Source: an optimization exercise on an open RTL-to-GDS flow (aim: small area, a short achievable clock period and few clock cycles). Production flows keep margins and buffers that such runs may drop.
Where RTL was checked, it was by simulation tests only, not by an equivalence proof against the original.
The series may have gaps, and a smaller design here may also do less where the tests do not look.
For runs 2 to 8, only the layout was checked, not whether the RTL still works.
No activity file was given, so power comes from the tool's default toggle rates.

### Sizing map, run 1

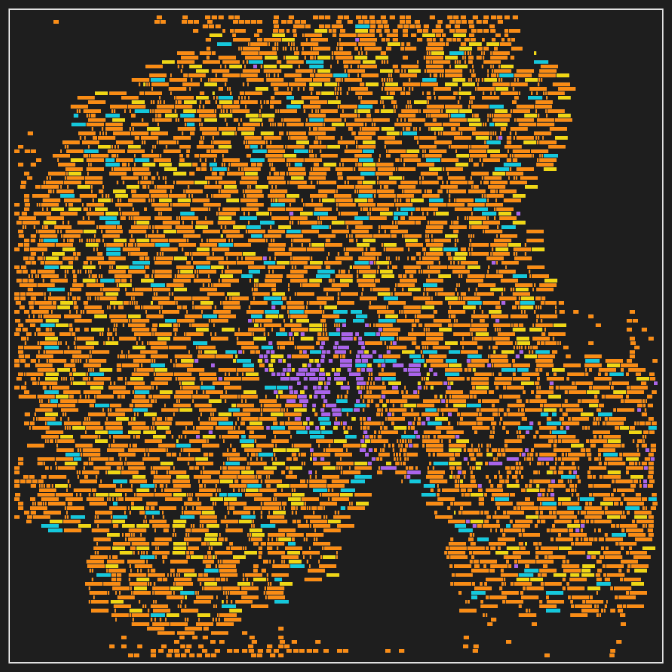
### Clock network drawn from the DEF, run 1

Scale bar: 100 µm.
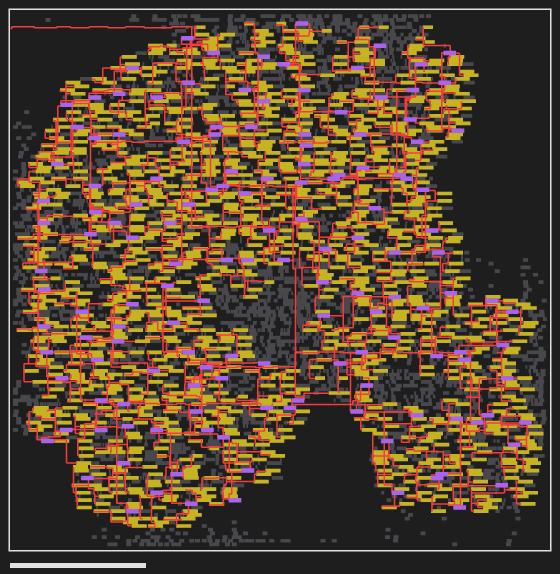
### Wiring by layer, run 1

Two of the layers only.
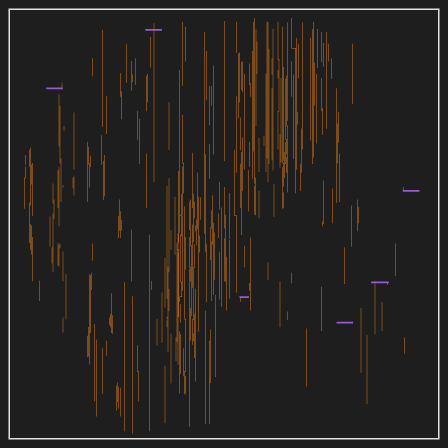
### Final layout, run 1

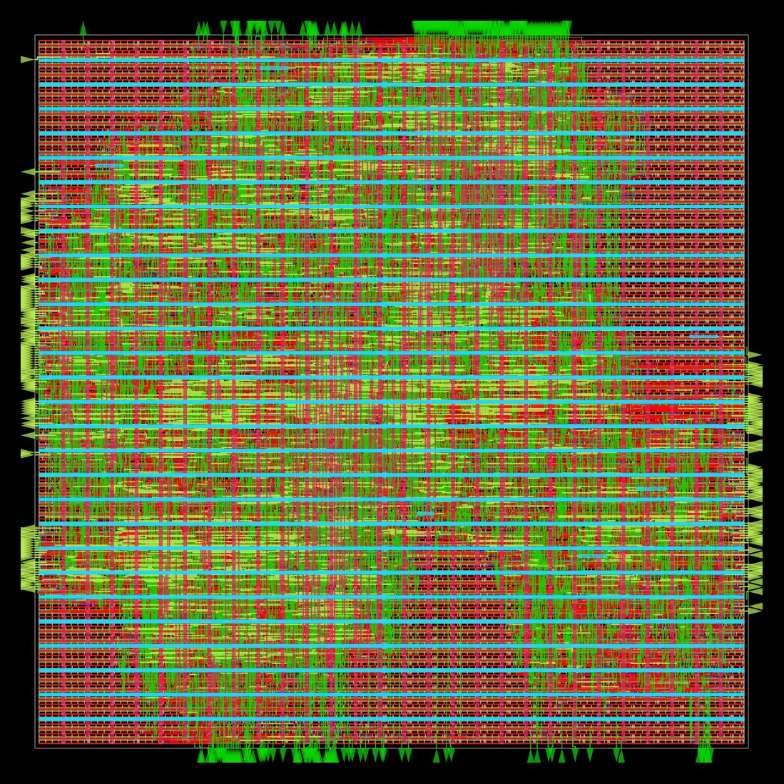
==> flow/design.v <==
module cache(
    clk,
    proc_reset,
    proc_read,
    proc_write,
    proc_addr,
    proc_rdata,
    proc_wdata,
    proc_stall,
    mem_read,
    mem_write,
    mem_addr,
    mem_rdata,
    mem_wdata,
    mem_ready
);
    input          clk;
    input          proc_reset;
    input          proc_read, proc_write;
    input   [29:0] proc_addr;   
    input   [31:0] proc_wdata;
    output         proc_stall;
    output reg [31:0] proc_rdata;
    input  [127:0] mem_rdata;
    input          mem_ready;
    output         mem_read, mem_write;
    output  [27:0] mem_addr;
    output [127:0] mem_wdata;
    reg [127:0] block0 [0:3]; 
    reg [127:0] block1 [0:3]; 
    reg valid0 [0:3];        
    reg valid1 [0:3];       
    reg dirty0 [0:3];        
    reg dirty1 [0:3];         
    reg [25:0] tag0 [0:3];   
    reg [25:0] tag1 [0:3];   
    reg LRU [0:3];             
    wire [25:0] tag_t;       
    wire [1:0] index;        
    wire [1:0] offset;     
    wire hit0, hit1, hit;   
    wire replace_way;          
    reg [2:0] state, nxt_state;
    reg replace_way_reg;     
    localparam IDLE = 3'b000, CHECK = 3'b001, READ = 3'b010, WRITE = 3'b011, UPDATE = 3'b100;
    always @(*) begin
        case(state)
            IDLE:    nxt_state = (proc_read || proc_write) ? CHECK : IDLE;
            CHECK:   nxt_state = hit ? IDLE : 
                                 (replace_way ? (valid1[index] && dirty1[index]) : 
                                                (valid0[index] && dirty0[index])) ? WRITE : READ;
            READ:    nxt_state = (mem_ready) ? (proc_read ? UPDATE : IDLE) : READ;
            WRITE:   nxt_state = (mem_ready) ? READ : WRITE;
            UPDATE:  nxt_state = IDLE;
            default: nxt_state = state;
        endcase
    end
    always @(posedge clk) begin
        if (proc_reset) begin
            state <= IDLE;
        end
        else begin 
            state <= nxt_state;
        end
    end
    assign tag_t = proc_addr[29:4];    
    assign index = proc_addr[3:2];      
    assign offset = proc_addr[1:0];   
    assign hit0 = valid0[index] && (tag0[index] == tag_t); 
    assign hit1 = valid1[index] && (tag1[index] == tag_t); 
    assign hit = hit0 || hit1;                           
    assign proc_stall = (nxt_state != IDLE);
    assign replace_way = ~LRU[index];  
    assign mem_read = (state == READ);
    assign mem_write = (state == WRITE);
    assign mem_addr = (state == WRITE) ? 
                      (replace_way_reg ? {tag1[index], index} : {tag0[index], index}) : 
                      proc_addr[29:2];
    assign mem_wdata = replace_way_reg ? block1[index] : block0[index];
    integer i;
    always @(posedge clk) begin
        if (proc_reset) begin
            for (i = 0; i < 4; i = i+1) begin
                valid0[i] <= 1'b0;
                valid1[i] <= 1'b0;
            end
        end
        else if (state == READ && mem_ready) begin 
            if (replace_way_reg) valid1[index] <= 1'b1;
            else valid0[index] <= 1'b1;
        end 
    end
    always @(posedge clk) begin
        if (proc_reset) begin
            for (i = 0; i < 4; i = i+1) begin
                dirty0[i] <= 1'b0;
                dirty1[i] <= 1'b0;
            end
        end
        else if (proc_write) begin
            if (state == IDLE && hit0) dirty0[index] <= 1'b1;
            else if (state == IDLE && hit1) dirty1[index] <= 1'b1;
            else if (state == READ && mem_ready) begin
                if (replace_way_reg) dirty1[index] <= 1'b1;
                else dirty0[index] <= 1'b1;
            end
        end
        else if (state == WRITE && mem_ready) begin
            if (replace_way_reg) dirty1[index] <= 1'b0;
            else dirty0[index] <= 1'b0;
        end
    end
    always @(posedge clk) begin
        if (proc_reset) begin
            for (i = 0; i < 4; i = i+1) begin
                tag0[i] <= 26'd0;
                tag1[i] <= 26'd0;
            end
        end
        else if (state == READ && mem_ready) begin
            if (replace_way_reg) tag1[index] <= tag_t;
            else tag0[index] <= tag_t;
        end
    end
    always @(posedge clk) begin
        if (proc_reset) begin
            for (i = 0; i < 4; i = i+1) begin
                LRU[i] <= 1'b0;
            end
        end
        else if (state == CHECK && hit) begin
            LRU[index] <= hit1 ? 1'b1 : 1'b0; 
        end
        else if (state == READ && mem_ready) begin
            LRU[index] <= replace_way_reg ? 1'b1 : 1'b0; 
        end
    end
    always @(posedge clk) begin
        if (proc_reset) begin
            for (i = 0; i < 4; i = i+1) begin
                block0[i] <= 128'd0;
            end
        end
        else if (proc_write && state == IDLE && hit0) begin
            case (offset)
                2'b00: block0[index][31:0] <= proc_wdata;
                2'b01: block0[index][63:32] <= proc_wdata;
                2'b10: block0[index][95:64] <= proc_wdata;
                2'b11: block0[index][127:96] <= proc_wdata;
            endcase
         end
        else if (state == READ && mem_ready && !replace_way_reg) begin
            if (proc_write) begin
                case (offset)
                    2'b00: block0[index] <= {mem_rdata[127:32], proc_wdata};
                    2'b01: block0[index] <= {mem_rdata[127:64], proc_wdata, mem_rdata[31:0]};
                    2'b10: block0[index] <= {mem_rdata[127:96], proc_wdata, mem_rdata[63:0]};
                    2'b11: block0[index] <= {proc_wdata, mem_rdata[95:0]};
                endcase
            end
            else begin
                block0[index] <= mem_rdata;
            end
        end
    end
    always @(posedge clk) begin
        if (proc_reset) begin
            for (i = 0; i < 4; i = i+1) begin
                block1[i] <= 128'd0;
            end
        end
        else if (proc_write && state == IDLE && hit1) begin
            case (offset)
                2'b00: block1[index][31:0] <= proc_wdata;
                2'b01: block1[index][63:32] <= proc_wdata;
                2'b10: block1[index][95:64] <= proc_wdata;
                2'b11: block1[index][127:96] <= proc_wdata;
            endcase
        end
        else if (state == READ && mem_ready && replace_way_reg) begin
            if (proc_write) begin
                case (offset)
                    2'b00: block1[index] <= {mem_rdata[127:32], proc_wdata};
                    2'b01: block1[index] <= {mem_rdata[127:64], proc_wdata, mem_rdata[31:0]};
                    2'b10: block1[index] <= {mem_rdata[127:96], proc_wdata, mem_rdata[63:0]};
                    2'b11: block1[index] <= {proc_wdata, mem_rdata[95:0]};
                endcase
            end
            else begin
                block1[index] <= mem_rdata;
            end
        end
    end
    always @(posedge clk) begin
        if (proc_reset) begin
            proc_rdata <= 32'd0;
        end 
        else if (proc_read && state == IDLE && hit) begin
            case (offset)
                2'b00: proc_rdata <= hit0 ? block0[index][31:0] : block1[index][31:0];
                2'b01: proc_rdata <= hit0 ? block0[index][63:32] : block1[index][63:32];
                2'b10: proc_rdata <= hit0 ? block0[index][95:64] : block1[index][95:64];
                2'b11: proc_rdata <= hit0 ? block0[index][127:96] : block1[index][127:96];
            endcase
        end
        else if (state == READ && mem_ready && proc_read) begin
            case (offset)
                2'b00: proc_rdata <= mem_rdata[31:0];
                2'b01: proc_rdata <= mem_rdata[63:32];
                2'b10: proc_rdata <= mem_rdata[95:64];
                2'b11: proc_rdata <= mem_rdata[127:96];
            endcase
        end
    end
    always @(posedge clk) begin
        if (proc_reset) begin
            replace_way_reg <= 1'b0;
        end
        else if (state == CHECK && !hit) begin
            replace_way_reg <= replace_way;
        end
    end
endmodule
==> flow/run.sh <==
#!/bin/bash
# synth_recipe.tcl (not shown) runs the flow's synth.tcl, then flattens the netlist and writes it again
# the make line also repeats each setting of config.mk as NAME=value (left out here)
make -C /OpenROAD-flow-scripts/flow DESIGN_CONFIG=/design/flow/config.mk WORK_HOME=/design/flow/orfs CLKGATE_MAP_FILE= SYNTH_SCRIPT=/design/flow/synth_recipe.tcl finish
==> flow/config.mk <==
export PLATFORM = sky130hd
export DESIGN_NAME = cache
export DESIGN_NICKNAME = cache
export VERILOG_FILES = /design/flow/design.v
export SDC_FILE = /design/flow/constraint.sdc
export NUM_CORES = 4
export LEC_CHECK = 0
export CAP_MARGIN = 20
export CORE_MARGIN = 2
export CORE_UTILIZATION = 40
export SLEW_MARGIN = 20
==> flow/constraint.sdc <==
create_clock -name core_clock -period 6.0 [get_ports {clk}]
set_input_delay 1.2000 -clock core_clock [delete_from_list [all_inputs] [get_ports {clk}]]
set_output_delay 1.2000 -clock core_clock [all_outputs]
set_load 0.01 [all_outputs]
==> Flow_metrics.wiki, run 1 <==
{| class="wikitable"
! Metric !! Value
|-
| Global routing met3 resource utilization || 0.07319
|-
| Synthesized-area fraction occupied by ao, oa, aoi and oai cells || 0.04974
|-
| Ant. Diodes || 9
|-
| TritonCTS Sinks || 1288
|-
| Grt met1 use || 0.4041
|-
| Depth of the worst register-to-register path || 6
|-
| Proportion of layout cells with a drive suffix above 1 || 0.1814
|-
| Mean Syn Cell Area || 13.54 µm²
|-
| Ratio of total power to cell area || 296.9 nW/µm²
|-
| Post-synthesis adder-cell area fraction || 0
|-
| Switching power || 5.495 mW
|-
| Setup violations, final || 0
|-
| Reported leakage power || 27.24 nW
|-
| Final count of pins violating max slew || 0
|-
| Clk. pwr || 8.96 mW
|-
| Non-clock buffer share || 0.07801
|-
| Worst setup path startpoint || proc_addr[3]
|-
| Number of synthesized flops with an enable pin || 1252
|-
| Critical-path maximum fanout || 49
|-
| Multi-input gates || 2670
|-
| First DRT Iteration DRCs || 6688
|-
| Number of levels in the clock H-tree || 4
|-
| Number of instances on the worst hold path || 2
|-
| Kind of capture point of the worst setup path || output port
|-
| Root buf cell || sky130_fd_sc_hd__clkbuf_16
|-
| Post-route worst hold slack || 0.6109 ns
|-
| Total combinational power || 2.68 mW
|-
| Clock-pin slew on the worst setup and hold paths || 0.06 ns
|-
| Length of the first detailed-routing pass in iterations || 6
|-
| CP Class || in -> out
|-
| Outcome || complete, no violations
|-
| Count of buffers added by post-CTS timing repair for setup || 0
|-
| Maximum clock path buffer count || 3
|-
| Dominant combinational cell family by area after synthesis || multiplexers
|-
| Starting utilization of the core area || 0.4027
|-
| Overall power || 21.92 mW
|-
| Tightest Pin Transition || 1.086 ns
|-
| Share of synthesized registers carrying an async set or reset || 0
|-
| Required time at the endpoint of the critical path || 4.80 ns
|-
| Tightest slew margin relative to the limit || 0.2741
|-
| Total number of cells along the worst setup path || 7
|-
| DR DRC count || 0
|-
| Vias in the first global route || 43050
|-
| Library cell occupying the most area in the post-synthesis netlist || sky130_fd_sc_hd__edfxtp_1
|-
| Pin count of the biggest net entering global routing || 120
|-
| Peak ir drop on the vdd network || 0.0003211 V
|-
| Routed metal-1 wirelength || 89500 µm
|-
| Seq_cells || 1288
|-
| Peak per-stage delay on the critical path || 0.72 ns
|-
| Worst hold endpoint || state[1]
|-
| Most used standard cells in the synthesized netlist || sky130_fd_sc_hd__edfxtp_1 (1252), sky130_fd_sc_hd__nor2_1 (891), sky130_fd_sc_hd__nand2_1 (455)
|-
| Crit-path slowest cell || sky130_fd_sc_hd__buf_4
|-
| Multiplexer share of the synthesized area || 0.1689
|-
| Largest delay contributor family on the critical path || buffers and inverters
|-
| First-pass GRT wire length || 336300 µm
|-
| Core Rows || 144
|-
| CORE AREA || 153900 µm²
|-
| Leading register cell type out of synthesis || sky130_fd_sc_hd__edfxtp_1
|-
| Regs by FF count || block0 (512), block1 (512)
|-
| PostCTS Resize Cnt || 0
|-
| Internal power || 16.42 mW
|-
| F_max || 183.2 MHz
|-
| Post-synthesis xor/xnor area fraction || 0.006422
|-
| Reg2Reg Setup Slack || 2.00 ns
|-
| Biggest area consumer among cell classes || sequential cells
|-
| Share of final layout cell area taken by clock buffers and inverters || 0.06393
|-
| Met2 wire len || 111000 µm
|-
| GRT busiest layer || met2
|-
| Commonest non-fill, non-tap cell in the layout || sky130_fd_sc_hd__edfxtp_1
|-
| Estimated wirelength of the detail-placed design || 150600 µm
|-
| Routability-driven placement congestion ratio || 0.8696
|-
| Total gr overflow || 0
|-
| Sequential cell area || 38320 µm²
|-
| Total CTS buffers || 145
|-
| Average vias per placed instance || 6.310
|-
| Post-synth net total || 4772
|-
| Most frequent cells in the layout || sky130_fd_sc_hd__edfxtp_1 (1252), sky130_fd_sc_hd__nor2_1 (879), sky130_fd_sc_hd__nand2_1 (448)
|-
| Seq power || 10.3 mW
|-
| Simple-Gate Fraction of Synth Area || 0.1161
|-
| Buffers on Ports || 385
|-
| Max_cap viols || 0
|-
| Ordered cell list for the critical path || buf_8 > buf_4 > buf_4 > mux4_2 > nand2_1 > nand2_1 > clkdlybuf4s50_1
|-
| FF-to-FF End || tag1[1][13]
|-
| Origin of the worst min-delay path || state[1]
|-
| Setup TNS || 0 ns
|-
| Area of the mapped netlist || 61960 µm²
|-
| Most frequent cell after synthesis || sky130_fd_sc_hd__edfxtp_1
|-
| Critical Path AT || 4.26 ns
|-
| Area after detailed placement || 69080 µm²
|}
Testbench counts for the RTL of run 1, summed over its fixed seeds: cycles 152,918.
## Picture notes: 'Sizing map'
| color | size | cells |
|---|---|---|
| purple | x3 and x4 | 199 |
| cyan | x6 and larger | 229 |
| orange | x1 and smaller | 4088 |
| yellow | x2 | 478 |
Area Growth Syn to Fin: 19.15%
count of plain and timing-repair buffers: 570
final instance area: 73820 µm²
post-route worst setup slack: 0.5401 ns

## Picture notes: 'Clock network drawn from the DEF'
[yellow] flip-flops | count: 1288
[red] clock wires | length: 16100 µm
[purple] clock-net drivers | count: 145
flops lie: widely spread
insertion delay to the later sink of the worst-skew pair: 0.80 ns
fraction of power consumed by the clock network: 0.409
largest clock skew in the final design: 0.03291 ns

## Picture notes: 'Wiring by layer'
| color | layer | wire length |
|---|---|---|
| orange | M4 | 12900 µm |
| purple | M5 | 77.3 µm |
final wirelength: 242700 µm
via count: 44470

## Picture notes: 'Final layout'
die width: 397.6 µm
number of non-filler instances in the completed layout: 7047
ports placed on the boundary: 386
Die ar.: 158100 µm²
Finished Core Util: 0.4798

### The metal 1 layer, run 1

Scale bar: 100 µm. Supply wires on this layer in gray.
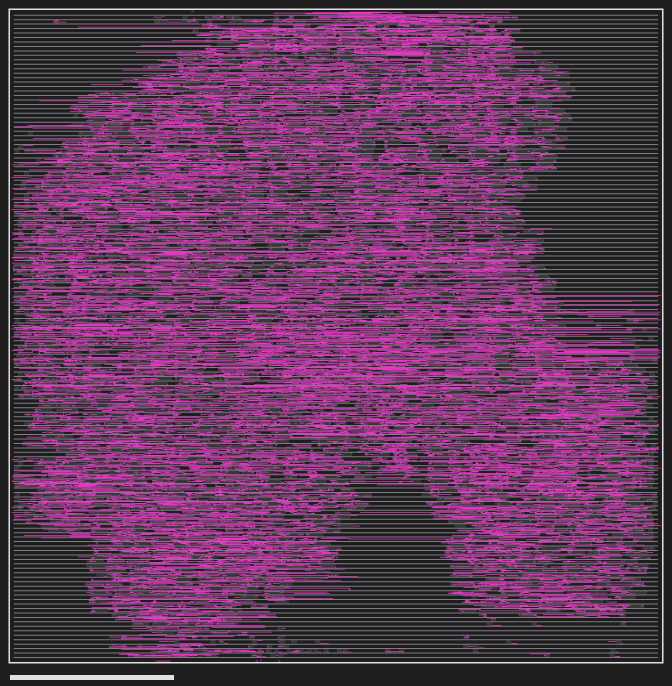

==> inputs of run 2 (changes only) <==
==> flow/design.v (replaced) <==
module cache(
    clk,
    proc_reset,
    proc_read,
    proc_write,
    proc_addr,
    proc_rdata,
    proc_wdata,
    proc_stall,
    mem_read,
    mem_write,
    mem_addr,
    mem_rdata,
    mem_wdata,
    mem_ready
);
    input          clk;
    input          proc_reset;
    input          proc_read, proc_write;
    input   [29:0] proc_addr;   
    input   [31:0] proc_wdata;
    output         proc_stall;
    output  [31:0] proc_rdata;
    input  [127:0] mem_rdata;
    input          mem_ready;
    output         mem_read, mem_write;
    output  [27:0] mem_addr;
    output [127:0] mem_wdata;
    reg [127:0] block0 [0:3];
    reg [127:0] block1 [0:3];
    reg [25:0]  tag0 [0:3];
    reg [25:0]  tag1 [0:3];
    reg [3:0]   valid0, valid1;
    reg [3:0]   dirty0, dirty1;
    reg [3:0]   mru;                
    localparam IDLE = 2'd0, WB = 2'd1, RD = 2'd2;
    reg [1:0] state;
    wire [25:0] tag_t  = proc_addr[29:4];
    wire [1:0]  index  = proc_addr[3:2];
    wire [1:0]  offset = proc_addr[1:0];
    wire        req    = proc_read | proc_write;
    wire [25:0]  tag0_i = tag0[index];
    wire [25:0]  tag1_i = tag1[index];
    wire [127:0] blk0_i = block0[index];
    wire [127:0] blk1_i = block1[index];
    wire hit0 = valid0[index] && (tag0_i == tag_t);
    wire hit1 = valid1[index] && (tag1_i == tag_t);
    wire hit  = hit0 | hit1;
    wire victim   = ~mru[index];                   
    wire vic_dirty = victim ? (valid1[index] & dirty1[index])
                            : (valid0[index] & dirty0[index]);
    wire idle = (state == IDLE);
    wire fill = (state == RD) & mem_ready;
    wire miss = idle & req & ~hit;
    assign mem_write = (state == WB) | (miss & vic_dirty);
    assign mem_read  = (state == RD) | (miss & ~vic_dirty);
    assign proc_stall = idle ? (req & ~hit) : ~fill;
    wire wb_addr = (state == WB) | (idle & vic_dirty);
    assign mem_addr  = wb_addr ? {(victim ? tag1_i : tag0_i), index} : proc_addr[29:2];
    assign mem_wdata = victim ? blk1_i : blk0_i;
    wire [31:0] rd0 = blk0_i[offset*32 +: 32];
    wire [31:0] rd1 = blk1_i[offset*32 +: 32];
    wire [31:0] rdm = mem_rdata[offset*32 +: 32];
    assign proc_rdata = (state == RD) ? rdm : (hit1 ? rd1 : rd0);
    always @(posedge clk) begin
        if (proc_reset) state <= IDLE;
        else case (state)
            IDLE:    if (miss) state <= vic_dirty ? WB : RD;
            WB:      if (mem_ready) state <= RD;
            RD:      if (mem_ready) state <= IDLE;
            default: state <= IDLE;
        endcase
    end
    wire wr_hit = idle & proc_write;
    integer i;
    always @(posedge clk) begin
        if (proc_reset) begin
            valid0 <= 4'd0;
            valid1 <= 4'd0;
            dirty0 <= 4'd0;
            dirty1 <= 4'd0;
            mru    <= 4'd0;
        end else begin
            for (i = 0; i < 4; i = i + 1) begin
                if (index == i) begin
                    if (idle & req & hit) mru[i] <= hit1;
                    else if (fill) mru[i] <= victim;
                    if (fill) begin
                        if (victim) begin
                            valid1[i] <= 1'b1;
                            dirty1[i] <= proc_write;
                        end else begin
                            valid0[i] <= 1'b1;
                            dirty0[i] <= proc_write;
                        end
                    end else if (wr_hit) begin
                        if (hit0) dirty0[i] <= 1'b1;
                        if (hit1) dirty1[i] <= 1'b1;
                    end
                end
            end
        end
    end
    wire [127:0] wdata;
    genvar k;
    generate
        for (k = 0; k < 4; k = k + 1) begin : g_wd
            assign wdata[k*32 +: 32] = ((state == RD) && !(proc_write && offset == k))
                                       ? mem_rdata[k*32 +: 32] : proc_wdata;
        end
    endgenerate
    integer j, w;
    always @(posedge clk) begin
        for (j = 0; j < 4; j = j + 1) begin
            if (index == j) begin
                if (fill & ~victim) tag0[j] <= tag_t;
                if (fill &  victim) tag1[j] <= tag_t;
                for (w = 0; w < 4; w = w + 1) begin
                    if ((fill & ~victim) | (wr_hit & hit0 & (offset == w)))
                        block0[j][w*32 +: 32] <= wdata[w*32 +: 32];
                    if ((fill &  victim) | (wr_hit & hit1 & (offset == w)))
                        block1[j][w*32 +: 32] <= wdata[w*32 +: 32];
                end
            end
        end
    end
endmodule
### The metal 1 layer, run 2

Scale bar: 100 µm. Supply wires on this layer in gray.
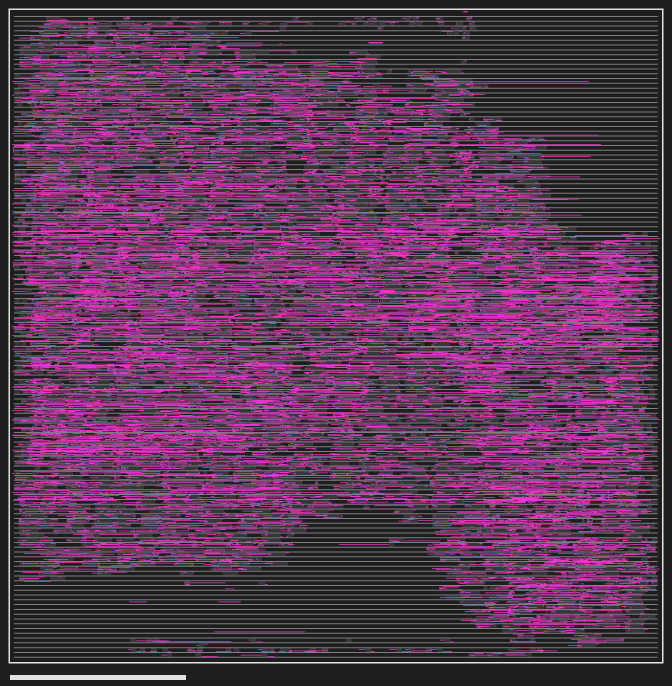
longest straight run: 114 µm
nets with wire on the layer: 3549
wire length on this layer: 69.6 mm
share of all routed wire: 38%
main direction: horizontal
final wirelength: 181700 µm
grt met1 use: 0.3489
via count: 32740

### Clock network drawn from the DEF, run 2

Scale bar: 100 µm.
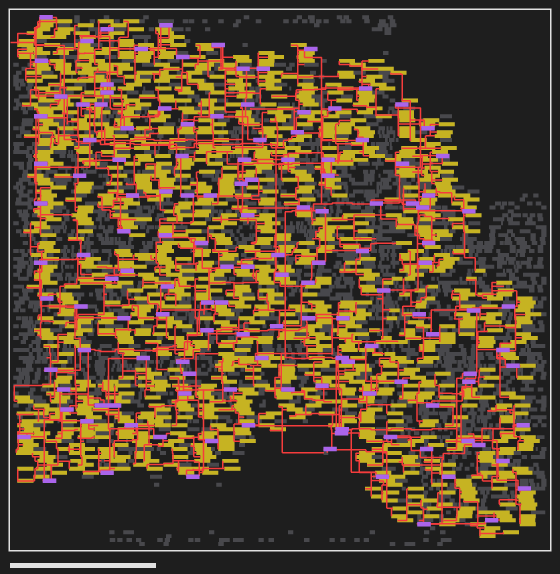
[purple] clock-net drivers | count: 136
[yellow] flip-flops | count: 1254
[red] clock wires | length: 15200 µm
routed clock nets: 137
largest clock skew in the final design: 0.04230 ns
fraction of power consumed by the clock network: 0.405
insertion delay to the later sink of the worst-skew pair: 0.76 ns
Clk. pwr: 8.26 mW

### Sizing map, run 2

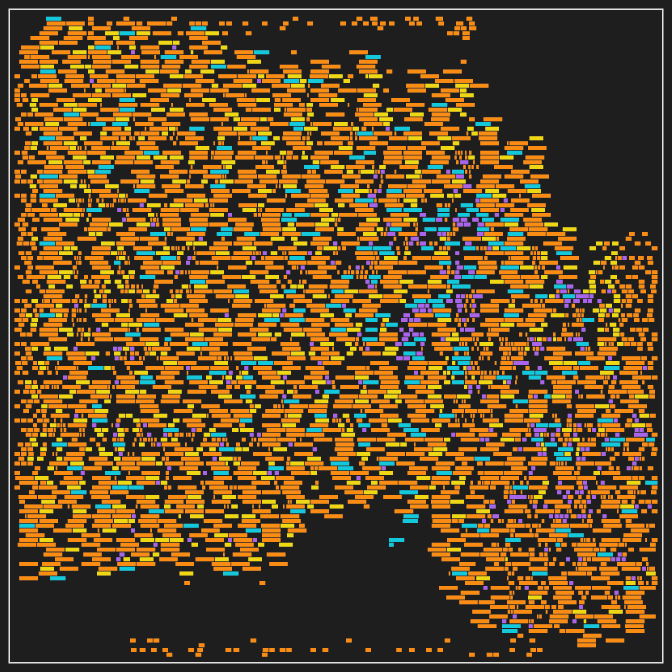
| color | size | cells |
|---|---|---|
| yellow | x2 | 590 |
| purple | x3 and x4 | 293 |
| cyan | x6 and larger | 234 |
| orange | x1 and smaller | 2598 |
post-route worst setup slack: 0.06049 ns
count of plain and timing-repair buffers: 679

==> run 2 against run 1 <==
Compared with the run above:
- cell count decreased by 22%
- global-route usage decreased by 4.3 points
- non-clock buffer count increased by 109
- die area decreased by 13%
- via count decreased by 26%
- sequential cell count decreased by 34
- largest cell class unchanged
- synthesized area decreased by 13%
- combinational power decreased by 15%
- design area decreased by 9.3%
- clock power decreased by 7.8%
- still clean
- setup slack got worse by 0.48 ns
- clock skew increased by 0.0094 ns
==> Flow_metrics.wiki, run 2 <==
{| class="wikitable"
! Metric !! Value
|-
| Origin of the worst min-delay path || valid1[0]
|-
| Crit-path slowest cell || sky130_fd_sc_hd__clkdlybuf4s50_1
|-
| Non-clock buffer share || 0.1039 (+0.02586)
|-
| Startpoint of the worst-slack reg-to-reg timing path || tag0[3][5]
|-
| Share of synthesized registers carrying an async set or reset || 0 (unchanged)
|-
| Area Growth Syn to Fin || 24.37%
|-
| Kind of capture point of the worst setup path || output port
|-
| CORE AREA || 133500 µm² (-13%)
|-
| Most frequent cell after synthesis || sky130_fd_sc_hd__edfxtp_1
|-
| Most frequent cells in the layout || sky130_fd_sc_hd__edfxtp_1 (1232), sky130_fd_sc_hd__clkdlybuf4s50_1 (360), sky130_fd_sc_hd__mux4_2 (282)
|-
| Seq_cells || 1254 (-2.6%)
|-
| Area after detailed placement || 62270 µm² (-9.9%)
|-
| Post-route worst hold slack || 0.4637 ns (-0.1472 ns)
|-
| PostCTS Resize Cnt || 16 (+16)
|-
| Depth of the worst register-to-register path || 10 (+4)
|-
| Peak per-stage delay on the critical path || 0.58 ns (-0.14 ns)
|-
| Library cell occupying the most area in the post-synthesis netlist || sky130_fd_sc_hd__edfxtp_1
|-
| Finished Core Util || 0.5017 (+0.02186)
|-
| Most used standard cells in the synthesized netlist || sky130_fd_sc_hd__edfxtp_1 (1232), sky130_fd_sc_hd__mux4_2 (283), sky130_fd_sc_hd__mux2_2 (260)
|-
| Proportion of layout cells with a drive suffix above 1 || 0.3007 (+0.1193)
|-
| Routability-driven placement congestion ratio || 0.9229 (+6.1%)
|-
| Part of the power in registers || 0.483
|-
| Die ar. || 137500 µm² (-13%)
|-
| Leading register cell type out of synthesis || sky130_fd_sc_hd__edfxtp_1
|-
| Buffers on Ports || 385 (unchanged)
|-
| Share of final layout cell area taken by clock buffers and inverters || 0.06547 (+0.001538)
|-
| Switching power || 4.924 mW (-10%)
|-
| Number of synthesized flops with an enable pin || 1232 (-1.6%)
|-
| Starting utilization of the core area || 0.4034 (+0.0006705)
|-
| Critical-path maximum fanout || 22 (-55%)
|-
| Count of buffers added by post-CTS timing repair for setup || 1 (+1)
|-
| Reg2Reg Setup Slack || 1.99 ns (about the same)
|-
| Ratio of total power to cell area || 305.0 nW/µm² (+2.7%)
|-
| Number of instances on the worst hold path || 2 (unchanged)
|-
| FF-to-FF End || block0[0][86]
|-
| DR DRC count || 0 (unchanged)
|-
| Clock-pin slew on the worst setup and hold paths || 0.06 ns (about the same)
|-
| Final count of pins violating max slew || 0 (unchanged)
|-
| Max_cap viols || 0 (unchanged)
|-
| Simple-Gate Fraction of Synth Area || 0.04851 (-0.06761)
|-
| Tightest Pin Transition || 1.042 ns (-0.04424 ns)
|-
| Ports placed on the boundary || 386 (unchanged)
|-
| GRT busiest layer || met2
|-
| Setup violations, final || 0 (unchanged)
|-
| Tightest slew margin relative to the limit || 0.3021 (+0.02797)
|-
| Final-layout clock buffer total || 174
|-
| Length of the first detailed-routing pass in iterations || 6 (unchanged)
|-
| First DRT Iteration DRCs || 4336 (-35%)
|-
| Total CTS buffers || 136 (-6.2%)
|-
| Post-synthesis adder-cell area fraction || 0 (unchanged)
|-
| Worst setup path startpoint || proc_addr[3]
|-
| F_max || 168.4 MHz (-8.1%)
|-
| Total combinational power || 2.29 mW (-15%)
|-
| Post-synthesis xor/xnor area fraction || 0.007322 (+0.0009000)
|-
| Number of levels in the clock H-tree || 4 (unchanged)
|-
| Reported leakage power || 21.62 nW (-21%)
|-
| Post-synth net total || 3187 (-33%)
|-
| TritonCTS Sinks || 1254 (-2.6%)
|-
| Critical Path AT || 4.74 ns (+0.48 ns)
|-
| Estimated wirelength of the detail-placed design || 123500 µm (-18%)
|-
| Required time at the endpoint of the critical path || 4.80 ns (about the same)
|-
| Ordered cell list for the critical path || buf_12 > mux4_2 > nor2b_1 > a2111o_1 > nor4_2 > buf_4 > nand4_4 > buf_12 > buf_12 > clkbuf_16 > a31oi_1 > nand4_1 > clkdlybuf4s50_1
|-
| Pin count of the biggest net entering global routing || 105 (-13%)
|-
| Internal power || 15.49 mW (-5.7%)
|-
| Biggest area consumer among cell classes || sequential cells
|-
| Peak ir drop on the vdd network || 0.0002488 V (-22%)
|-
| Ant. Diodes || 8 (-1)
|-
| Sequential cell area || 37440 µm² (-2.3%)
|-
| Total gr overflow || 0 (unchanged)
|-
| Final instance area || 66950 µm² (-9.3%)
|-
| Largest delay contributor family on the critical path || buffers and inverters
|-
| # nets final || 3803
|-
| Number of non-filler instances in the completed layout || 5491 (-22%)
|-
| Mean Syn Cell Area || 17.99 µm² (+33%)
|-
| Total number of cells along the worst setup path || 13 (+6)
|-
| GR Util met2 || 0.4156
|-
| Overall power || 20.42 mW (-6.9%)
|-
| Multi-input gates || 1525 (-43%)
|-
| Routed metal-1 wirelength || 69620 µm (-22%)
|-
| Outcome || complete, no violations
|-
| Area of the mapped netlist || 53830 µm² (-13%)
|-
| Multiplexer share of the synthesized area || 0.1916 (+0.02278)
|-
| Seq power || 9.86 mW (-4%)
|-
| Dominant combinational cell family by area after synthesis || multiplexers
|-
| Vias in the first global route || 31970 (-26%)
|-
| Root buf cell || sky130_fd_sc_hd__clkbuf_16
|-
| Synthesized-area fraction occupied by ao, oa, aoi and oai cells || 0.03796 (-0.01178)
|-
| First-pass GRT wire length || 249900 µm (-26%)
|-
| CP Class || in -> out
|-
| Met2 wire len || 85810 µm (-23%)
|-
| Maximum clock path buffer count || 3 (unchanged)
|-
| CP Capture Point || proc_rdata[14]
|-
| Regs by FF count || block0 (512), block1 (512)
|}
### Wiring by layer, run 2

Two of the layers only.
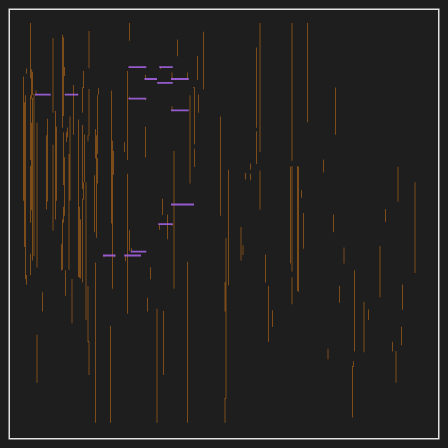

==> inputs of run 3 (changes only) <==
--- a/flow/config.mk
+++ b/flow/config.mk
@@ -9,3 +9,4 @@
 export CORE_MARGIN = 2
 export CORE_UTILIZATION = 40
+export SETUP_SLACK_MARGIN = 1.8
 export SLEW_MARGIN = 20
### Wiring by layer, run 3

Two of the layers only.
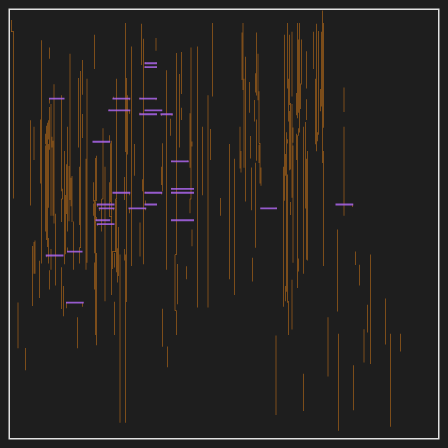
| color | layer | wire length |
|---|---|---|
| purple | M5 | 363 µm |
| orange | M4 | 11300 µm |
GRT Total Usage: 0.2787
final wirelength: 200000 µm
routed length per instance: 35.28 µm
via count: 34560

### Sizing map, run 3

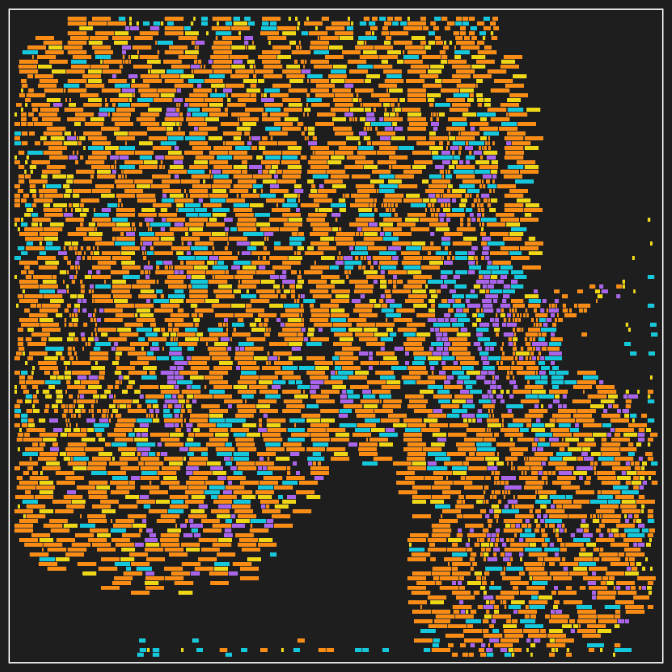
| color | size | cells |
|---|---|---|
| purple | x3 and x4 | 507 |
| orange | x1 and smaller | 2259 |
| yellow | x2 | 658 |
| cyan | x6 and larger | 464 |
final instance area: 71420 µm²
Area Growth Syn to Fin: 32.67%
count of plain and timing-repair buffers: 848
post-route worst setup slack: 0.2091 ns

### The metal 1 layer, run 3

Scale bar: 100 µm. Supply wires on this layer in gray.
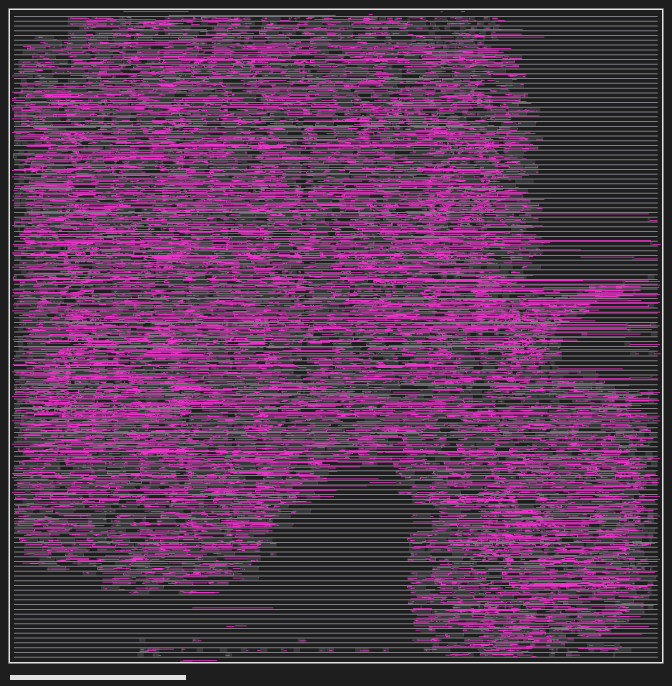
nets with wire on the layer: 3718
wire length on this layer: 73.2 mm
share of all routed wire: 37%
grt met1 use: 0.3583

==> run 3 against run 2 <==
Compared with the run above:
- clock skew rose by 0.0055 ns
- synthesized area did not move
- setup slack improved by 0.15 ns
- critical path type unchanged
==> Flow_metrics.wiki, run 3 <==
{| class="wikitable"
! Metric !! Value
|-
| Area after detailed placement || 62840 µm² (+0.92%)
|-
| Ordered cell list for the critical path || buf_16 > buf_6 > mux2i_1 > o2bb2ai_1 > a2111o_1 > nor4_4 > buf_4 > nand4_4 > buf_12 > buf_12 > buf_12 > buf_12 > buf_8 > nand3_2 > o21ai_1 > or4b_4 > buf_6
|-
| Total CTS buffers || 136 (unchanged)
|-
| Setup violations, final || 0 (unchanged)
|-
| Share of final layout cell area taken by clock buffers and inverters || 0.06025 (-0.005218)
|-
| Most used standard cells in the synthesized netlist || sky130_fd_sc_hd__edfxtp_1 (1232), sky130_fd_sc_hd__mux4_2 (283), sky130_fd_sc_hd__mux2_2 (260)
|-
| GR Util met2 || 0.4494 (+0.03387)
|-
| Ant. Diodes || 12 (+4)
|-
| Length of the first detailed-routing pass in iterations || 8 (+2)
|-
| Estimated wirelength of the detail-placed design || 123200 µm (-0.23%)
|-
| Kind of capture point of the worst setup path || output port
|-
| Post-synth net total || 3187 (unchanged)
|-
| Final-report hold violation count || 0
|-
| Total gr overflow || 0 (unchanged)
|-
| CORE AREA || 133500 µm² (unchanged)
|-
| Dominant combinational cell family by area after synthesis || multiplexers
|-
| Clk. pwr || 8.12 mW (-2%)
|-
| CP Capture Point || proc_rdata[20]
|-
| Overall power || 20.52 mW (+0.51%)
|-
| Most frequent cell after synthesis || sky130_fd_sc_hd__edfxtp_1
|-
| Final count of pins violating max slew || 0 (unchanged)
|-
| Critical Path AT || 4.59 ns (-0.15 ns)
|-
| Number of synthesized flops with an enable pin || 1232 (unchanged)
|-
| Number of instances in the placed design || 5211
|-
| Insertion delay to the later sink of the worst-skew pair || 0.78 ns (+0.02 ns)
|-
| Number of instances on the worst hold path || 2 (unchanged)
|-
| TritonCTS Sinks || 1254 (unchanged)
|-
| Largest clock skew in the final design || 0.04781 ns (+0.005511 ns)
|-
| Share of synthesized registers carrying an async set or reset || 0 (unchanged)
|-
| Root buf cell || sky130_fd_sc_hd__clkbuf_16
|-
| Reported leakage power || 23.93 nW (+11%)
|-
| Post-route worst hold slack || 0.4702 ns (+0.006542 ns)
|-
| Seq_cells || 1254 (unchanged)
|-
| Number of non-filler instances in the completed layout || 5668 (+3.2%)
|-
| Peak ir drop on the vdd network || 0.0002538 V (+2.0%)
|-
| Largest delay contributor family on the critical path || buffers and inverters
|-
| Sequential cell area || 37440 µm² (unchanged)
|-
| Die ar. || 137500 µm² (unchanged)
|-
| Number of levels in the clock H-tree || 4 (unchanged)
|-
| Area of the mapped netlist || 53830 µm² (unchanged)
|-
| Critical-path maximum fanout || 14 (-36%)
|-
| Total combinational power || 2.54 mW (+11%)
|-
| Seq power || 9.86 mW (about the same)
|-
| Peak per-stage delay on the critical path || 0.57 ns (about the same)
|-
| # nets final || 3972 (+4.4%)
|-
| Switching power || 5.080 mW (+3.2%)
|-
| Count of buffers added by post-CTS timing repair for setup || 39 (+38)
|-
| Pin count of the biggest net entering global routing || 76 (-28%)
|-
| Multi-input combinational cell area || 17480 µm²
|-
| Synthesized instance count || 2992
|-
| Ratio of total power to cell area || 287.4 nW/µm² (-5.8%)
|-
| CP Class || in -> out
|-
| Total number of cells along the worst setup path || 17 (+4)
|-
| Multi-input gates || 1525 (unchanged)
|-
| Starting utilization of the core area || 0.4034 (unchanged)
|-
| Depth of the worst register-to-register path || 16 (+6)
|-
| Vias in the first global route || 33200 (+3.8%)
|-
| GRT busiest layer || met2
|-
| Final-layout clock buffer total || 172 (-1.1%)
|-
| Library cell occupying the most area in the post-synthesis netlist || sky130_fd_sc_hd__edfxtp_1
|-
| Multiplexer share of the synthesized area || 0.1916 (unchanged)
|-
| Non-clock buffer share || 0.1388 (+0.03495)
|-
| Proportion of layout cells with a drive suffix above 1 || 0.4190 (+0.1183)
|-
| Finished Core Util || 0.5351 (+0.03349)
|-
| Fraction of power consumed by the clock network || 0.396 (-0.009)
|-
| First DRT Iteration DRCs || 4722 (+8.9%)
|-
| Origin of the worst min-delay path || valid0[1]
|-
| Maximum clock path buffer count || 3 (unchanged)
|-
| Post-synthesis adder-cell area fraction || 0 (unchanged)
|-
| Routability-driven placement congestion ratio || 0.9000 (-2.5%)
|-
| Ports placed on the boundary || 386 (unchanged)
|-
| Buffers on Ports || 385 (unchanged)
|-
| Internal power || 15.44 mW (-0.34%)
|-
| PostCTS Resize Cnt || 341 (+325)
|-
| Part of the power in registers || 0.481 (-0.002)
|-
| Simple-Gate Fraction of Synth Area || 0.04851 (unchanged)
|-
| DR DRC count || 0 (unchanged)
|-
| Post-synthesis xor/xnor area fraction || 0.007322 (unchanged)
|-
| Regs by FF count || block0 (512), block1 (512)
|-
| Tightest slew margin relative to the limit || 0.3524 (+0.05035)
|-
| Synthesized-area fraction occupied by ao, oa, aoi and oai cells || 0.03796 (unchanged)
|-
| Outcome || complete, no violations
|-
| Required time at the endpoint of the critical path || 4.80 ns (about the same)
|-
| Biggest area consumer among cell classes || sequential cells
|-
| Top power consumer group || sequential cells
|-
| Worst setup path startpoint || proc_addr[3]
|-
| Clock-pin slew on the worst setup and hold paths || 0.06 ns (about the same)
|-
| Proportion of cell area occupied by registers || 0.5242
|-
| Mean Syn Cell Area || 17.99 µm² (unchanged)
|-
| Routed metal-1 wirelength || 73180 µm (+5.1%)
|-
| Tightest Pin Transition || 0.9683 ns (-0.07370 ns)
|-
| HP Class || reg -> reg
|-
| Worst hold endpoint || valid0[1]
|-
| First-pass GRT wire length || 264100 µm (+5.7%)
|-
| Met2 wire len || 93890 µm (+9.4%)
|-
| FF-to-FF End || block1[1][99]
|}
### Final layout, run 3

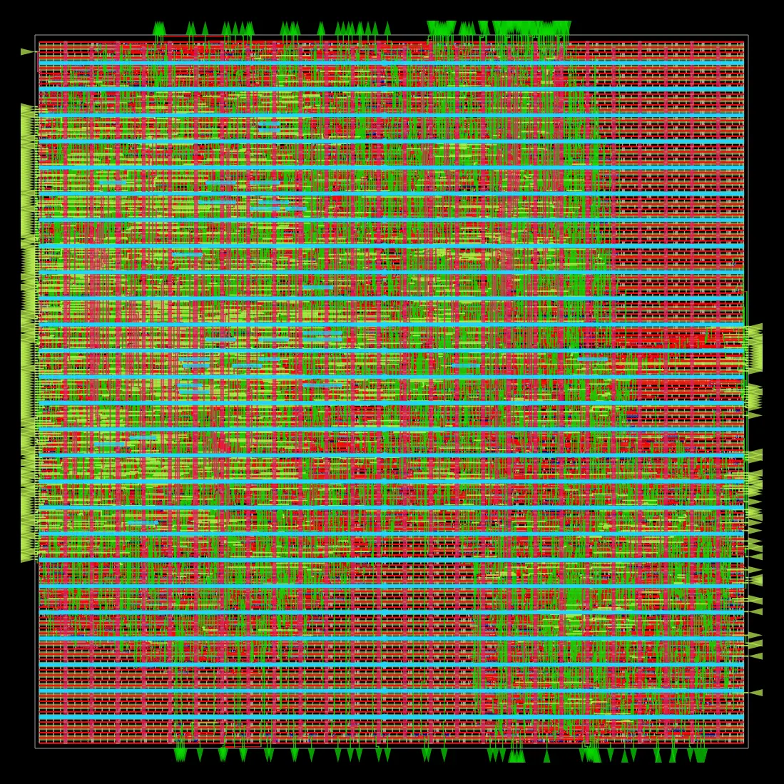

==> inputs of run 4 (changes only) <==
--- a/flow/design.v
+++ b/flow/design.v
@@ -44,6 +44,14 @@
     wire [127:0] blk0_i = block0[index];
     wire [127:0] blk1_i = block1[index];
-    wire hit0 = valid0[index] && (tag0_i == tag_t);
-    wire hit1 = valid1[index] && (tag1_i == tag_t);
+    wire [3:0] eq0, eq1;
+    genvar s;
+    generate
+        for (s = 0; s < 4; s = s + 1) begin : g_cmp
+            assign eq0[s] = valid0[s] && (tag0[s] == tag_t);
+            assign eq1[s] = valid1[s] && (tag1[s] == tag_t);
+        end
+    endgenerate
+    wire hit0 = eq0[index];
+    wire hit1 = eq1[index];
     wire hit  = hit0 | hit1;
     wire victim   = ~mru[index];                   
### Final layout, run 4

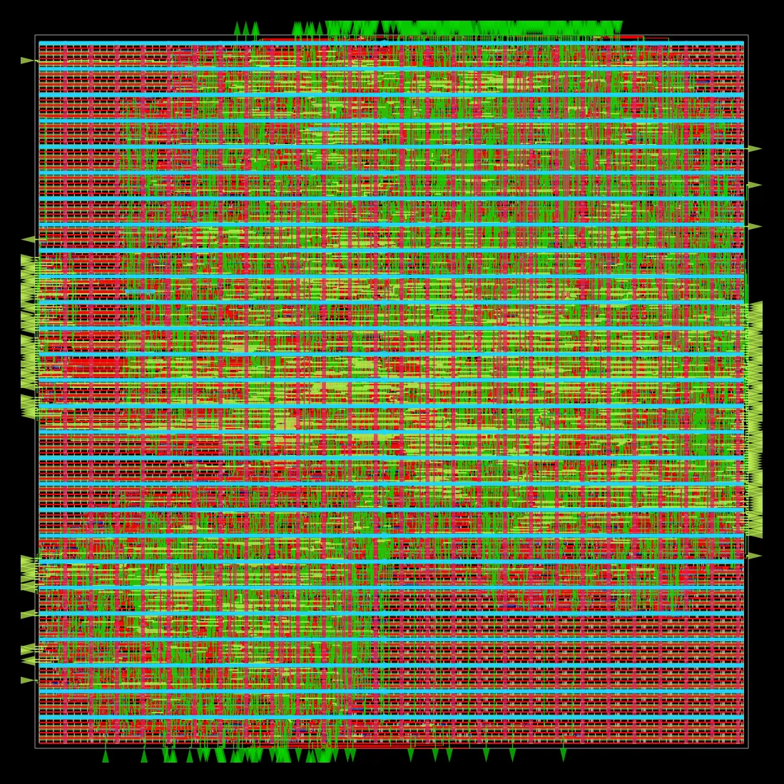
number of non-filler instances in the completed layout: 5500
Die ar.: 140000 µm²
final instance area: 71610 µm²
Finished Core Util: 0.5280

### Sizing map, run 4

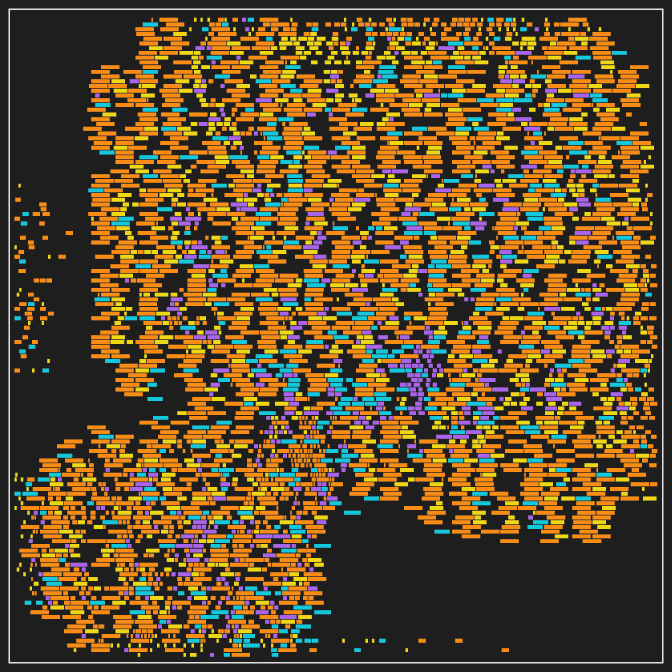
| color | size | cells |
|---|---|---|
| cyan | x6 and larger | 393 |
| orange | x1 and smaller | 2051 |
| yellow | x2 | 853 |
| purple | x3 and x4 | 405 |
Area Growth Syn to Fin: 30.69%
post-route worst setup slack: 0.7228 ns
count of plain and timing-repair buffers: 766

### Clock network drawn from the DEF, run 4

Scale bar: 100 µm.
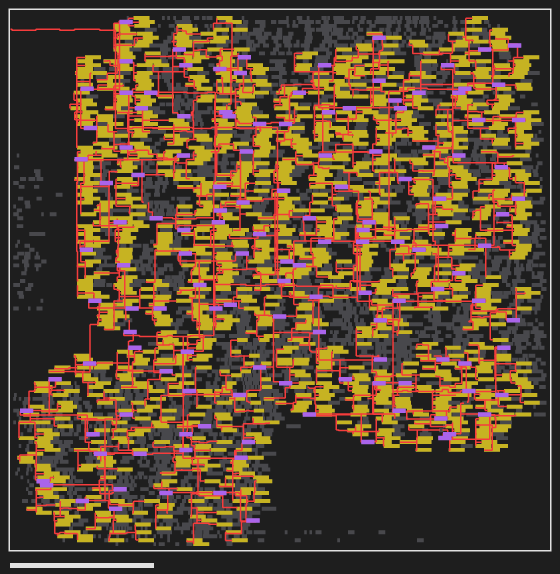
[purple] clock-net drivers | count: 135
[red] clock wires | length: 15100 µm
[yellow] flip-flops | count: 1254
routed clock nets: 136
largest clock skew in the final design: 0.04822 ns
Clk. pwr: 8.30 mW
fraction of power consumed by the clock network: 0.392
insertion delay to the later sink of the worst-skew pair: 0.78 ns

==> run 4 against run 3 <==
Compared with the run above:
- register-to-register slack improved by 0.31 ns
- routed wire length is 6.1% higher
- sequential cell count unchanged
- global-route usage up 0.40 points
- setup slack improved by 0.51 ns
- clock power increased by 2%
- sequential share of layout area is 0.14 points lower
- synthesized cell count decreased by 3.0%
- die area is 1.8% higher
- cell count shrank 3.0%
- clock skew about the same
- first-iteration DRC count is 23% higher
==> Flow_metrics.wiki, run 4 <==
{| class="wikitable"
! Metric !! Value
|-
| F_max || 189.5 MHz
|-
| Power share of the combinational group || 0.140
|-
| TritonCTS Sinks || 1254 (unchanged)
|-
| Sequential cell area || 37440 µm² (unchanged)
|-
| First DRT Iteration DRCs || 5798 (+23%)
|-
| Synthesized instance count || 2902 (-3.0%)
|-
| Estimated wirelength of the detail-placed design || 133200 µm (+8.1%)
|-
| Outcome || complete, no violations
|-
| Setup TNS || 0 ns
|-
| Worst hold endpoint || dirty1[2]
|-
| Routed metal-1 wirelength || 81980 µm (+12%)
|-
| Vias in the first global route || 33400 (+0.63%)
|-
| Simple-Gate Fraction of Synth Area || 0.02151 (-0.02700)
|-
| Setup repair after global routing missed its margin || true
|-
| Kind of capture point of the worst setup path || output port
|-
| GR Util met2 || 0.4328 (-0.01661)
|-
| Multiplexer share of the synthesized area || 0.1847 (-0.006926)
|-
| Buffers on Ports || 385 (unchanged)
|-
| Met2 wire len || 97210 µm (+3.5%)
|-
| Synthesized-area fraction occupied by ao, oa, aoi and oai cells || 0.05818 (+0.02022)
|-
| Ordered cell list for the critical path || buf_6 > buf_6 > xor2_1 > nor4_2 > nand4_1 > o22ai_2 > a22oi_2 > buf_12 > buf_16 > buf_12 > buf_12 > o221a_2 > a22oi_2 > o2111ai_2 > buf_2
|-
| Fraction of the yosys area taken by sequential cells || 0.6832
|-
| Hold buffer count at cts || 0
|-
| Inverter count of the layout excluding clock inverters || 31
|-
| Peak per-stage delay on the critical path || 0.37 ns (-0.20 ns)
|-
| Critical Path AT || 4.08 ns (-0.51 ns)
|-
| Clock-pin slew on the worst setup and hold paths || 0.06 ns (about the same)
|-
| Max_cap viols || 0
|-
| Worst setup path startpoint || proc_addr[11]
|-
| Final-layout clock buffer total || 161 (-6.4%)
|-
| Required time at the endpoint of the critical path || 4.80 ns (about the same)
|-
| Origin of the worst min-delay path || dirty1[2]
|-
| Multi-input combinational cell area || 19120 µm² (+9.4%)
|-
| Area of the mapped netlist || 54800 µm² (+1.8%)
|-
| CP Capture Point || proc_rdata[26]
|-
| Number of instances in the placed design || 5074 (-2.6%)
|-
| Final-report hold violation count || 0 (unchanged)
|-
| Biggest area consumer among cell classes || sequential cells
|-
| Most frequent cell after synthesis || sky130_fd_sc_hd__edfxtp_1
|-
| Leading post-synthesis cells by cell area || sky130_fd_sc_hd__edfxtp_1 (68%), sky130_fd_sc_hd__mux4_2 (13%), sky130_fd_sc_hd__mux2_2 (5.3%)
|-
| Part of the power in registers || 0.468 (-0.013)
|-
| Share of Yosys cell area claimed by the top area cell type || 0.6751
|-
| Routed length per instance || 38.56 µm (+9.3%)
|-
| Die width || 374.1 µm
|-
| Most frequent CP cell || sky130_fd_sc_hd__buf_12
|-
| Mean Syn Cell Area || 18.88 µm² (+5.0%)
|-
| Starting utilization of the core area || 0.4040 (+0.0006620)
|-
| Length of the first detailed-routing pass in iterations || 7 (-1)
|-
| Number of fillers in the final layout || 10550
|-
| Count of cell types in the netlist || 48
|-
| Number of synthesized flops with an enable pin || 1232 (unchanged)
|-
| CORE AREA || 135600 µm² (+1.6%)
|-
| Non-clock buffer share || 0.1162 (-0.02264)
|-
| Leading register cell type out of synthesis || sky130_fd_sc_hd__edfxtp_1
|-
| Ratio of total power to cell area || 295.9 nW/µm² (+3.0%)
|-
| Via count || 35060 (+1.5%)
|-
| Crit-path slowest cell || sky130_fd_sc_hd__nor4_2
|-
| CP Class || in -> out
|-
| Startpoint type of the worst setup path || primary input
|-
| Peak ir drop on the vdd network || 0.0002281 V (-10%)
|-
| Commonest non-fill, non-tap cell in the layout || sky130_fd_sc_hd__edfxtp_1
|-
| Post-route worst hold slack || 0.5228 ns (+0.05258 ns)
|-
| Ports placed on the boundary || 386 (unchanged)
|-
| Regs by FF count || block0 (512), block1 (512)
|-
| Largest delay contributor family on the critical path || buffers and inverters
|-
| Global routing met3 resource utilization || 0.07695
|-
| Total number of yosys warnings || 5
|-
| Grt met1 use || 0.3885 (+0.03024)
|-
| Share of final layout cell area taken by clock buffers and inverters || 0.06076 (+0.0005162)
|-
| Area after detailed placement || 63180 µm² (+0.53%)
|-
| Internal power || 15.80 mW (+2.3%)
|-
| Number of levels in the clock H-tree || 4 (unchanged)
|-
| CTS tree || yes
|-
| Total CTS buffers || 135 (-0.74%)
|-
| HP Class || reg -> reg
|-
| Routability-driven placement congestion ratio || 0.9019 (+0.21%)
|-
| Met3 WL || 25220 µm
|-
| Maximum clock path buffer count || 3 (unchanged)
|-
| Overall power || 21.19 mW (+3.2%)
|-
| # nets final || 3790 (-4.6%)
|-
| Proportion of total power due to net switching || 0.2545
|-
| Critical-path maximum fanout || 22 (+8)
|-
| Final wirelength || 212100 µm (+6.1%)
|-
| Post-synth net total || 3097 (-2.8%)
|-
| Dominant combinational cell family by area after synthesis || multiplexers
|-
| Antenna violations before repair || 21
|-
| Root buf cell || sky130_fd_sc_hd__clkbuf_16
|-
| Total number of cells along the worst setup path || 15 (-2)
|-
| Depth of the worst register-to-register path || 12 (-4)
|-
| Period Utilization, post-route || 0.8795
|-
| Pre-CTS WS || -0.4311 ns
|-
| Tightest slew margin relative to the limit || 0.2558 (-0.09664)
|-
| Reg2Reg Setup Slack || 2.23 ns
|-
| Number of buffer and inverter stages on the critical path || 7
|-
| Seq power || 9.92 mW (+0.6%)
|-
| Proportion of layout cells with a drive suffix above 1 || 0.4460 (+0.02699)
|-
| Tightest Pin Transition || 1.114 ns (+0.1455 ns)
|-
| Total gr overflow || 0 (unchanged)
|-
| Proportion of cell area occupied by multi-input gates || 0.2670
|-
| Core Rows || 135
|-
| GRT Total Usage || 0.2827 (+0.003976)
|-
| Top Layer Used || met5
|-
| Setup violations, final || 0 (unchanged)
|-
| Reported leakage power || 23.51 nW (-1.7%)
|-
| Overall die height || 374.1 µm
|-
| Final count of pins violating max slew || 0 (unchanged)
|-
| Post-synthesis adder-cell area fraction || 0 (unchanged)
|-
| Proportion of cell area occupied by registers || 0.5227 (-0.001438)
|-
| DRT antenna net count || 0
|-
| Library cell occupying the most area in the post-synthesis netlist || sky130_fd_sc_hd__edfxtp_1
|-
| Seq_cells || 1254 (unchanged)
|-
| Number of well taps || 1781
|-
| Most used standard cells in the synthesized netlist || sky130_fd_sc_hd__edfxtp_1 (1232), sky130_fd_sc_hd__mux4_2 (309), sky130_fd_sc_hd__mux2_2 (256)
|-
| Most frequent cells in the layout || sky130_fd_sc_hd__edfxtp_1 (1232), sky130_fd_sc_hd__mux4_2 (308), sky130_fd_sc_hd__mux2_2 (211)
|-
| Count of buffers added by post-CTS timing repair for setup || 59 (+51%)
|-
| GRT busiest layer || met2
|-
| Ant. Diodes || 17 (+5)
|-
| Pin count of the biggest net entering global routing || 127 (+67%)
|-
| Total combinational power || 2.97 mW (+17%)
|-
| Post-synthesis xor/xnor area fraction || 0.03324 (+0.02592)
|-
| DR DRC count || 0 (unchanged)
|-
| Average vias per placed instance || 6.375
|-
| Total of flip-flops plus latches after synthesis || 1254
|-
| First-pass GRT wire length || 274300 µm (+3.9%)
|-
| Multi-input gates || 1407 (-7.7%)
|-
| PostCTS Resize Cnt || 533 (+56%)
|-
| Switching power || 5.392 mW (+6.1%)
|-
| Number of instances on the worst hold path || 2 (unchanged)
|-
| Share of synthesized registers carrying an async set or reset || 0 (unchanged)
|-
| Startpoint of the worst-slack reg-to-reg timing path || tag1[3][8]
|-
| Top power consumer group || sequential cells
|-
| FF-to-FF End || block1[1][86]
|-
| Final critical-path required period || 5.277 ns
|}
### The metal 1 layer, run 4

Scale bar: 100 µm. Supply wires on this layer in gray.
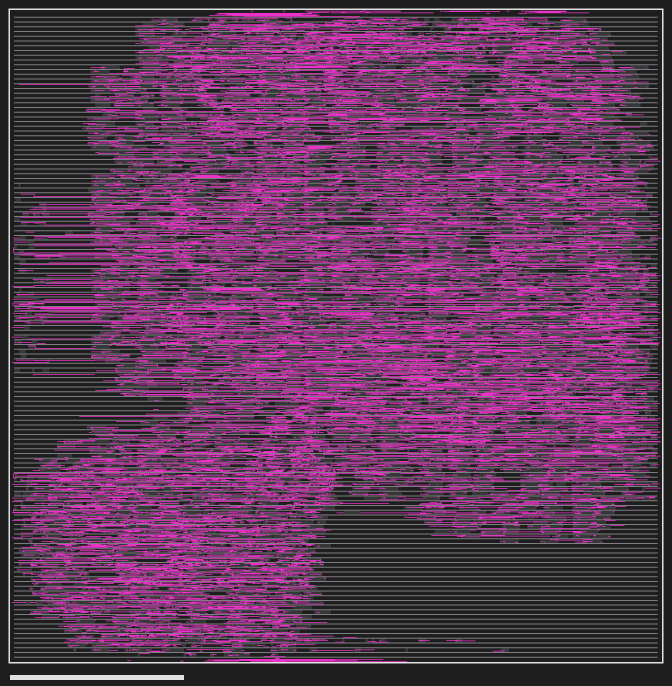

==> inputs of run 5 (changes only) <==
--- a/flow/design.v
+++ b/flow/design.v
@@ -70,5 +70,5 @@
     wire [31:0] rd1 = blk1_i[offset*32 +: 32];
     wire [31:0] rdm = mem_rdata[offset*32 +: 32];
-    assign proc_rdata = (state == RD) ? rdm : (hit1 ? rd1 : rd0);
+    assign proc_rdata = (state == RD) ? rdm : (hit0 ? rd0 : rd1);
     always @(posedge clk) begin
         if (proc_reset) state <= IDLE;
@@ -103,6 +103,6 @@
                         end
                     end else if (wr_hit) begin
-                        if (hit0) dirty0[i] <= 1'b1;
-                        if (hit1) dirty1[i] <= 1'b1;
+                        if (eq0[i]) dirty0[i] <= 1'b1;
+                        if (eq1[i]) dirty1[i] <= 1'b1;
                     end
                 end
@@ -125,7 +125,7 @@
                 if (fill &  victim) tag1[j] <= tag_t;
                 for (w = 0; w < 4; w = w + 1) begin
-                    if ((fill & ~victim) | (wr_hit & hit0 & (offset == w)))
+                    if ((fill & ~victim) | (wr_hit & eq0[j] & (offset == w)))
                         block0[j][w*32 +: 32] <= wdata[w*32 +: 32];
-                    if ((fill &  victim) | (wr_hit & hit1 & (offset == w)))
+                    if ((fill &  victim) | (wr_hit & eq1[j] & (offset == w)))
                         block1[j][w*32 +: 32] <= wdata[w*32 +: 32];
                 end
### The metal 1 layer, run 5

Scale bar: 100 µm. Supply wires on this layer in gray.
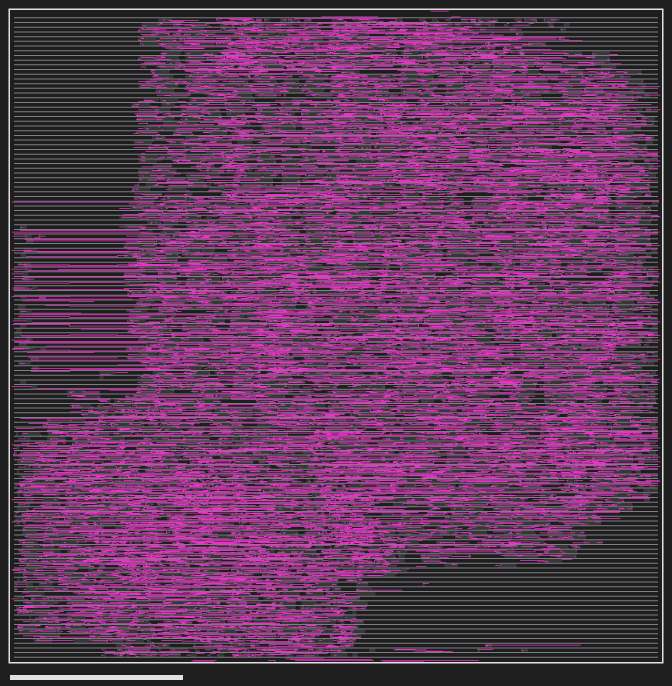
nets with wire on the layer: 4015
longest straight run: 110 µm
grt met1 use: 0.4154
final wirelength: 221500 µm
via count: 37610

### Wiring by layer, run 5

Two of the layers only.
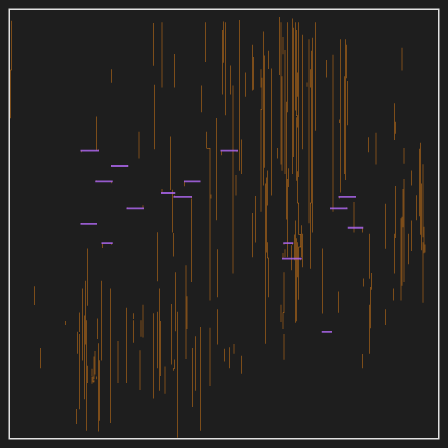
| color | layer | wire length |
|---|---|---|
| purple | M5 | 200 µm |
| orange | M4 | 8800 µm |
routed length per instance: 37.28 µm
GRT Total Usage: 0.2911

### Sizing map, run 5

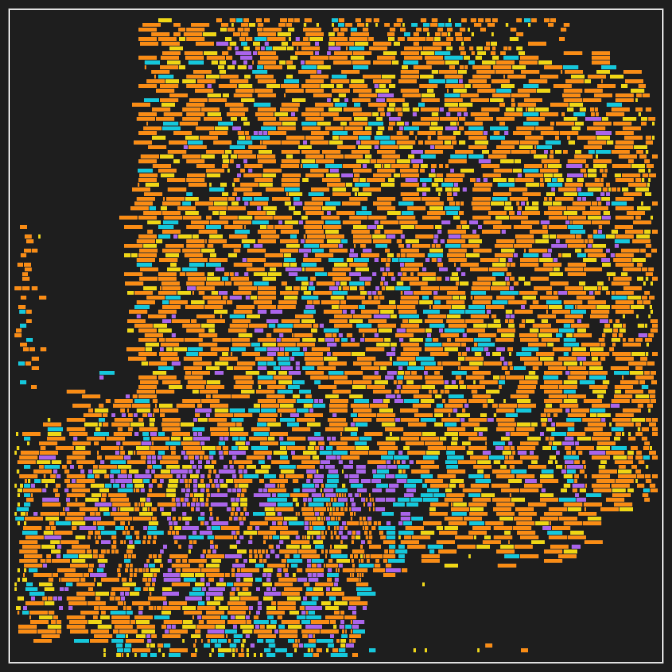
| color | size | cells |
|---|---|---|
| cyan | x6 and larger | 467 |
| orange | x1 and smaller | 2211 |
| yellow | x2 | 839 |
| purple | x3 and x4 | 613 |
final instance area: 75730 µm²
count of plain and timing-repair buffers: 1081
post-route worst setup slack: 0.4709 ns

==> run 5 against run 4 <==
Compared with the run above:
- sequential share of layout area down 2.8 points
- routed wire length up 4.4%
- clock skew down 0.0026 ns
- critical path type unchanged
==> Flow_metrics.wiki, run 5 <==
{| class="wikitable"
! Metric !! Value
|-
| Outcome || complete, no violations
|-
| Ports placed on the boundary || 386 (unchanged)
|-
| Power share of the combinational group || 0.143 (+0.003)
|-
| Insertion delay to the later sink of the worst-skew pair || 0.79 ns (about the same)
|-
| Internal power || 15.68 mW (-0.73%)
|-
| Seq power || 9.88 mW (-0.4%)
|-
| Non-clock buffer share || 0.1536 (+0.03745)
|-
| Synthesized-area fraction occupied by ao, oa, aoi and oai cells || 0.05335 (-0.004829)
|-
| Reported leakage power || 25.81 nW (+9.7%)
|-
| Global routing met3 resource utilization || 0.08884 (+0.01189)
|-
| Most frequent CP cell || sky130_fd_sc_hd__buf_6
|-
| Inverter count of the layout excluding clock inverters || 9 (-71%)
|-
| Worst setup path startpoint || proc_addr[4]
|-
| Leading register cell type out of synthesis || sky130_fd_sc_hd__edfxtp_1
|-
| Total CTS buffers || 138 (+2.2%)
|-
| Met3 WL || 29460 µm (+17%)
|-
| PostCTS Resize Cnt || 613 (+15%)
|-
| Part of the power in registers || 0.472 (+0.004)
|-
| Total of flip-flops plus latches after synthesis || 1254 (unchanged)
|-
| Mean Syn Cell Area || 18.48 µm² (-2.1%)
|-
| Tightest Pin Transition || 0.9832 ns (-0.1306 ns)
|-
| Startpoint of the worst-slack reg-to-reg timing path || tag0[1][18]
|-
| Count of cell types in the netlist || 55 (+15%)
|-
| Hold buffer count at cts || 0 (unchanged)
|-
| GR Util met2 || 0.4227 (-0.01012)
|-
| Switching power || 5.270 mW (-2.3%)
|-
| Maximum clock path buffer count || 3 (unchanged)
|-
| Period Utilization, post-route || 0.9215 (+0.04198)
|-
| DRT antenna net count || 0 (unchanged)
|-
| Critical Path AT || 4.33 ns (+0.25 ns)
|-
| Clock-pin slew on the worst setup and hold paths || 0.06 ns (about the same)
|-
| Total number of yosys warnings || 5 (unchanged)
|-
| Required time at the endpoint of the critical path || 4.80 ns (about the same)
|-
| Estimated wirelength of the detail-placed design || 141300 µm (+6.1%)
|-
| Share of synthesized registers carrying an async set or reset || 0 (unchanged)
|-
| Number of instances in the placed design || 5390 (+6.2%)
|-
| Seq_cells || 1254 (unchanged)
|-
| Share of Yosys cell area claimed by the top area cell type || 0.6642 (-0.01095)
|-
| Final-report hold violation count || 0 (unchanged)
|-
| Proportion of cell area occupied by multi-input gates || 0.2655 (-0.001472)
|-
| F_max || 180.9 MHz (-4.6%)
|-
| Most used standard cells in the synthesized netlist || sky130_fd_sc_hd__edfxtp_1 (1232), sky130_fd_sc_hd__mux4_2 (311), sky130_fd_sc_hd__mux2_2 (256)
|-
| Number of synthesized flops with an enable pin || 1232 (unchanged)
|-
| Multi-input combinational cell area || 20110 µm² (+5.2%)
|-
| Multi-input gates || 1541 (+9.5%)
|-
| Synthesized instance count || 3014 (+3.9%)
|-
| Max_cap viols || 0 (unchanged)
|-
| Post-synthesis xor/xnor area fraction || 0.03315 (-0.00008990)
|-
| Ant. Diodes || 16 (-1)
|-
| Ordered cell list for the critical path || buf_6 > buf_8 > xnor2_4 > buf_6 > nand4_1 > nor4_4 > a32oi_2 > o22a_4 > buf_12 > buf_12 > buf_6 > o221a_4 > a22oi_2 > buf_4 > o211ai_1 > buf_2
|-
| Regs by FF count || block0 (512), block1 (512)
|-
| Proportion of cell area occupied by registers || 0.4944 (-0.02837)
|-
| Area after detailed placement || 65460 µm² (+3.6%)
|-
| Share of final layout cell area taken by clock buffers and inverters || 0.05588 (-0.004884)
|-
| Routed metal-1 wirelength || 85480 µm (+4.3%)
|-
| FF-to-FF End || block0[1][84]
|-
| Pin count of the biggest net entering global routing || 108 (-15%)
|-
| Commonest non-fill, non-tap cell in the layout || sky130_fd_sc_hd__edfxtp_1
|-
| Length of the first detailed-routing pass in iterations || 7 (unchanged)
|-
| Origin of the worst min-delay path || mru[2]
|-
| Setup repair after global routing missed its margin || true
|-
| Crit-path slowest cell || sky130_fd_sc_hd__nor4_4
|-
| Final critical-path required period || 5.529 ns (+0.2519 ns)
|-
| CP Capture Point || proc_rdata[26]
|-
| CORE AREA || 137800 µm² (+1.6%)
|-
| # nets final || 4220 (+11%)
|-
| Routability-driven placement congestion ratio || 0.9938 (+10%)
|-
| Largest delay contributor family on the critical path || buffers and inverters
|-
| TritonCTS Sinks || 1254 (unchanged)
|-
| Setup TNS || 0 ns (unchanged)
|-
| Number of buffer and inverter stages on the critical path || 8 (+1)
|-
| Overall die height || 377.2 µm (+0.81%)
|-
| CP Class || in -> out
|-
| Fraction of the yosys area taken by sequential cells || 0.6721 (-0.01108)
|-
| Overall power || 20.95 mW (-1.1%)
|-
| Tightest slew margin relative to the limit || 0.3436 (+0.08777)
|-
| Peak per-stage delay on the critical path || 0.38 ns (about the same)
|-
| Total combinational power || 2.99 mW (about the same)
|-
| Depth of the worst register-to-register path || 31 (+19)
|-
| Number of fillers in the final layout || 10730 (+1.7%)
|-
| Dominant combinational cell family by area after synthesis || multiplexers
|-
| Starting utilization of the core area || 0.4041 (about the same)
|-
| Buffers on Ports || 385 (unchanged)
|-
| Post-synthesis adder-cell area fraction || 0 (unchanged)
|-
| Die ar. || 142300 µm² (+1.6%)
|-
| Sequential cell area || 37440 µm² (unchanged)
|-
| Biggest area consumer among cell classes || sequential cells
|-
| Worst hold endpoint || mru[2]
|-
| Die width || 377.2 µm (+0.81%)
|-
| Simple-Gate Fraction of Synth Area || 0.03947 (+0.01796)
|-
| Core Rows || 136 (+0.74%)
|-
| First DRT Iteration DRCs || 5550 (-4.3%)
|-
| HP Class || reg -> reg
|-
| Root buf cell || sky130_fd_sc_hd__clkbuf_16
|-
| GRT busiest layer || met2
|-
| Fraction of power consumed by the clock network || 0.386 (-0.006)
|-
| Proportion of total power due to net switching || 0.2515 (-0.002939)
|-
| Post-route worst hold slack || 0.4637 ns (-0.05912 ns)
|-
| Area of the mapped netlist || 55700 µm² (+1.6%)
|-
| Kind of capture point of the worst setup path || output port
|-
| Post-synth net total || 3209 (+3.6%)
|-
| Top Layer Used || met5
|-
| CTS tree || yes
|-
| Multiplexer share of the synthesized area || 0.1823 (-0.002367)
|-
| Vias in the first global route || 34640 (+3.7%)
|-
| Proportion of layout cells with a drive suffix above 1 || 0.4646 (+0.01867)
|-
| Average vias per placed instance || 6.331 (-0.68%)
|-
| Finished Core Util || 0.5494 (+0.02141)
|-
| Library cell occupying the most area in the post-synthesis netlist || sky130_fd_sc_hd__edfxtp_1
|-
| DR DRC count || 0 (unchanged)
|-
| Critical-path maximum fanout || 7 (-68%)
|-
| Number of well taps || 1794 (+0.73%)
|-
| Number of levels in the clock H-tree || 4 (unchanged)
|-
| Most frequent cell after synthesis || sky130_fd_sc_hd__edfxtp_1
|-
| Final-layout clock buffer total || 174 (+8.1%)
|-
| Met2 wire len || 97530 µm (+0.33%)
|-
| Reg2Reg Setup Slack || 0.83 ns (-1.40 ns)
|-
| Top power consumer group || sequential cells
|-
| Total number of cells along the worst setup path || 16 (+1)
|-
| Final count of pins violating max slew || 0 (unchanged)
|-
| Number of instances on the worst hold path || 1 (-1)
|-
| Clk. pwr || 8.08 mW (-2.7%)
|-
| Setup violations, final || 0 (unchanged)
|-
| Startpoint type of the worst setup path || primary input
|-
| First-pass GRT wire length || 284600 µm (+3.7%)
|-
| Largest clock skew in the final design || 0.04561 ns (-0.002614 ns)
|-
| Total gr overflow || 0 (unchanged)
|-
| Leading post-synthesis cells by cell area || sky130_fd_sc_hd__edfxtp_1 (66%), sky130_fd_sc_hd__mux4_2 (13%), sky130_fd_sc_hd__mux2_2 (5.2%)
|-
| Count of buffers added by post-CTS timing repair for setup || 117 (+98%)
|-
| Number of non-filler instances in the completed layout || 5940 (+8.0%)
|-
| Most frequent cells in the layout || sky130_fd_sc_hd__edfxtp_1 (1232), sky130_fd_sc_hd__buf_4 (430), sky130_fd_sc_hd__mux4_2 (310)
|-
| Area Growth Syn to Fin || 35.95%
|-
| Peak ir drop on the vdd network || 0.0002607 V (+14%)
|-
| Ratio of total power to cell area || 276.7 nW/µm² (-6.5%)
|-
| Antenna violations before repair || 51 (+140%)
|-
| Pre-CTS WS || -0.2825 ns (+0.1487 ns)
|}
### Clock network drawn from the DEF, run 5

Scale bar: 100 µm.
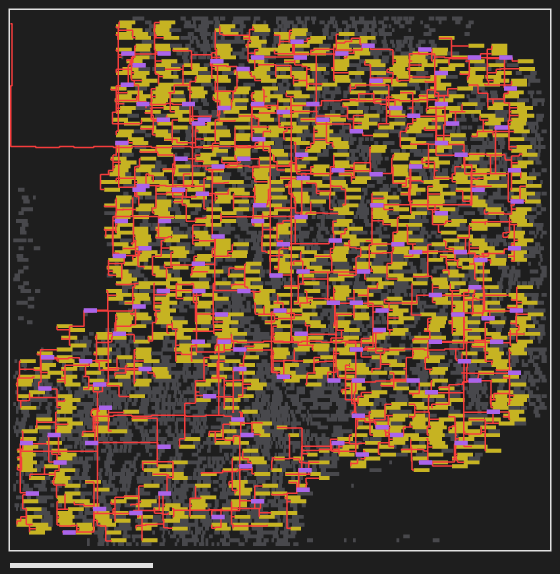

==> inputs of run 6 (changes only) <==
--- a/flow/config.mk
+++ b/flow/config.mk
@@ -8,5 +8,7 @@
 export CAP_MARGIN = 20
 export CORE_MARGIN = 2
-export CORE_UTILIZATION = 40
+export CORE_UTILIZATION = 60
+export CTS_BUF_LIST = sky130_fd_sc_hd__clkbuf_8
+export CTS_CLUSTER_SIZE = 30
 export SETUP_SLACK_MARGIN = 1.8
 export SLEW_MARGIN = 20
### Clock network drawn from the DEF, run 6

Scale bar: 100 µm.
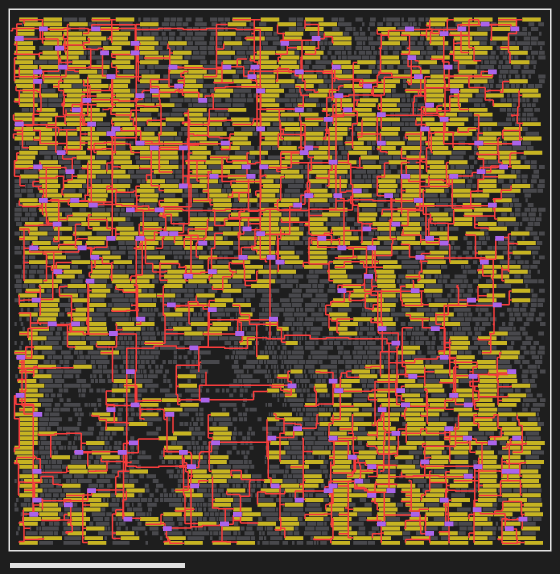
[yellow] flip-flops | count: 1254
[purple] clock-net drivers | count: 196
[red] clock wires | length: 15500 µm
flops lie: widely spread
routed clock nets: 197
largest clock skew in the final design: 0.08163 ns
insertion delay to the later sink of the worst-skew pair: 0.96 ns

### The metal 1 layer, run 6

Scale bar: 100 µm. Supply wires on this layer in gray.
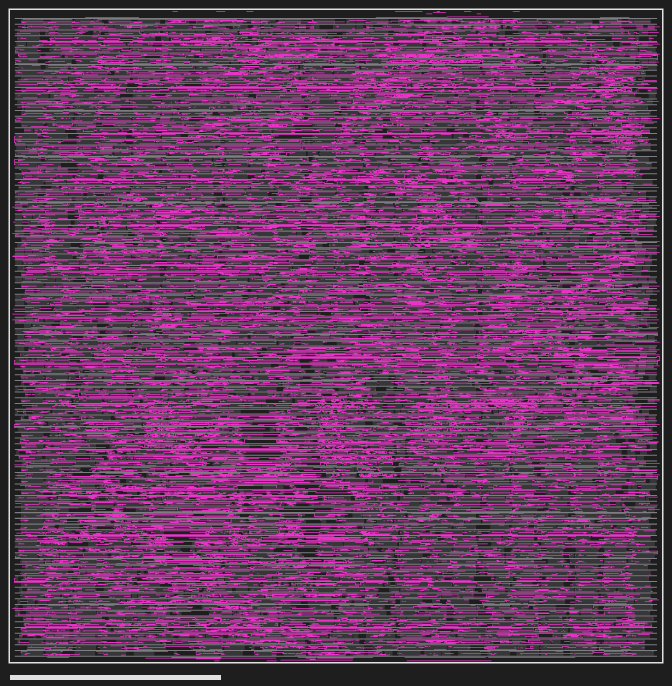
wire length on this layer: 73.4 mm
longest straight run: 95.7 µm
grt met1 use: 0.5717
final wirelength: 223800 µm
via count: 39890

==> run 6 against run 5 <==
Compared with the run above:
- largest power group unchanged
- largest cell class unchanged
- sequential share of layout area grew 0.14 points
- critical path depth is 2 lower
- critical endpoint is now proc_rdata[4]
- non-clock buffer count grew 31
- core utilization up 27 points
- still clean
==> Flow_metrics.wiki, run 6 <==
{| class="wikitable"
! Metric !! Value
|-
| Clock-pin slew on the worst setup and hold paths || 0.06 ns (about the same)
|-
| Share of synthesized registers carrying an async set or reset || 0 (unchanged)
|-
| Routed length per instance || 40.43 µm (+8.4%)
|-
| Part of the power in registers || 0.490 (+0.018)
|-
| Count of plain and timing-repair buffers || 1112 (+2.9%)
|-
| Post-route worst hold slack || 0.5056 ns (+0.04192 ns)
|-
| # nets final || 4311 (+2.2%)
|-
| Sequential cell area || 37440 µm² (unchanged)
|-
| Post-synthesis xor/xnor area fraction || 0.03315 (unchanged)
|-
| Outcome || complete, no violations
|-
| Top Layer Used || met5
|-
| Leading register cell type out of synthesis || sky130_fd_sc_hd__edfxtp_1
|-
| Seq_cells || 1254 (unchanged)
|-
| Synthesized instance count || 3014 (unchanged)
|-
| Total number of yosys warnings || 5 (unchanged)
|-
| Crit-path slowest cell || sky130_fd_sc_hd__nor4_4
|-
| Share of Yosys cell area claimed by the top area cell type || 0.6642 (unchanged)
|-
| Most used standard cells in the synthesized netlist || sky130_fd_sc_hd__edfxtp_1 (1232), sky130_fd_sc_hd__mux4_2 (311), sky130_fd_sc_hd__mux2_2 (256)
|-
| Reported leakage power || 26.44 nW (+2.5%)
|-
| Dominant combinational cell family by area after synthesis || multiplexers
|-
| CP Capture Point || proc_rdata[4]
|-
| Hold buffer count at cts || 0 (unchanged)
|-
| TritonCTS Sinks || 1254 (unchanged)
|-
| PostCTS Resize Cnt || 436 (-29%)
|-
| Leading post-synthesis cells by cell area || sky130_fd_sc_hd__edfxtp_1 (66%), sky130_fd_sc_hd__mux4_2 (13%), sky130_fd_sc_hd__mux2_2 (5.2%)
|-
| CP Class || in -> out
|-
| Biggest area consumer among cell classes || sequential cells
|-
| Setup TNS || 0 ns (unchanged)
|-
| Ports placed on the boundary || 386 (unchanged)
|-
| Global routing met3 resource utilization || 0.1618 (+0.07298)
|-
| Proportion of cell area occupied by multi-input gates || 0.2745 (+0.009014)
|-
| Final instance area || 75520 µm² (-0.27%)
|-
| Number of non-filler instances in the completed layout || 5536 (-6.8%)
|-
| Final count of pins violating max slew || 0 (unchanged)
|-
| Die width || 308.7 µm (-18%)
|-
| Starting utilization of the core area || 0.6068 (+0.2026)
|-
| Non-clock buffer share || 0.1579 (+0.004298)
|-
| GRT busiest layer || met2
|-
| Met2 wire len || 97520 µm (about the same)
|-
| First DRT Iteration DRCs || 7133 (+29%)
|-
| Overall power || 20.16 mW (-3.8%)
|-
| HP Class || reg -> reg
|-
| Required time at the endpoint of the critical path || 4.80 ns (about the same)
|-
| CTS tree || yes
|-
| Ant. Diodes || 27 (+11)
|-
| Core Rows || 111 (-18%)
|-
| Vias in the first global route || 35760 (+3.2%)
|-
| Count of cell types in the netlist || 55 (unchanged)
|-
| Share of final layout cell area taken by clock buffers and inverters || 0.04989 (-0.005993)
|-
| Top power consumer group || sequential cells
|-
| Ordered cell list for the critical path || buf_2 > buf_4 > xnor2_4 > nand4_1 > nor4_4 > a32oi_2 > o22a_4 > buf_12 > buf_16 > or2_1 > a311oi_2 > buf_4 > o211ai_1 > buf_2
|-
| Startpoint type of the worst setup path || primary input
|-
| GRT Total Usage || 0.4239 (+0.1328)
|-
| CORE AREA || 91800 µm² (-33%)
|-
| Number of well taps || 1243 (-31%)
|-
| DR DRC count || 0 (unchanged)
|-
| Critical-path maximum fanout || 5 (-2)
|-
| Setup violations, final || 0 (unchanged)
|-
| Number of instances on the worst hold path || 1 (unchanged)
|-
| Tightest Pin Transition || 1.143 ns (+0.1595 ns)
|-
| Synthesized-area fraction occupied by ao, oa, aoi and oai cells || 0.05335 (unchanged)
|-
| Mean Syn Cell Area || 18.48 µm² (unchanged)
|-
| Root buf cell || sky130_fd_sc_hd__clkbuf_8
|-
| Inverter count of the layout excluding clock inverters || 9 (unchanged)
|-
| Worst setup path startpoint || proc_addr[13]
|-
| Origin of the worst min-delay path || mru[1]
|-
| Pin count of the biggest net entering global routing || 99 (-8.3%)
|-
| Proportion of cell area occupied by registers || 0.4957 (+0.001360)
|-
| Simple-Gate Fraction of Synth Area || 0.03947 (unchanged)
|-
| Final critical-path required period || 5.603 ns (+0.07436 ns)
|-
| Finished Core Util || 0.8226 (+0.2732)
|-
| Internal power || 14.75 mW (-5.9%)
|-
| Final-report hold violation count || 0 (unchanged)
|-
| Most frequent cells in the layout || sky130_fd_sc_hd__edfxtp_1 (1232), sky130_fd_sc_hd__buf_4 (474), sky130_fd_sc_hd__mux4_2 (311)
|-
| Met3 WL || 38040 µm (+29%)
|-
| Antenna violations before repair || 27 (-47%)
|-
| Number of levels in the clock H-tree || 4 (unchanged)
|-
| Proportion of layout cells with a drive suffix above 1 || 0.4705 (+0.005815)
|-
| Routed metal-1 wirelength || 73350 µm (-14%)
|-
| Ratio of total power to cell area || 267.0 nW/µm² (-3.5%)
|-
| Regs by FF count || block0 (512), block1 (512)
|-
| F_max || 178.5 MHz (-1.3%)
|-
| Peak ir drop on the vdd network || 0.0002554 V (-2.0%)
|-
| Worst hold endpoint || mru[1]
|-
| Length of the first detailed-routing pass in iterations || 8 (+1)
|-
| Total of flip-flops plus latches after synthesis || 1254 (unchanged)
|-
| Post-synth net total || 3209 (unchanged)
|-
| Commonest non-fill, non-tap cell in the layout || sky130_fd_sc_hd__edfxtp_1
|-
| Routability-driven placement congestion ratio || 1.018 (+2.5%)
|-
| Max_cap viols || 0 (unchanged)
|-
| Depth of the worst register-to-register path || 25 (-19%)
|-
| Tightest slew margin relative to the limit || 0.2365 (-0.1071)
|-
| Maximum clock path buffer count || 3 (unchanged)
|-
| Final-layout clock buffer total || 197 (+13%)
|-
| Kind of capture point of the worst setup path || output port
|-
| Area of the mapped netlist || 55700 µm² (unchanged)
|-
| Area after detailed placement || 64660 µm² (-1.2%)
|-
| Number of synthesized flops with an enable pin || 1232 (unchanged)
|-
| Number of fillers in the final layout || 4320 (-60%)
|-
| Seq power || 9.89 mW (about the same)
|-
| Period Utilization, post-route || 0.9339 (+0.01239)
|-
| Average vias per placed instance || 7.206 (+14%)
|-
| Post-synthesis adder-cell area fraction || 0 (unchanged)
|-
| Proportion of total power due to net switching || 0.2684 (+0.01684)
|-
| FF-to-FF End || block0[1][35]
|-
| Library cell occupying the most area in the post-synthesis netlist || sky130_fd_sc_hd__edfxtp_1
|-
| Multi-input combinational cell area || 20730 µm² (+3.1%)
|-
| Pre-CTS WS || -0.6874 ns (-0.4049 ns)
|-
| Fraction of the yosys area taken by sequential cells || 0.6721 (unchanged)
|-
| Total combinational power || 3.10 mW (+4%)
|-
| Most frequent cell after synthesis || sky130_fd_sc_hd__edfxtp_1
|}
### Sizing map, run 6

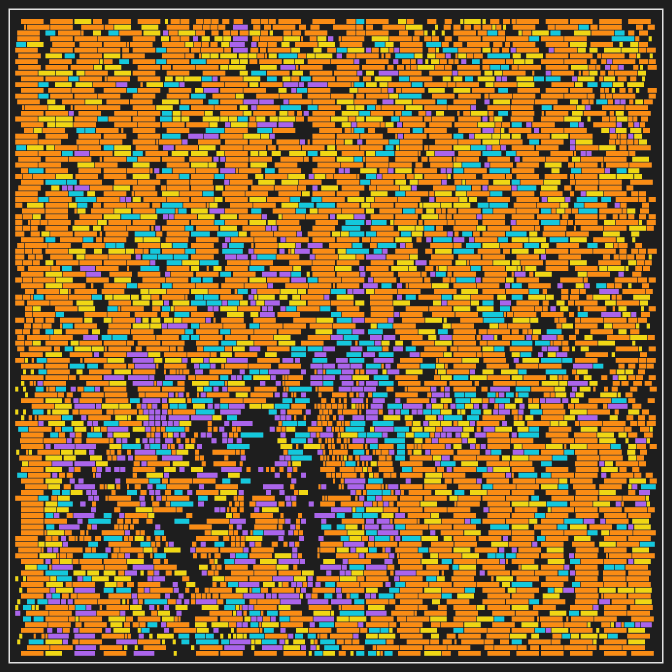
| color | size | cells |
|---|---|---|
| purple | x3 and x4 | 676 |
| cyan | x6 and larger | 490 |
| yellow | x2 | 841 |
| orange | x1 and smaller | 2259 |
Area Growth Syn to Fin: 35.57%
post-route worst setup slack: 0.3966 ns

### Final layout, run 6

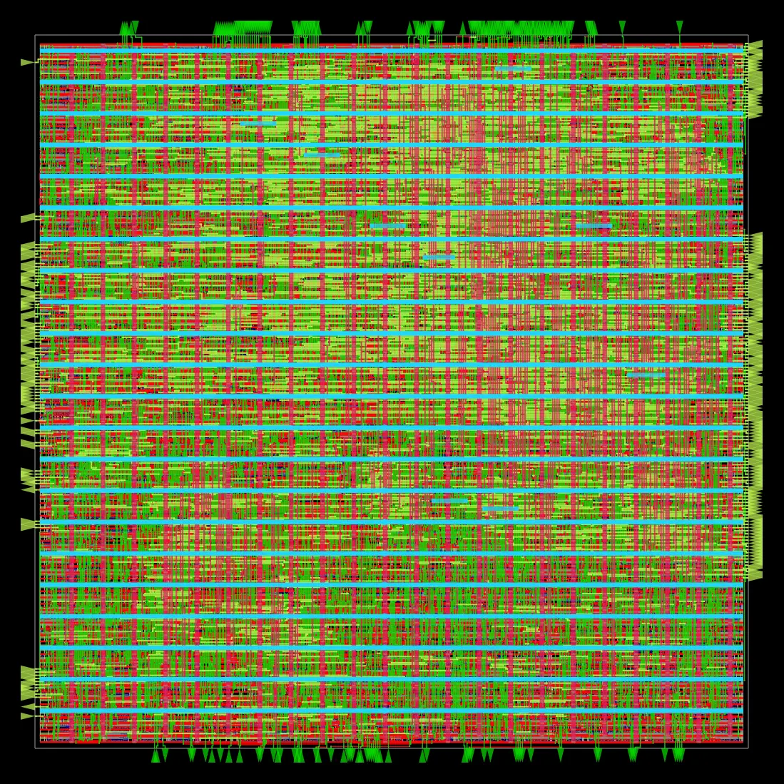

--- run 7 (changed files replaced; the others as in run 6) ---
==> flow/design.v <==
module cache(
    clk,
    proc_reset,
    proc_read,
    proc_write,
    proc_addr,
    proc_rdata,
    proc_wdata,
    proc_stall,
    mem_read,
    mem_write,
    mem_addr,
    mem_rdata,
    mem_wdata,
    mem_ready
);
    input          clk;
    input          proc_reset;
    input          proc_read, proc_write;
    input   [29:0] proc_addr;   
    input   [31:0] proc_wdata;
    output         proc_stall;
    output  [31:0] proc_rdata;
    input  [127:0] mem_rdata;
    input          mem_ready;
    output         mem_read, mem_write;
    output  [27:0] mem_addr;
    output [127:0] mem_wdata;
    reg [127:0] block0 [0:3];
    reg [127:0] block1 [0:3];
    reg [25:0]  tag0 [0:3];
    reg [25:0]  tag1 [0:3];
    reg [3:0]   valid0, valid1;
    reg [3:0]   dirty0, dirty1;
    reg [3:0]   mru;                
    reg s_wb, s_rd, s_done;
    reg hit_r, way_r;               
    reg [31:0]  rdata_r;
    reg [27:0]  maddr_r;
    reg [127:0] mwdata_r;
    wire s_idle = ~(s_wb | s_rd | s_done);
    wire [25:0] tag_t  = proc_addr[29:4];
    wire [1:0]  index  = proc_addr[3:2];
    wire [1:0]  offset = proc_addr[1:0];
    wire        req    = proc_read | proc_write;
    wire [3:0] eq0, eq1;
    genvar s;
    generate
        for (s = 0; s < 4; s = s + 1) begin : g_cmp
            assign eq0[s] = valid0[s] && (tag0[s] == tag_t);
            assign eq1[s] = valid1[s] && (tag1[s] == tag_t);
        end
    endgenerate
    wire hit0 = eq0[index];
    wire hit1 = eq1[index];
    wire hit  = hit0 | hit1;
    wire [25:0]  tag0_i = tag0[index];
    wire [25:0]  tag1_i = tag1[index];
    wire [127:0] blk0_i = block0[index];
    wire [127:0] blk1_i = block1[index];
    wire victim    = ~mru[index];                  
    wire vic_dirty = victim ? (valid1[index] & dirty1[index])
                            : (valid0[index] & dirty0[index]);
    wire fill = s_rd & mem_ready;
    assign proc_stall = ~s_done;
    assign proc_rdata = rdata_r;
    assign mem_write  = s_wb;
    assign mem_read   = s_rd;
    assign mem_addr   = maddr_r;
    assign mem_wdata  = mwdata_r;
    wire look = s_idle & req;
    always @(posedge clk) begin
        if (proc_reset) begin
            s_wb   <= 1'b0;
            s_rd   <= 1'b0;
            s_done <= 1'b0;
        end else begin
            s_wb   <= s_wb ? ~mem_ready : (look & ~hit & vic_dirty);
            s_rd   <= s_rd ? ~mem_ready : ((look & ~hit & ~vic_dirty) | (s_wb & mem_ready));
            s_done <= (look & hit) | fill;
        end
    end
    always @(posedge clk) begin
        hit_r <= s_idle & hit;
        way_r <= hit1;
    end
    wire [31:0] rd0 = blk0_i[offset*32 +: 32];
    wire [31:0] rd1 = blk1_i[offset*32 +: 32];
    wire [31:0] rdm = mem_rdata[offset*32 +: 32];
    always @(posedge clk) begin
        rdata_r  <= s_rd ? rdm : (hit0 ? rd0 : rd1);
        maddr_r  <= ((s_idle & vic_dirty) | (s_wb & ~mem_ready))
                    ? {(victim ? tag1_i : tag0_i), index} : proc_addr[29:2];
        mwdata_r <= victim ? blk1_i : blk0_i;
    end
    wire wr_hit = s_done & hit_r & proc_write;
    integer i;
    always @(posedge clk) begin
        if (proc_reset) begin
            valid0 <= 4'd0;
            valid1 <= 4'd0;
            dirty0 <= 4'd0;
            dirty1 <= 4'd0;
            mru    <= 4'd0;
        end else begin
            for (i = 0; i < 4; i = i + 1) begin
                if (index == i) begin
                    if (s_done & hit_r) mru[i] <= way_r;
                    else if (fill) mru[i] <= victim;
                    if (fill) begin
                        if (victim) begin
                            valid1[i] <= 1'b1;
                            dirty1[i] <= proc_write;
                        end else begin
                            valid0[i] <= 1'b1;
                            dirty0[i] <= proc_write;
                        end
                    end else if (wr_hit) begin
                        if (~way_r) dirty0[i] <= 1'b1;
                        if ( way_r) dirty1[i] <= 1'b1;
                    end
                end
            end
        end
    end
    wire [127:0] wdata;
    genvar k;
    generate
        for (k = 0; k < 4; k = k + 1) begin : g_wd
            assign wdata[k*32 +: 32] = (s_rd && !(proc_write && offset == k))
                                       ? mem_rdata[k*32 +: 32] : proc_wdata;
        end
    endgenerate
    integer j, w;
    always @(posedge clk) begin
        for (j = 0; j < 4; j = j + 1) begin
            if (index == j) begin
                if (fill & ~victim) tag0[j] <= tag_t;
                if (fill &  victim) tag1[j] <= tag_t;
                for (w = 0; w < 4; w = w + 1) begin
                    if ((fill & ~victim) | (wr_hit & ~way_r & (offset == w)))
                        block0[j][w*32 +: 32] <= wdata[w*32 +: 32];
                    if ((fill &  victim) | (wr_hit &  way_r & (offset == w)))
                        block1[j][w*32 +: 32] <= wdata[w*32 +: 32];
                end
            end
        end
    end
endmodule
==> flow/config.mk <==
export PLATFORM = sky130hd
export DESIGN_NAME = cache
export DESIGN_NICKNAME = cache
export VERILOG_FILES = /design/flow/design.v
export SDC_FILE = /design/flow/constraint.sdc
export NUM_CORES = 4
export LEC_CHECK = 0
export CAP_MARGIN = 20
export CORE_MARGIN = 2
export CORE_UTILIZATION = 40
export SETUP_SLACK_MARGIN = 3.2
export SLEW_MARGIN = 20
### Final layout, run 7

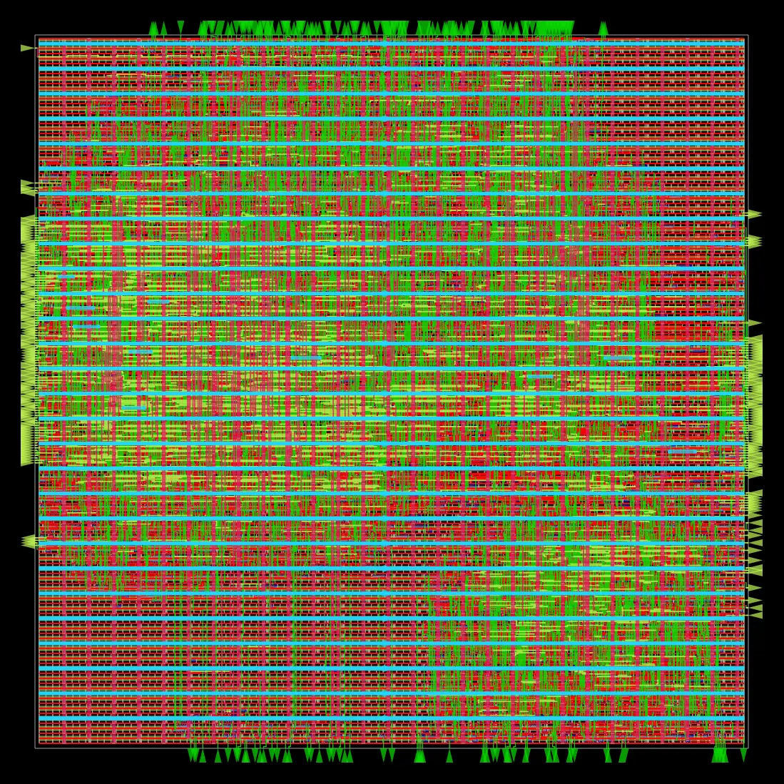
final wirelength: 210800 µm
final instance area: 73610 µm²
Die ar.: 150800 µm²

### Wiring by layer, run 7

Two of the layers only.
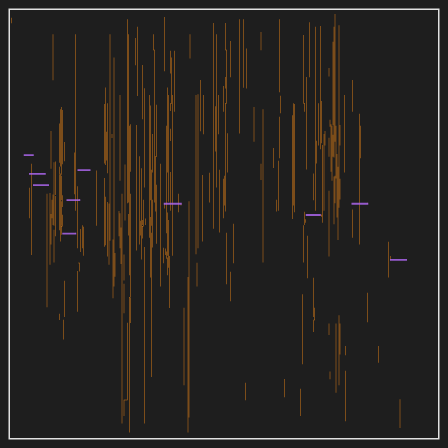
| color | layer | wire length |
|---|---|---|
| orange | M4 | 11400 µm |
| purple | M5 | 121 µm |
routed length per instance: 34.72 µm
GRT Total Usage: 0.2753
via count: 36790

### Sizing map, run 7

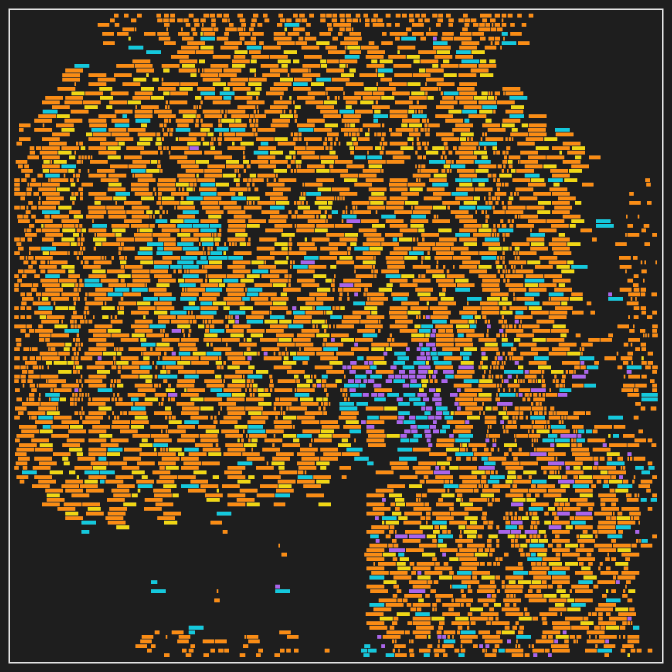
| color | size | cells |
|---|---|---|
| purple | x3 and x4 | 169 |
| yellow | x2 | 606 |
| orange | x1 and smaller | 3025 |
| cyan | x6 and larger | 335 |
Area Growth Syn to Fin: 24.62%
post-route worst setup slack: 2.830 ns
count of plain and timing-repair buffers: 578

==> run 7 against run 6 <==
Compared with the run above:
- largest cell class unchanged
- combinational power decreased by 27%
- clock skew down 0.048 ns
- still clean
- power rose by 15%
- non-clock buffer count down 534
- routed wire length decreased by 5.8%
- clock power grew 31%
- critical path depth unchanged
- critical endpoint is now rdata_r[11]
==> Flow_metrics.wiki, run 7 <==
{| class="wikitable"
! Metric !! Value
|-
| Outcome || complete, no violations
|-
| Area after detailed placement || 65920 µm² (+2.0%)
|-
| Number of synthesized flops with an enable pin || 1232 (unchanged)
|-
| PostCTS Resize Cnt || 605 (+39%)
|-
| Number of well taps || 1930 (+55%)
|-
| Overall power || 23.12 mW (+15%)
|-
| Startpoint type of the worst setup path || primary input
|-
| TritonCTS Sinks || 1445 (+15%)
|-
| Global routing met3 resource utilization || 0.06847 (-0.09335)
|-
| Regs by FF count || block0 (512), block1 (512), mwdata_r (128)
|-
| Library cell occupying the most area in the post-synthesis netlist || sky130_fd_sc_hd__edfxtp_1
|-
| Starting utilization of the core area || 0.4014 (-0.2053)
|-
| DRT antenna net count || 0
|-
| Final count of pins violating max slew || 0 (unchanged)
|-
| Post-synth net total || 3677 (+15%)
|-
| F_max || 315.5 MHz (+77%)
|-
| GR Util met2 || 0.4344
|-
| Number of non-filler instances in the completed layout || 6070 (+9.6%)
|-
| Internal power || 17.48 mW (+18%)
|-
| Ordered cell list for the critical path || buf_6 > buf_8 > xor2_1 > nor2_1 > nand4_1 > o22a_4 > a2bb2oi_4 > buf_12 > buf_12 > buf_12 > buf_16 > o211ai_1 > nand4_1 > or2_1
|-
| Simple-Gate Fraction of Synth Area || 0.03252 (-0.006950)
|-
| Ratio of total power to cell area || 314.0 nW/µm² (+18%)
|-
| Hold buffer count at cts || 0 (unchanged)
|-
| FF-to-FF End || rdata_r[11]
|-
| Count of cell types in the netlist || 48 (-13%)
|-
| Routability-driven placement congestion ratio || 0.9135 (-10%)
|-
| Worst setup path startpoint || proc_addr[21]
|-
| Number of levels in the clock H-tree || 4 (unchanged)
|-
| Proportion of total power due to net switching || 0.2440 (-0.02440)
|-
| CP Capture Point || rdata_r[11]
|-
| Synthesized instance count || 3482 (+16%)
|-
| Sequential cell area || 41300 µm² (+10%)
|-
| Routed metal-1 wirelength || 78070 µm (+6.4%)
|-
| First-pass GRT wire length || 287600 µm
|-
| Critical Path AT || 3.85 ns
|-
| Pin count of the biggest net entering global routing || 98 (-1.0%)
|-
| Startpoint of the worst-slack reg-to-reg timing path || tag0[3][19]
|-
| Estimated wirelength of the detail-placed design || 126800 µm
|-
| Max_cap viols || 0 (unchanged)
|-
| Ports placed on the boundary || 386 (unchanged)
|-
| Setup repair after global routing missed its margin || true
|-
| Root buf cell || sky130_fd_sc_hd__clkbuf_16
|-
| Insertion delay to the later sink of the worst-skew pair || 0.79 ns (-0.17 ns)
|-
| Multiplexer share of the synthesized area || 0.1536
|-
| Tightest Pin Transition || 0.9348 ns (-0.2079 ns)
|-
| Clk. pwr || 9.43 mW
|-
| Pre-CTS WS || 0.8262 ns (+1.514 ns)
|-
| Share of final layout cell area taken by clock buffers and inverters || 0.06762 (+0.01773)
|-
| Met3 WL || 22760 µm (-40%)
|-
| Clock-pin slew on the worst setup and hold paths || 0.06 ns (about the same)
|-
| Proportion of layout cells with a drive suffix above 1 || 0.2684 (-0.2020)
|-
| Core Rows || 141 (+27%)
|-
| Most frequent cell after synthesis || sky130_fd_sc_hd__edfxtp_1
|-
| Inverter count of the layout excluding clock inverters || 134 (+125)
|-
| Seq power || 11.4 mW (+15%)
|-
| Peak ir drop on the vdd network || 0.0002450 V (-4.1%)
|-
| CP Class || in -> reg
|-
| Most frequent cells in the layout || sky130_fd_sc_hd__edfxtp_1 (1232), sky130_fd_sc_hd__mux4_2 (310), sky130_fd_sc_hd__dfxtp_1 (191)
|-
| Top Layer Used || met5
|-
| Vias in the first global route || 36250 (+1.4%)
|-
| Ant. Diodes || 5 (-81%)
|-
| Average vias per placed instance || 6.060 (-16%)
|-
| # nets final || 4202 (-2.5%)
|-
| Number of fillers in the final layout || 12240 (+180%)
|-
| Peak per-stage delay on the critical path || 0.34 ns
|-
| Total combinational power || 2.27 mW (-27%)
|-
| Leading post-synthesis cells by cell area || sky130_fd_sc_hd__edfxtp_1 (63%), sky130_fd_sc_hd__mux4_2 (12%), sky130_fd_sc_hd__dfxtp_1 (7.2%)
|-
| Total CTS buffers || 154
|-
| Multi-input gates || 1694
|-
| DR DRC count || 0 (unchanged)
|-
| Origin of the worst min-delay path || valid0[1]
|-
| Fraction of the yosys area taken by sequential cells || 0.6985 (+0.02647)
|-
| Dominant combinational cell family by area after synthesis || multiplexers
|-
| GRT busiest layer || met2
|-
| Worst hold endpoint || valid0[1]
|-
| Required time at the endpoint of the critical path || 6.68 ns (+1.88 ns)
|-
| Final-layout clock buffer total || 200 (+1.5%)
|-
| Reported leakage power || 24.74 nW (-6.5%)
|-
| Tightest slew margin relative to the limit || 0.3702 (+0.1337)
|-
| Largest delay contributor family on the critical path || compound AO/OA/AOI/OAI gates
|-
| Depth of the worst register-to-register path || 12 (-52%)
|-
| Finished Core Util || 0.5003 (-0.3223)
|-
| Length of the first detailed-routing pass in iterations || 6 (-2)
|-
| Number of instances in the placed design || 5682
|-
| Top power consumer group || sequential cells
|-
| Total number of cells along the worst setup path || 14
|-
| Power share of the combinational group || 0.098
|-
| Kind of capture point of the worst setup path || flop
|-
| Post-synthesis adder-cell area fraction || 0 (unchanged)
|-
| First DRT Iteration DRCs || 4887 (-31%)
|-
| Die width || 388.3 µm (+26%)
|-
| Number of instances on the worst hold path || 2 (+1)
|-
| Post-route worst hold slack || 0.5127 ns (+0.007082 ns)
|-
| Part of the power in registers || 0.494 (+0.004)
|-
| Biggest area consumer among cell classes || sequential cells
|-
| Antenna violations before repair || 17 (-37%)
|-
| CTS tree || yes
|-
| HP Class || reg -> reg
|-
| Proportion of cell area occupied by multi-input gates || 0.2391 (-0.03539)
|-
| Area of the mapped netlist || 59070 µm² (+6.0%)
|-
| Most used standard cells in the synthesized netlist || sky130_fd_sc_hd__edfxtp_1 (1232), sky130_fd_sc_hd__mux4_2 (310), sky130_fd_sc_hd__o21ai_0 (253)
|-
| Fraction of power consumed by the clock network || 0.408
|-
| Overall die height || 388.3 µm
|-
| Final critical-path required period || 3.170 ns (-2.434 ns)
|-
| Share of Yosys cell area claimed by the top area cell type || 0.6263 (-0.03782)
|-
| Setup violations, final || 0 (unchanged)
|-
| Largest clock skew in the final design || 0.03405 ns (-0.04757 ns)
|-
| CORE AREA || 147100 µm² (+60%)
|-
| Critical-path maximum fanout || 8 (+3)
|-
| Setup TNS || 0 ns (unchanged)
|-
| Total number of yosys warnings || 5 (unchanged)
|-
| Multi-input combinational cell area || 17600 µm² (-15%)
|-
| Seq_cells || 1445 (+15%)
|-
| Share of synthesized registers carrying an async set or reset || 0 (unchanged)
|-
| Count of buffers added by post-CTS timing repair for setup || 51
|-
| Synthesized-area fraction occupied by ao, oa, aoi and oai cells || 0.05861 (+0.005266)
|-
| Met2 wire len || 98410 µm (+0.91%)
|-
| Period Utilization, post-route || 0.5283 (-0.4056)
|-
| Number of buffer and inverter stages on the critical path || 6
|-
| Total of flip-flops plus latches after synthesis || 1445 (+15%)
|-
| Buffers on Ports || 385
|-
| Leading register cell type out of synthesis || sky130_fd_sc_hd__edfxtp_1
|-
| Total gr overflow || 0
|-
| Maximum clock path buffer count || 3 (unchanged)
|-
| Final-report hold violation count || 0 (unchanged)
|-
| Mean Syn Cell Area || 16.96 µm² (-8.2%)
|-
| Crit-path slowest cell || sky130_fd_sc_hd__o22a_4
|-
| Post-synthesis xor/xnor area fraction || 0.03084 (-0.002312)
|-
| Switching power || 5.639 mW
|-
| Grt met1 use || 0.3579 (-0.2138)
|-
| Most frequent CP cell || sky130_fd_sc_hd__buf_12
|-
| Commonest non-fill, non-tap cell in the layout || sky130_fd_sc_hd__edfxtp_1
|-
| Proportion of cell area occupied by registers || 0.5610 (+0.06531)
|-
| Reg2Reg Setup Slack || 2.92 ns
|-
| Non-clock buffer share || 0.09237 (-0.06556)
|}
### The metal 1 layer, run 7

Scale bar: 100 µm. Supply wires on this layer in gray.
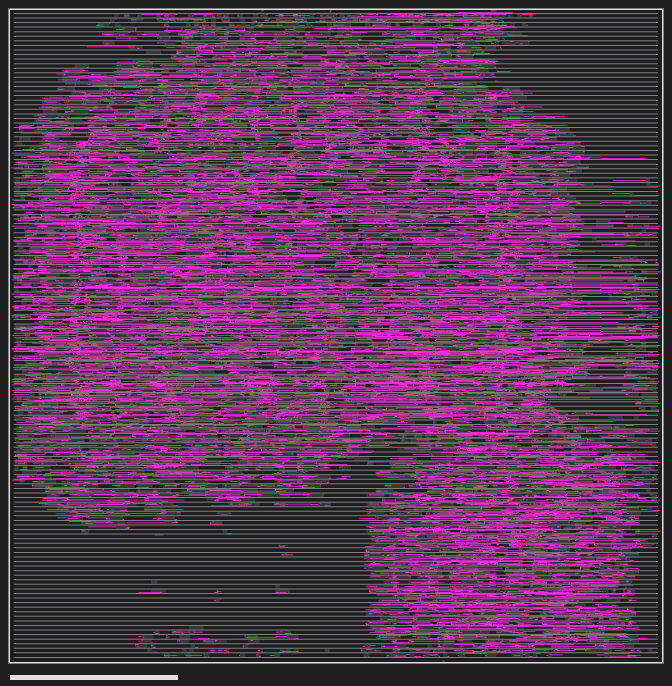

==> inputs of run 8 (changes only) <==
--- a/flow/config.mk
+++ b/flow/config.mk
@@ -9,4 +9,4 @@
 export CORE_MARGIN = 2
 export CORE_UTILIZATION = 40
-export SETUP_SLACK_MARGIN = 3.2
+export SETUP_SLACK_MARGIN = 3.6
 export SLEW_MARGIN = 20
### The metal 1 layer, run 8

Scale bar: 100 µm. Supply wires on this layer in gray.
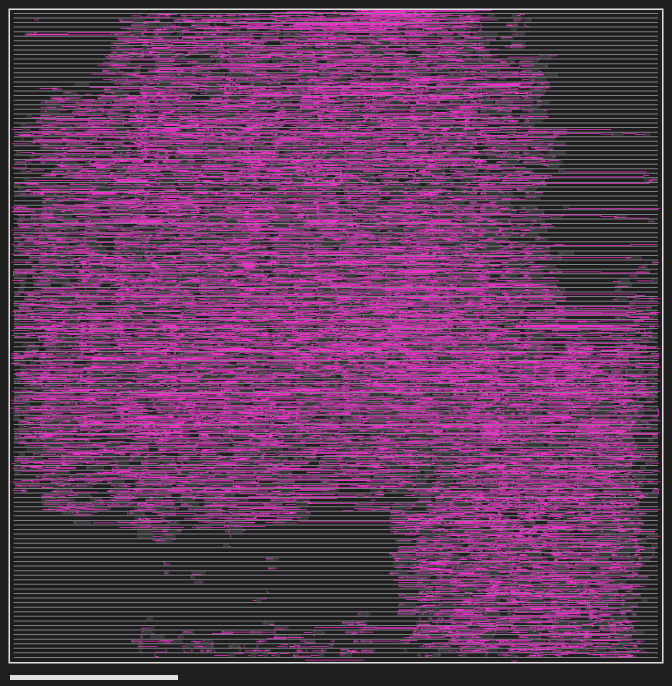
share of all routed wire: 34%
nets with wire on the layer: 4343
wire length on this layer: 90.5 mm
grt met1 use: 0.4265
via count: 41250

### Final layout, run 8

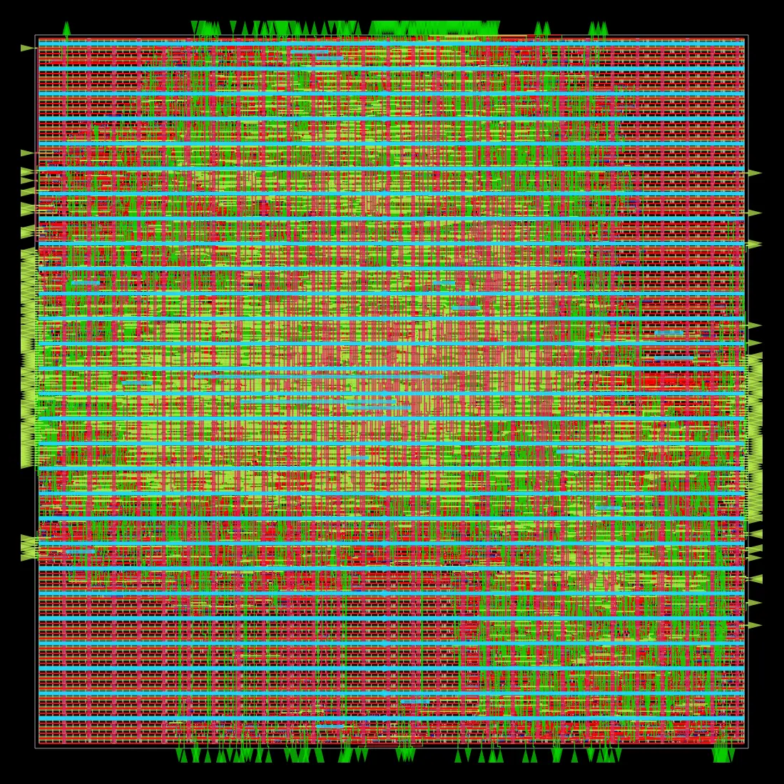
overall die height: 388.3 µm
Core Rows: 141
number of non-filler instances in the completed layout: 6418
final instance area: 82420 µm²
final wirelength: 263700 µm

==> run 8 against run 7 <==
Compared with the run above:
- routed wire length is 25% higher
- highest routed layer unchanged
- global-route usage increased by 5.8 points
- core utilization grew 6.0 points
- synthesized area is the same
- clock power grew 3.1%
==> Flow_metrics.wiki, run 8 <==
{| class="wikitable"
! Metric !! Value
|-
| Origin of the worst min-delay path || valid1[2]
|-
| Share of synthesized registers carrying an async set or reset || 0 (unchanged)
|-
| Ordered cell list for the critical path || buf_12 > xor2_4 > nor4_4 > nand4_1 > o22a_1 > a2bb2oi_4 > buf_12 > buf_16 > buf_12 > buf_16 > o21ai_1 > a41oi_1 > or2_1
|-
| Leading post-synthesis cells by cell area || sky130_fd_sc_hd__edfxtp_1 (63%), sky130_fd_sc_hd__mux4_2 (12%), sky130_fd_sc_hd__dfxtp_1 (7.2%)
|-
| PostCTS Resize Cnt || 1873 (+210%)
|-
| Proportion of layout cells with a drive suffix above 1 || 0.4247 (+0.1563)
|-
| Post-route worst setup slack || 2.654 ns (-0.1764 ns)
|-
| Root buf cell || sky130_fd_sc_hd__clkbuf_16
|-
| Number of fillers in the final layout || 11020 (-9.9%)
|-
| Critical Path AT || 4.07 ns (+0.22 ns)
|-
| Area of the mapped netlist || 59070 µm² (unchanged)
|-
| Average vias per placed instance || 6.427 (+6.1%)
|-
| First DRT Iteration DRCs || 7110 (+45%)
|-
| DRT antenna net count || 0 (unchanged)
|-
| CP Class || in -> reg
|-
| Proportion of cell area occupied by multi-input gates || 0.2301 (-0.009022)
|-
| Simple-Gate Fraction of Synth Area || 0.03252 (unchanged)
|-
| Inverter count of the layout excluding clock inverters || 134 (unchanged)
|-
| Non-clock buffer share || 0.1683 (+0.07597)
|-
| Length of the first detailed-routing pass in iterations || 8 (+2)
|-
| Synthesized instance count || 3482 (unchanged)
|-
| Worst setup path startpoint || proc_addr[27]
|-
| Critical-path maximum fanout || 9 (+1)
|-
| Kind of capture point of the worst setup path || flop
|-
| Share of final layout cell area taken by clock buffers and inverters || 0.06194 (-0.005677)
|-
| Hold buffer count at cts || 0 (unchanged)
|-
| Fraction of the yosys area taken by sequential cells || 0.6985 (unchanged)
|-
| Ant. Diodes || 12 (+7)
|-
| Area after detailed placement || 66730 µm² (+1.2%)
|-
| Reported leakage power || 28.32 nW (+14%)
|-
| Library cell occupying the most area in the post-synthesis netlist || sky130_fd_sc_hd__edfxtp_1
|-
| Buffers on Ports || 385 (unchanged)
|-
| Multi-input gates || 1694 (unchanged)
|-
| Seq power || 11.5 mW (about the same)
|-
| Mean Syn Cell Area || 16.96 µm² (unchanged)
|-
| Sequential cell area || 41530 µm² (+0.55%)
|-
| GRT Total Usage || 0.3334 (+0.05813)
|-
| GR Util met2 || 0.4793 (+0.04494)
|-
| Synthesized-area fraction occupied by ao, oa, aoi and oai cells || 0.05861 (unchanged)
|-
| Multi-input combinational cell area || 18960 µm² (+7.7%)
|-
| Total CTS buffers || 157 (+1.9%)
|-
| Part of the power in registers || 0.475 (-0.019)
|-
| Post-route worst hold slack || 0.5190 ns (+0.006320 ns)
|-
| TritonCTS Sinks || 1445 (unchanged)
|-
| Tightest slew margin relative to the limit || 0.2305 (-0.1397)
|-
| Pin count of the biggest net entering global routing || 75 (-23%)
|-
| Number of synthesized flops with an enable pin || 1232 (unchanged)
|-
| Number of levels in the clock H-tree || 4 (unchanged)
|-
| Startpoint type of the worst setup path || primary input
|-
| Post-synthesis xor/xnor area fraction || 0.03084 (unchanged)
|-
| Met3 WL || 41790 µm (+84%)
|-
| Final-layout clock buffer total || 215 (+7.5%)
|-
| Total of flip-flops plus latches after synthesis || 1445 (unchanged)
|-
| Top Layer Used || met5
|-
| Peak ir drop on the vdd network || 0.0003768 V (+54%)
|-
| # nets final || 4539 (+8.0%)
|-
| First-pass GRT wire length || 338200 µm (+18%)
|-
| Antenna violations before repair || 33 (+16)
|-
| Overall power || 24.12 mW (+4.4%)
|-
| Tightest Pin Transition || 1.154 ns (+0.2194 ns)
|-
| Clock-pin slew on the worst setup and hold paths || 0.07 ns (about the same)
|-
| Setup TNS || 0 ns (unchanged)
|-
| Die width || 388.3 µm (unchanged)
|-
| Global routing met3 resource utilization || 0.1353 (+0.06685)
|-
| Maximum clock path buffer count || 3 (unchanged)
|-
| Count of buffers added by post-CTS timing repair for setup || 212 (+320%)
|-
| Outcome || complete, no violations
|-
| Final-report hold violation count || 0 (unchanged)
|-
| CP Capture Point || rdata_r[29]
|-
| Period Utilization, post-route || 0.5577 (+0.02939)
|-
| Setup repair after global routing missed its margin || true
|-
| Met2 wire len || 111100 µm (+13%)
|-
| Routed metal-1 wirelength || 90520 µm (+16%)
|-
| Total number of yosys warnings || 5 (unchanged)
|-
| Share of Yosys cell area claimed by the top area cell type || 0.6263 (unchanged)
|-
| Most used standard cells in the synthesized netlist || sky130_fd_sc_hd__edfxtp_1 (1232), sky130_fd_sc_hd__mux4_2 (310), sky130_fd_sc_hd__o21ai_0 (253)
|-
| Largest delay contributor family on the critical path || compound AO/OA/AOI/OAI gates
|-
| Most frequent cells in the layout || sky130_fd_sc_hd__edfxtp_1 (1232), sky130_fd_sc_hd__mux4_2 (310), sky130_fd_sc_hd__buf_6 (242)
|-
| Regs by FF count || block0 (512), block1 (512), mwdata_r (128)
|-
| Proportion of cell area occupied by registers || 0.5039 (-0.05717)
|-
| Proportion of total power due to net switching || 0.2543 (+0.01036)
|-
| Estimated wirelength of the detail-placed design || 136900 µm (+8.0%)
|-
| GRT busiest layer || met2
|-
| Leading register cell type out of synthesis || sky130_fd_sc_hd__edfxtp_1
|-
| Depth of the worst register-to-register path || 12 (unchanged)
|-
| CTS tree || yes
|-
| Number of instances in the placed design || 5686 (+0.070%)
|-
| Seq_cells || 1445 (unchanged)
|-
| Number of buffer and inverter stages on the critical path || 5 (-1)
|-
| Finished Core Util || 0.5601 (+0.05986)
|-
| Biggest area consumer among cell classes || sequential cells
|-
| Total combinational power || 2.94 mW (+30%)
|-
| Number of instances on the worst hold path || 2 (unchanged)
|-
| Max_cap viols || 0 (unchanged)
|-
| Ratio of total power to cell area || 292.7 nW/µm² (-6.8%)
|-
| Startpoint of the worst-slack reg-to-reg timing path || tag0[2][23]
|-
| Total gr overflow || 0 (unchanged)
|-
| Final count of pins violating max slew || 0 (unchanged)
|-
| Pre-CTS WS || 1.190 ns (+0.3640 ns)
|-
| Setup violations, final || 0 (unchanged)
|-
| Final critical-path required period || 3.346 ns (+0.1764 ns)
|-
| Crit-path slowest cell || sky130_fd_sc_hd__nor4_4
|-
| Die ar. || 150800 µm² (unchanged)
|-
| CORE AREA || 147100 µm² (unchanged)
|-
| Starting utilization of the core area || 0.4014 (unchanged)
|-
| F_max || 298.9 MHz (-5.3%)
|-
| Count of plain and timing-repair buffers || 912 (+58%)
|-
| Worst hold endpoint || valid1[2]
|-
| Switching power || 6.135 mW (+8.8%)
|-
| Routability-driven placement congestion ratio || 0.9300 (+1.8%)
|-
| Routed length per instance || 41.09 µm (+18%)
|-
| DR DRC count || 0 (unchanged)
|-
| Ports placed on the boundary || 386 (unchanged)
|-
| Power share of the combinational group || 0.122 (+0.024)
|-
| Reg2Reg Setup Slack || 2.68 ns (-0.24 ns)
|-
| Top power consumer group || sequential cells
|-
| Vias in the first global route || 38890 (+7.3%)
|-
| Multiplexer share of the synthesized area || 0.1536 (unchanged)
|-
| Most frequent CP cell || sky130_fd_sc_hd__buf_12
|-
| FF-to-FF End || rdata_r[29]
|-
| HP Class || reg -> reg
|-
| Count of cell types in the netlist || 48 (unchanged)
|-
| Commonest non-fill, non-tap cell in the layout || sky130_fd_sc_hd__edfxtp_1
|-
| Post-synthesis adder-cell area fraction || 0 (unchanged)
|-
| Required time at the endpoint of the critical path || 6.73 ns (+0.05 ns)
|-
| Total number of cells along the worst setup path || 13 (-1)
|-
| Post-synth net total || 3677 (unchanged)
|}
### Clock network drawn from the DEF, run 8

Scale bar: 100 µm.
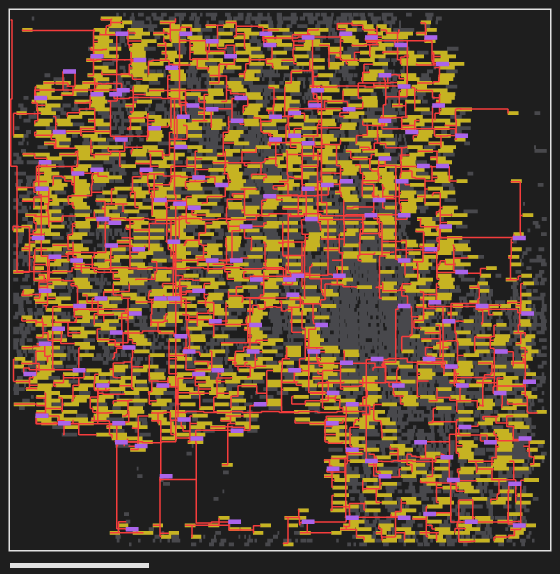
[yellow] flip-flops | count: 1445
[purple] clock-net drivers | count: 157
[red] clock wires | length: 18100 µm
flops lie: widely spread
routed clock nets: 158
fraction of power consumed by the clock network: 0.403
Clk. pwr: 9.72 mW
largest clock skew in the final design: 0.04698 ns
insertion delay to the later sink of the worst-skew pair: 0.85 ns

### Wiring by layer, run 8

Two of the layers only.
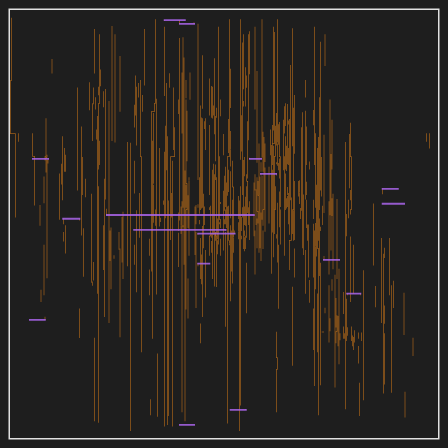

==> inputs of run 9 (changes only) <==
--- a/flow/design.v
+++ b/flow/design.v
@@ -88,6 +88,8 @@
     wire [31:0] rd1 = blk1_i[offset*32 +: 32];
     wire [31:0] rdm = mem_rdata[offset*32 +: 32];
+    wire [31:0] cand0 = s_rd ? rdm : rd0;
+    wire [31:0] cand1 = s_rd ? rdm : rd1;
     always @(posedge clk) begin
-        rdata_r  <= s_rd ? rdm : (hit0 ? rd0 : rd1);
+        rdata_r  <= hit0 ? cand0 : cand1;
         maddr_r  <= ((s_idle & vic_dirty) | (s_wb & ~mem_ready))
                     ? {(victim ? tag1_i : tag0_i), index} : proc_addr[29:2];
--- a/flow/config.mk
+++ b/flow/config.mk
@@ -9,4 +9,4 @@
 export CORE_MARGIN = 2
 export CORE_UTILIZATION = 40
-export SETUP_SLACK_MARGIN = 3.6
+export SETUP_SLACK_MARGIN = 3.4
 export SLEW_MARGIN = 20
### Wiring by layer, run 9

Two of the layers only.
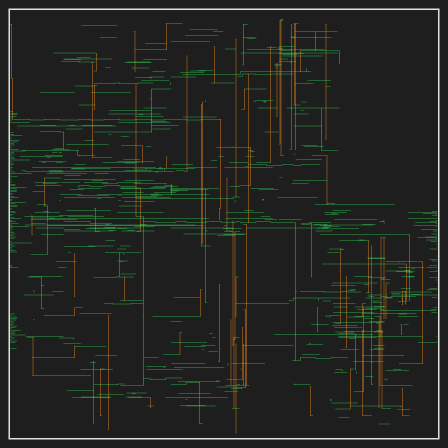
| color | layer | wire length |
|---|---|---|
| green | M3 | 11200 µm |
| orange | M4 | 5360 µm |
GRT Total Usage: 0.2378
via count: 31190
routed length per instance: 32.59 µm
final wirelength: 179500 µm

### Final layout, run 9

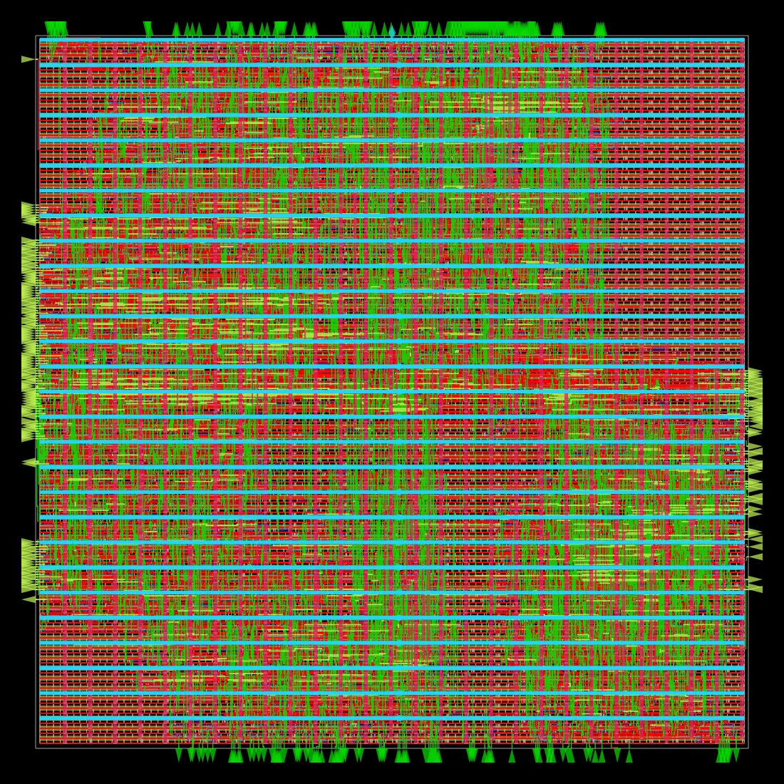
final instance area: 72170 µm²
number of non-filler instances in the completed layout: 5508
die width: 385.8 µm

### The metal 1 layer, run 9

Scale bar: 100 µm. Supply wires on this layer in gray.
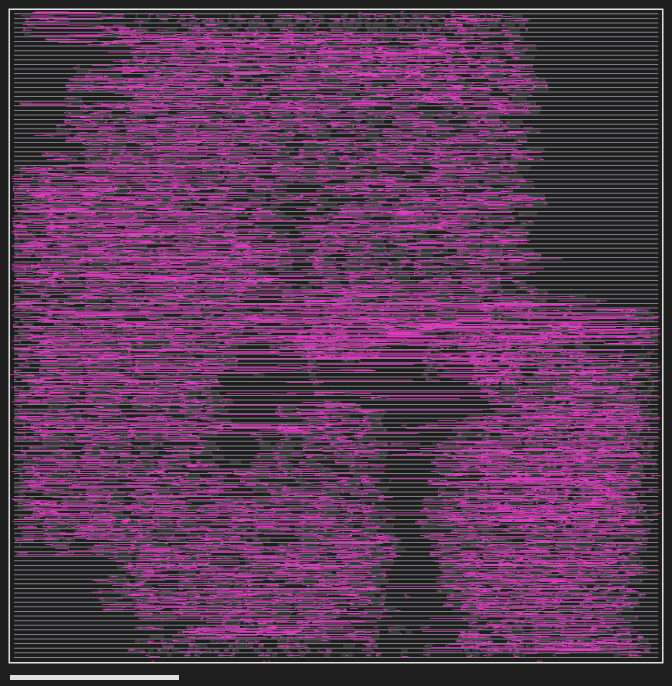
share of all routed wire: 41%
wire length on this layer: 73.8 mm
main direction: horizontal
nets with wire on the layer: 3501
grt met1 use: 0.3222

==> run 9 against run 8 <==
Compared with the run above:
- hold slack lost 0.021 ns
- synthesized cell count shrank 17%
- critical path depth shrank 8
- clock skew shrank 0.0015 ns
- largest cell class unchanged
- highest routed layer is now met4
- global-route usage shrank 9.6 points
- combinational power shrank about 20%
- sequential share of layout area grew 6.9 points
- still clean on timing, DRC and antenna
- maximum frequency grew 22%
- critical path type unchanged
- die area shrank 1.3%
- power shrank 3.5%
==> Flow_metrics.wiki, run 9 <==
{| class="wikitable"
! Metric !! Value
|-
| Proportion of total power due to net switching || 0.2391 (-0.01521)
|-
| DR DRC count || 0 (unchanged)
|-
| Share of Yosys cell area claimed by the top area cell type || 0.6345 (+0.008131)
|-
| Startpoint of the worst-slack reg-to-reg timing path || mru[0]
|-
| Ordered cell list for the critical path || buf_16 > mux4_4 > buf_4 > buf_12 > mux2_2
|-
| Total of flip-flops plus latches after synthesis || 1445 (unchanged)
|-
| Total number of yosys warnings || 5 (unchanged)
|-
| Pin count of the biggest net entering global routing || 97 (+29%)
|-
| Multiplexer share of the synthesized area || 0.2164 (+0.06281)
|-
| Reg2Reg Setup Slack || 3.42 ns (+0.74 ns)
|-
| Final-report hold violation count || 0 (unchanged)
|-
| Final count of pins violating max slew || 0 (unchanged)
|-
| Starting utilization of the core area || 0.4015 (about the same)
|-
| First-pass GRT wire length || 245100 µm (-28%)
|-
| GRT busiest layer || met2
|-
| CORE AREA || 145200 µm² (-1.3%)
|-
| Regs by FF count || block0 (512), block1 (512), mwdata_r (128)
|-
| Fraction of power consumed by the clock network || 0.409 (+0.006)
|-
| Post-synthesis xor/xnor area fraction || 0.03124 (+0.0004004)
|-
| Non-clock buffer share || 0.08365 (-0.08468)
|-
| Mean Syn Cell Area || 20.08 µm² (+18%)
|-
| Hold buffer count at cts || 0 (unchanged)
|-
| GR Util met2 || 0.3926 (-0.08669)
|-
| Fraction of the yosys area taken by sequential cells || 0.7076 (+0.009069)
|-
| Leading post-synthesis cells by cell area || sky130_fd_sc_hd__edfxtp_1 (63%), sky130_fd_sc_hd__mux4_2 (16%), sky130_fd_sc_hd__dfxtp_1 (7.3%)
|-
| Library cell occupying the most area in the post-synthesis netlist || sky130_fd_sc_hd__edfxtp_1
|-
| Count of buffers added by post-CTS timing repair for setup || 65 (-69%)
|-
| Multi-input combinational cell area || 17230 µm² (-9.2%)
|-
| Die ar. || 148800 µm² (-1.3%)
|-
| Insertion delay to the later sink of the worst-skew pair || 0.82 ns (-0.03 ns)
|-
| Total combinational power || 2.35 mW (-20%)
|-
| Most frequent cells in the layout || sky130_fd_sc_hd__edfxtp_1 (1232), sky130_fd_sc_hd__mux4_2 (405), sky130_fd_sc_hd__mux2_2 (257)
|-
| DRT antenna net count || 0 (unchanged)
|-
| Proportion of cell area occupied by multi-input gates || 0.2387 (+0.008630)
|-
| Peak ir drop on the vdd network || 0.0001980 V (-47%)
|-
| Area after detailed placement || 65110 µm² (-2.4%)
|-
| Kind of capture point of the worst setup path || flop
|-
| Overall power || 23.29 mW (-3.5%)
|-
| Reported leakage power || 23.82 nW (-16%)
|-
| Post-synth net total || 3099 (-16%)
|-
| Biggest area consumer among cell classes || sequential cells
|-
| PostCTS Resize Cnt || 966 (-48%)
|-
| FF-to-FF End || mwdata_r[42]
|-
| Ports placed on the boundary || 386 (unchanged)
|-
| Ant. Diodes || 1 (-11)
|-
| Share of synthesized registers carrying an async set or reset || 0 (unchanged)
|-
| Post-route worst hold slack || 0.4980 ns (-0.02101 ns)
|-
| Count of plain and timing-repair buffers || 570 (-38%)
|-
| Setup TNS || 0 ns (unchanged)
|-
| Maximum clock path buffer count || 3 (unchanged)
|-
| Crit-path slowest cell || sky130_fd_sc_hd__mux4_4
|-
| Proportion of layout cells with a drive suffix above 1 || 0.3978 (-0.02694)
|-
| Inverter count of the layout excluding clock inverters || 4 (-97%)
|-
| F_max || 364.2 MHz (+22%)
|-
| Average vias per placed instance || 5.663 (-12%)
|-
| Count of cell types in the netlist || 36 (-25%)
|-
| Startpoint type of the worst setup path || primary input
|-
| Number of instances on the worst hold path || 2 (unchanged)
|-
| Clk. pwr || 9.51 mW (-2.2%)
|-
| Worst setup path startpoint || proc_addr[2]
|-
| Area of the mapped netlist || 58310 µm² (-1.3%)
|-
| Top Layer Used || met4
|-
| Outcome || complete, no violations
|-
| Total gr overflow || 0 (unchanged)
|-
| Final-layout clock buffer total || 212 (-1.4%)
|-
| Number of fillers in the final layout || 11750 (+6.6%)
|-
| TritonCTS Sinks || 1445 (unchanged)
|-
| Total number of cells along the worst setup path || 5 (-8)
|-
| Most used standard cells in the synthesized netlist || sky130_fd_sc_hd__edfxtp_1 (1232), sky130_fd_sc_hd__mux4_2 (405), sky130_fd_sc_hd__mux2_2 (257)
|-
| Tightest slew margin relative to the limit || 0.3296 (+0.09912)
|-
| Tightest Pin Transition || 1.006 ns (-0.1487 ns)
|-
| Critical Path AT || 3.39 ns (-0.68 ns)
|-
| Seq power || 11.4 mW (about the same)
|-
| Synthesized-area fraction occupied by ao, oa, aoi and oai cells || 0.01013 (-0.04849)
|-
| Worst hold endpoint || valid1[2]
|-
| Buffers on Ports || 385 (unchanged)
|-
| Setup repair after global routing missed its margin || true
|}
Testbench counts for the RTL of run 9, summed over its fixed seeds: cycles 145,525.

==> afterwards: timing with drivers on the ports <==
How much do the figures lean on ideal ports? The routed layouts below were timed once more, with nothing changed but the port constraints. Step 1, drivers: a clkbuf_16 drives clk and a buf_2 each remaining input, both assumed. Step 2 also shifts input and output timing later by t, the mid clock arrival at the registers, as if the neighbouring blocks saw the same clock. a / b / c = no drivers / after step 1 / after step 2; a / b = the first two.
run | t (ns) | setup WS [ns] | clock arrival spread, ns | worst data-port slew with drivers (ns)
run 1 | 0.864 | 0.540 / 0.488 / 0.488 | 0.033 / 0.032 | 0.19
run 2 | 0.835 | 0.060 / -0.004 / -0.004 | 0.060 / 0.060 | 0.23
run 3 | 0.846 | 0.209 / -0.057 / -0.057 | 0.057 / 0.056 | 0.28
run 4 | 0.843 | 0.723 / 0.690 / 0.690 | 0.049 / 0.049 | 0.21
run 5 | 0.845 | 0.471 / 0.435 / -0.289 | 0.047 / 0.047 | 0.20
run 6 | 0.992 | 0.397 / 0.359 / 0.289 | 0.082 / 0.081 | 0.23
run 7 | 0.863 | 2.830 / 2.733 / 1.869 | 0.038 / 0.037 | 0.27
run 8 | 0.907 | 2.654 / 2.664 / 1.756 | 0.057 / 0.057 | 0.31
run 9 | 0.879 | 3.254 / 3.059 / 2.179 | 0.055 / 0.055 | 0.30
Met with ideal ports but missed after step 2: setup timing in run 2, run 3 and run 5. For run 9, which loses most, drivers alone change the setup slack by -0.195 ns; drivers and shift together by -1.075 ns.
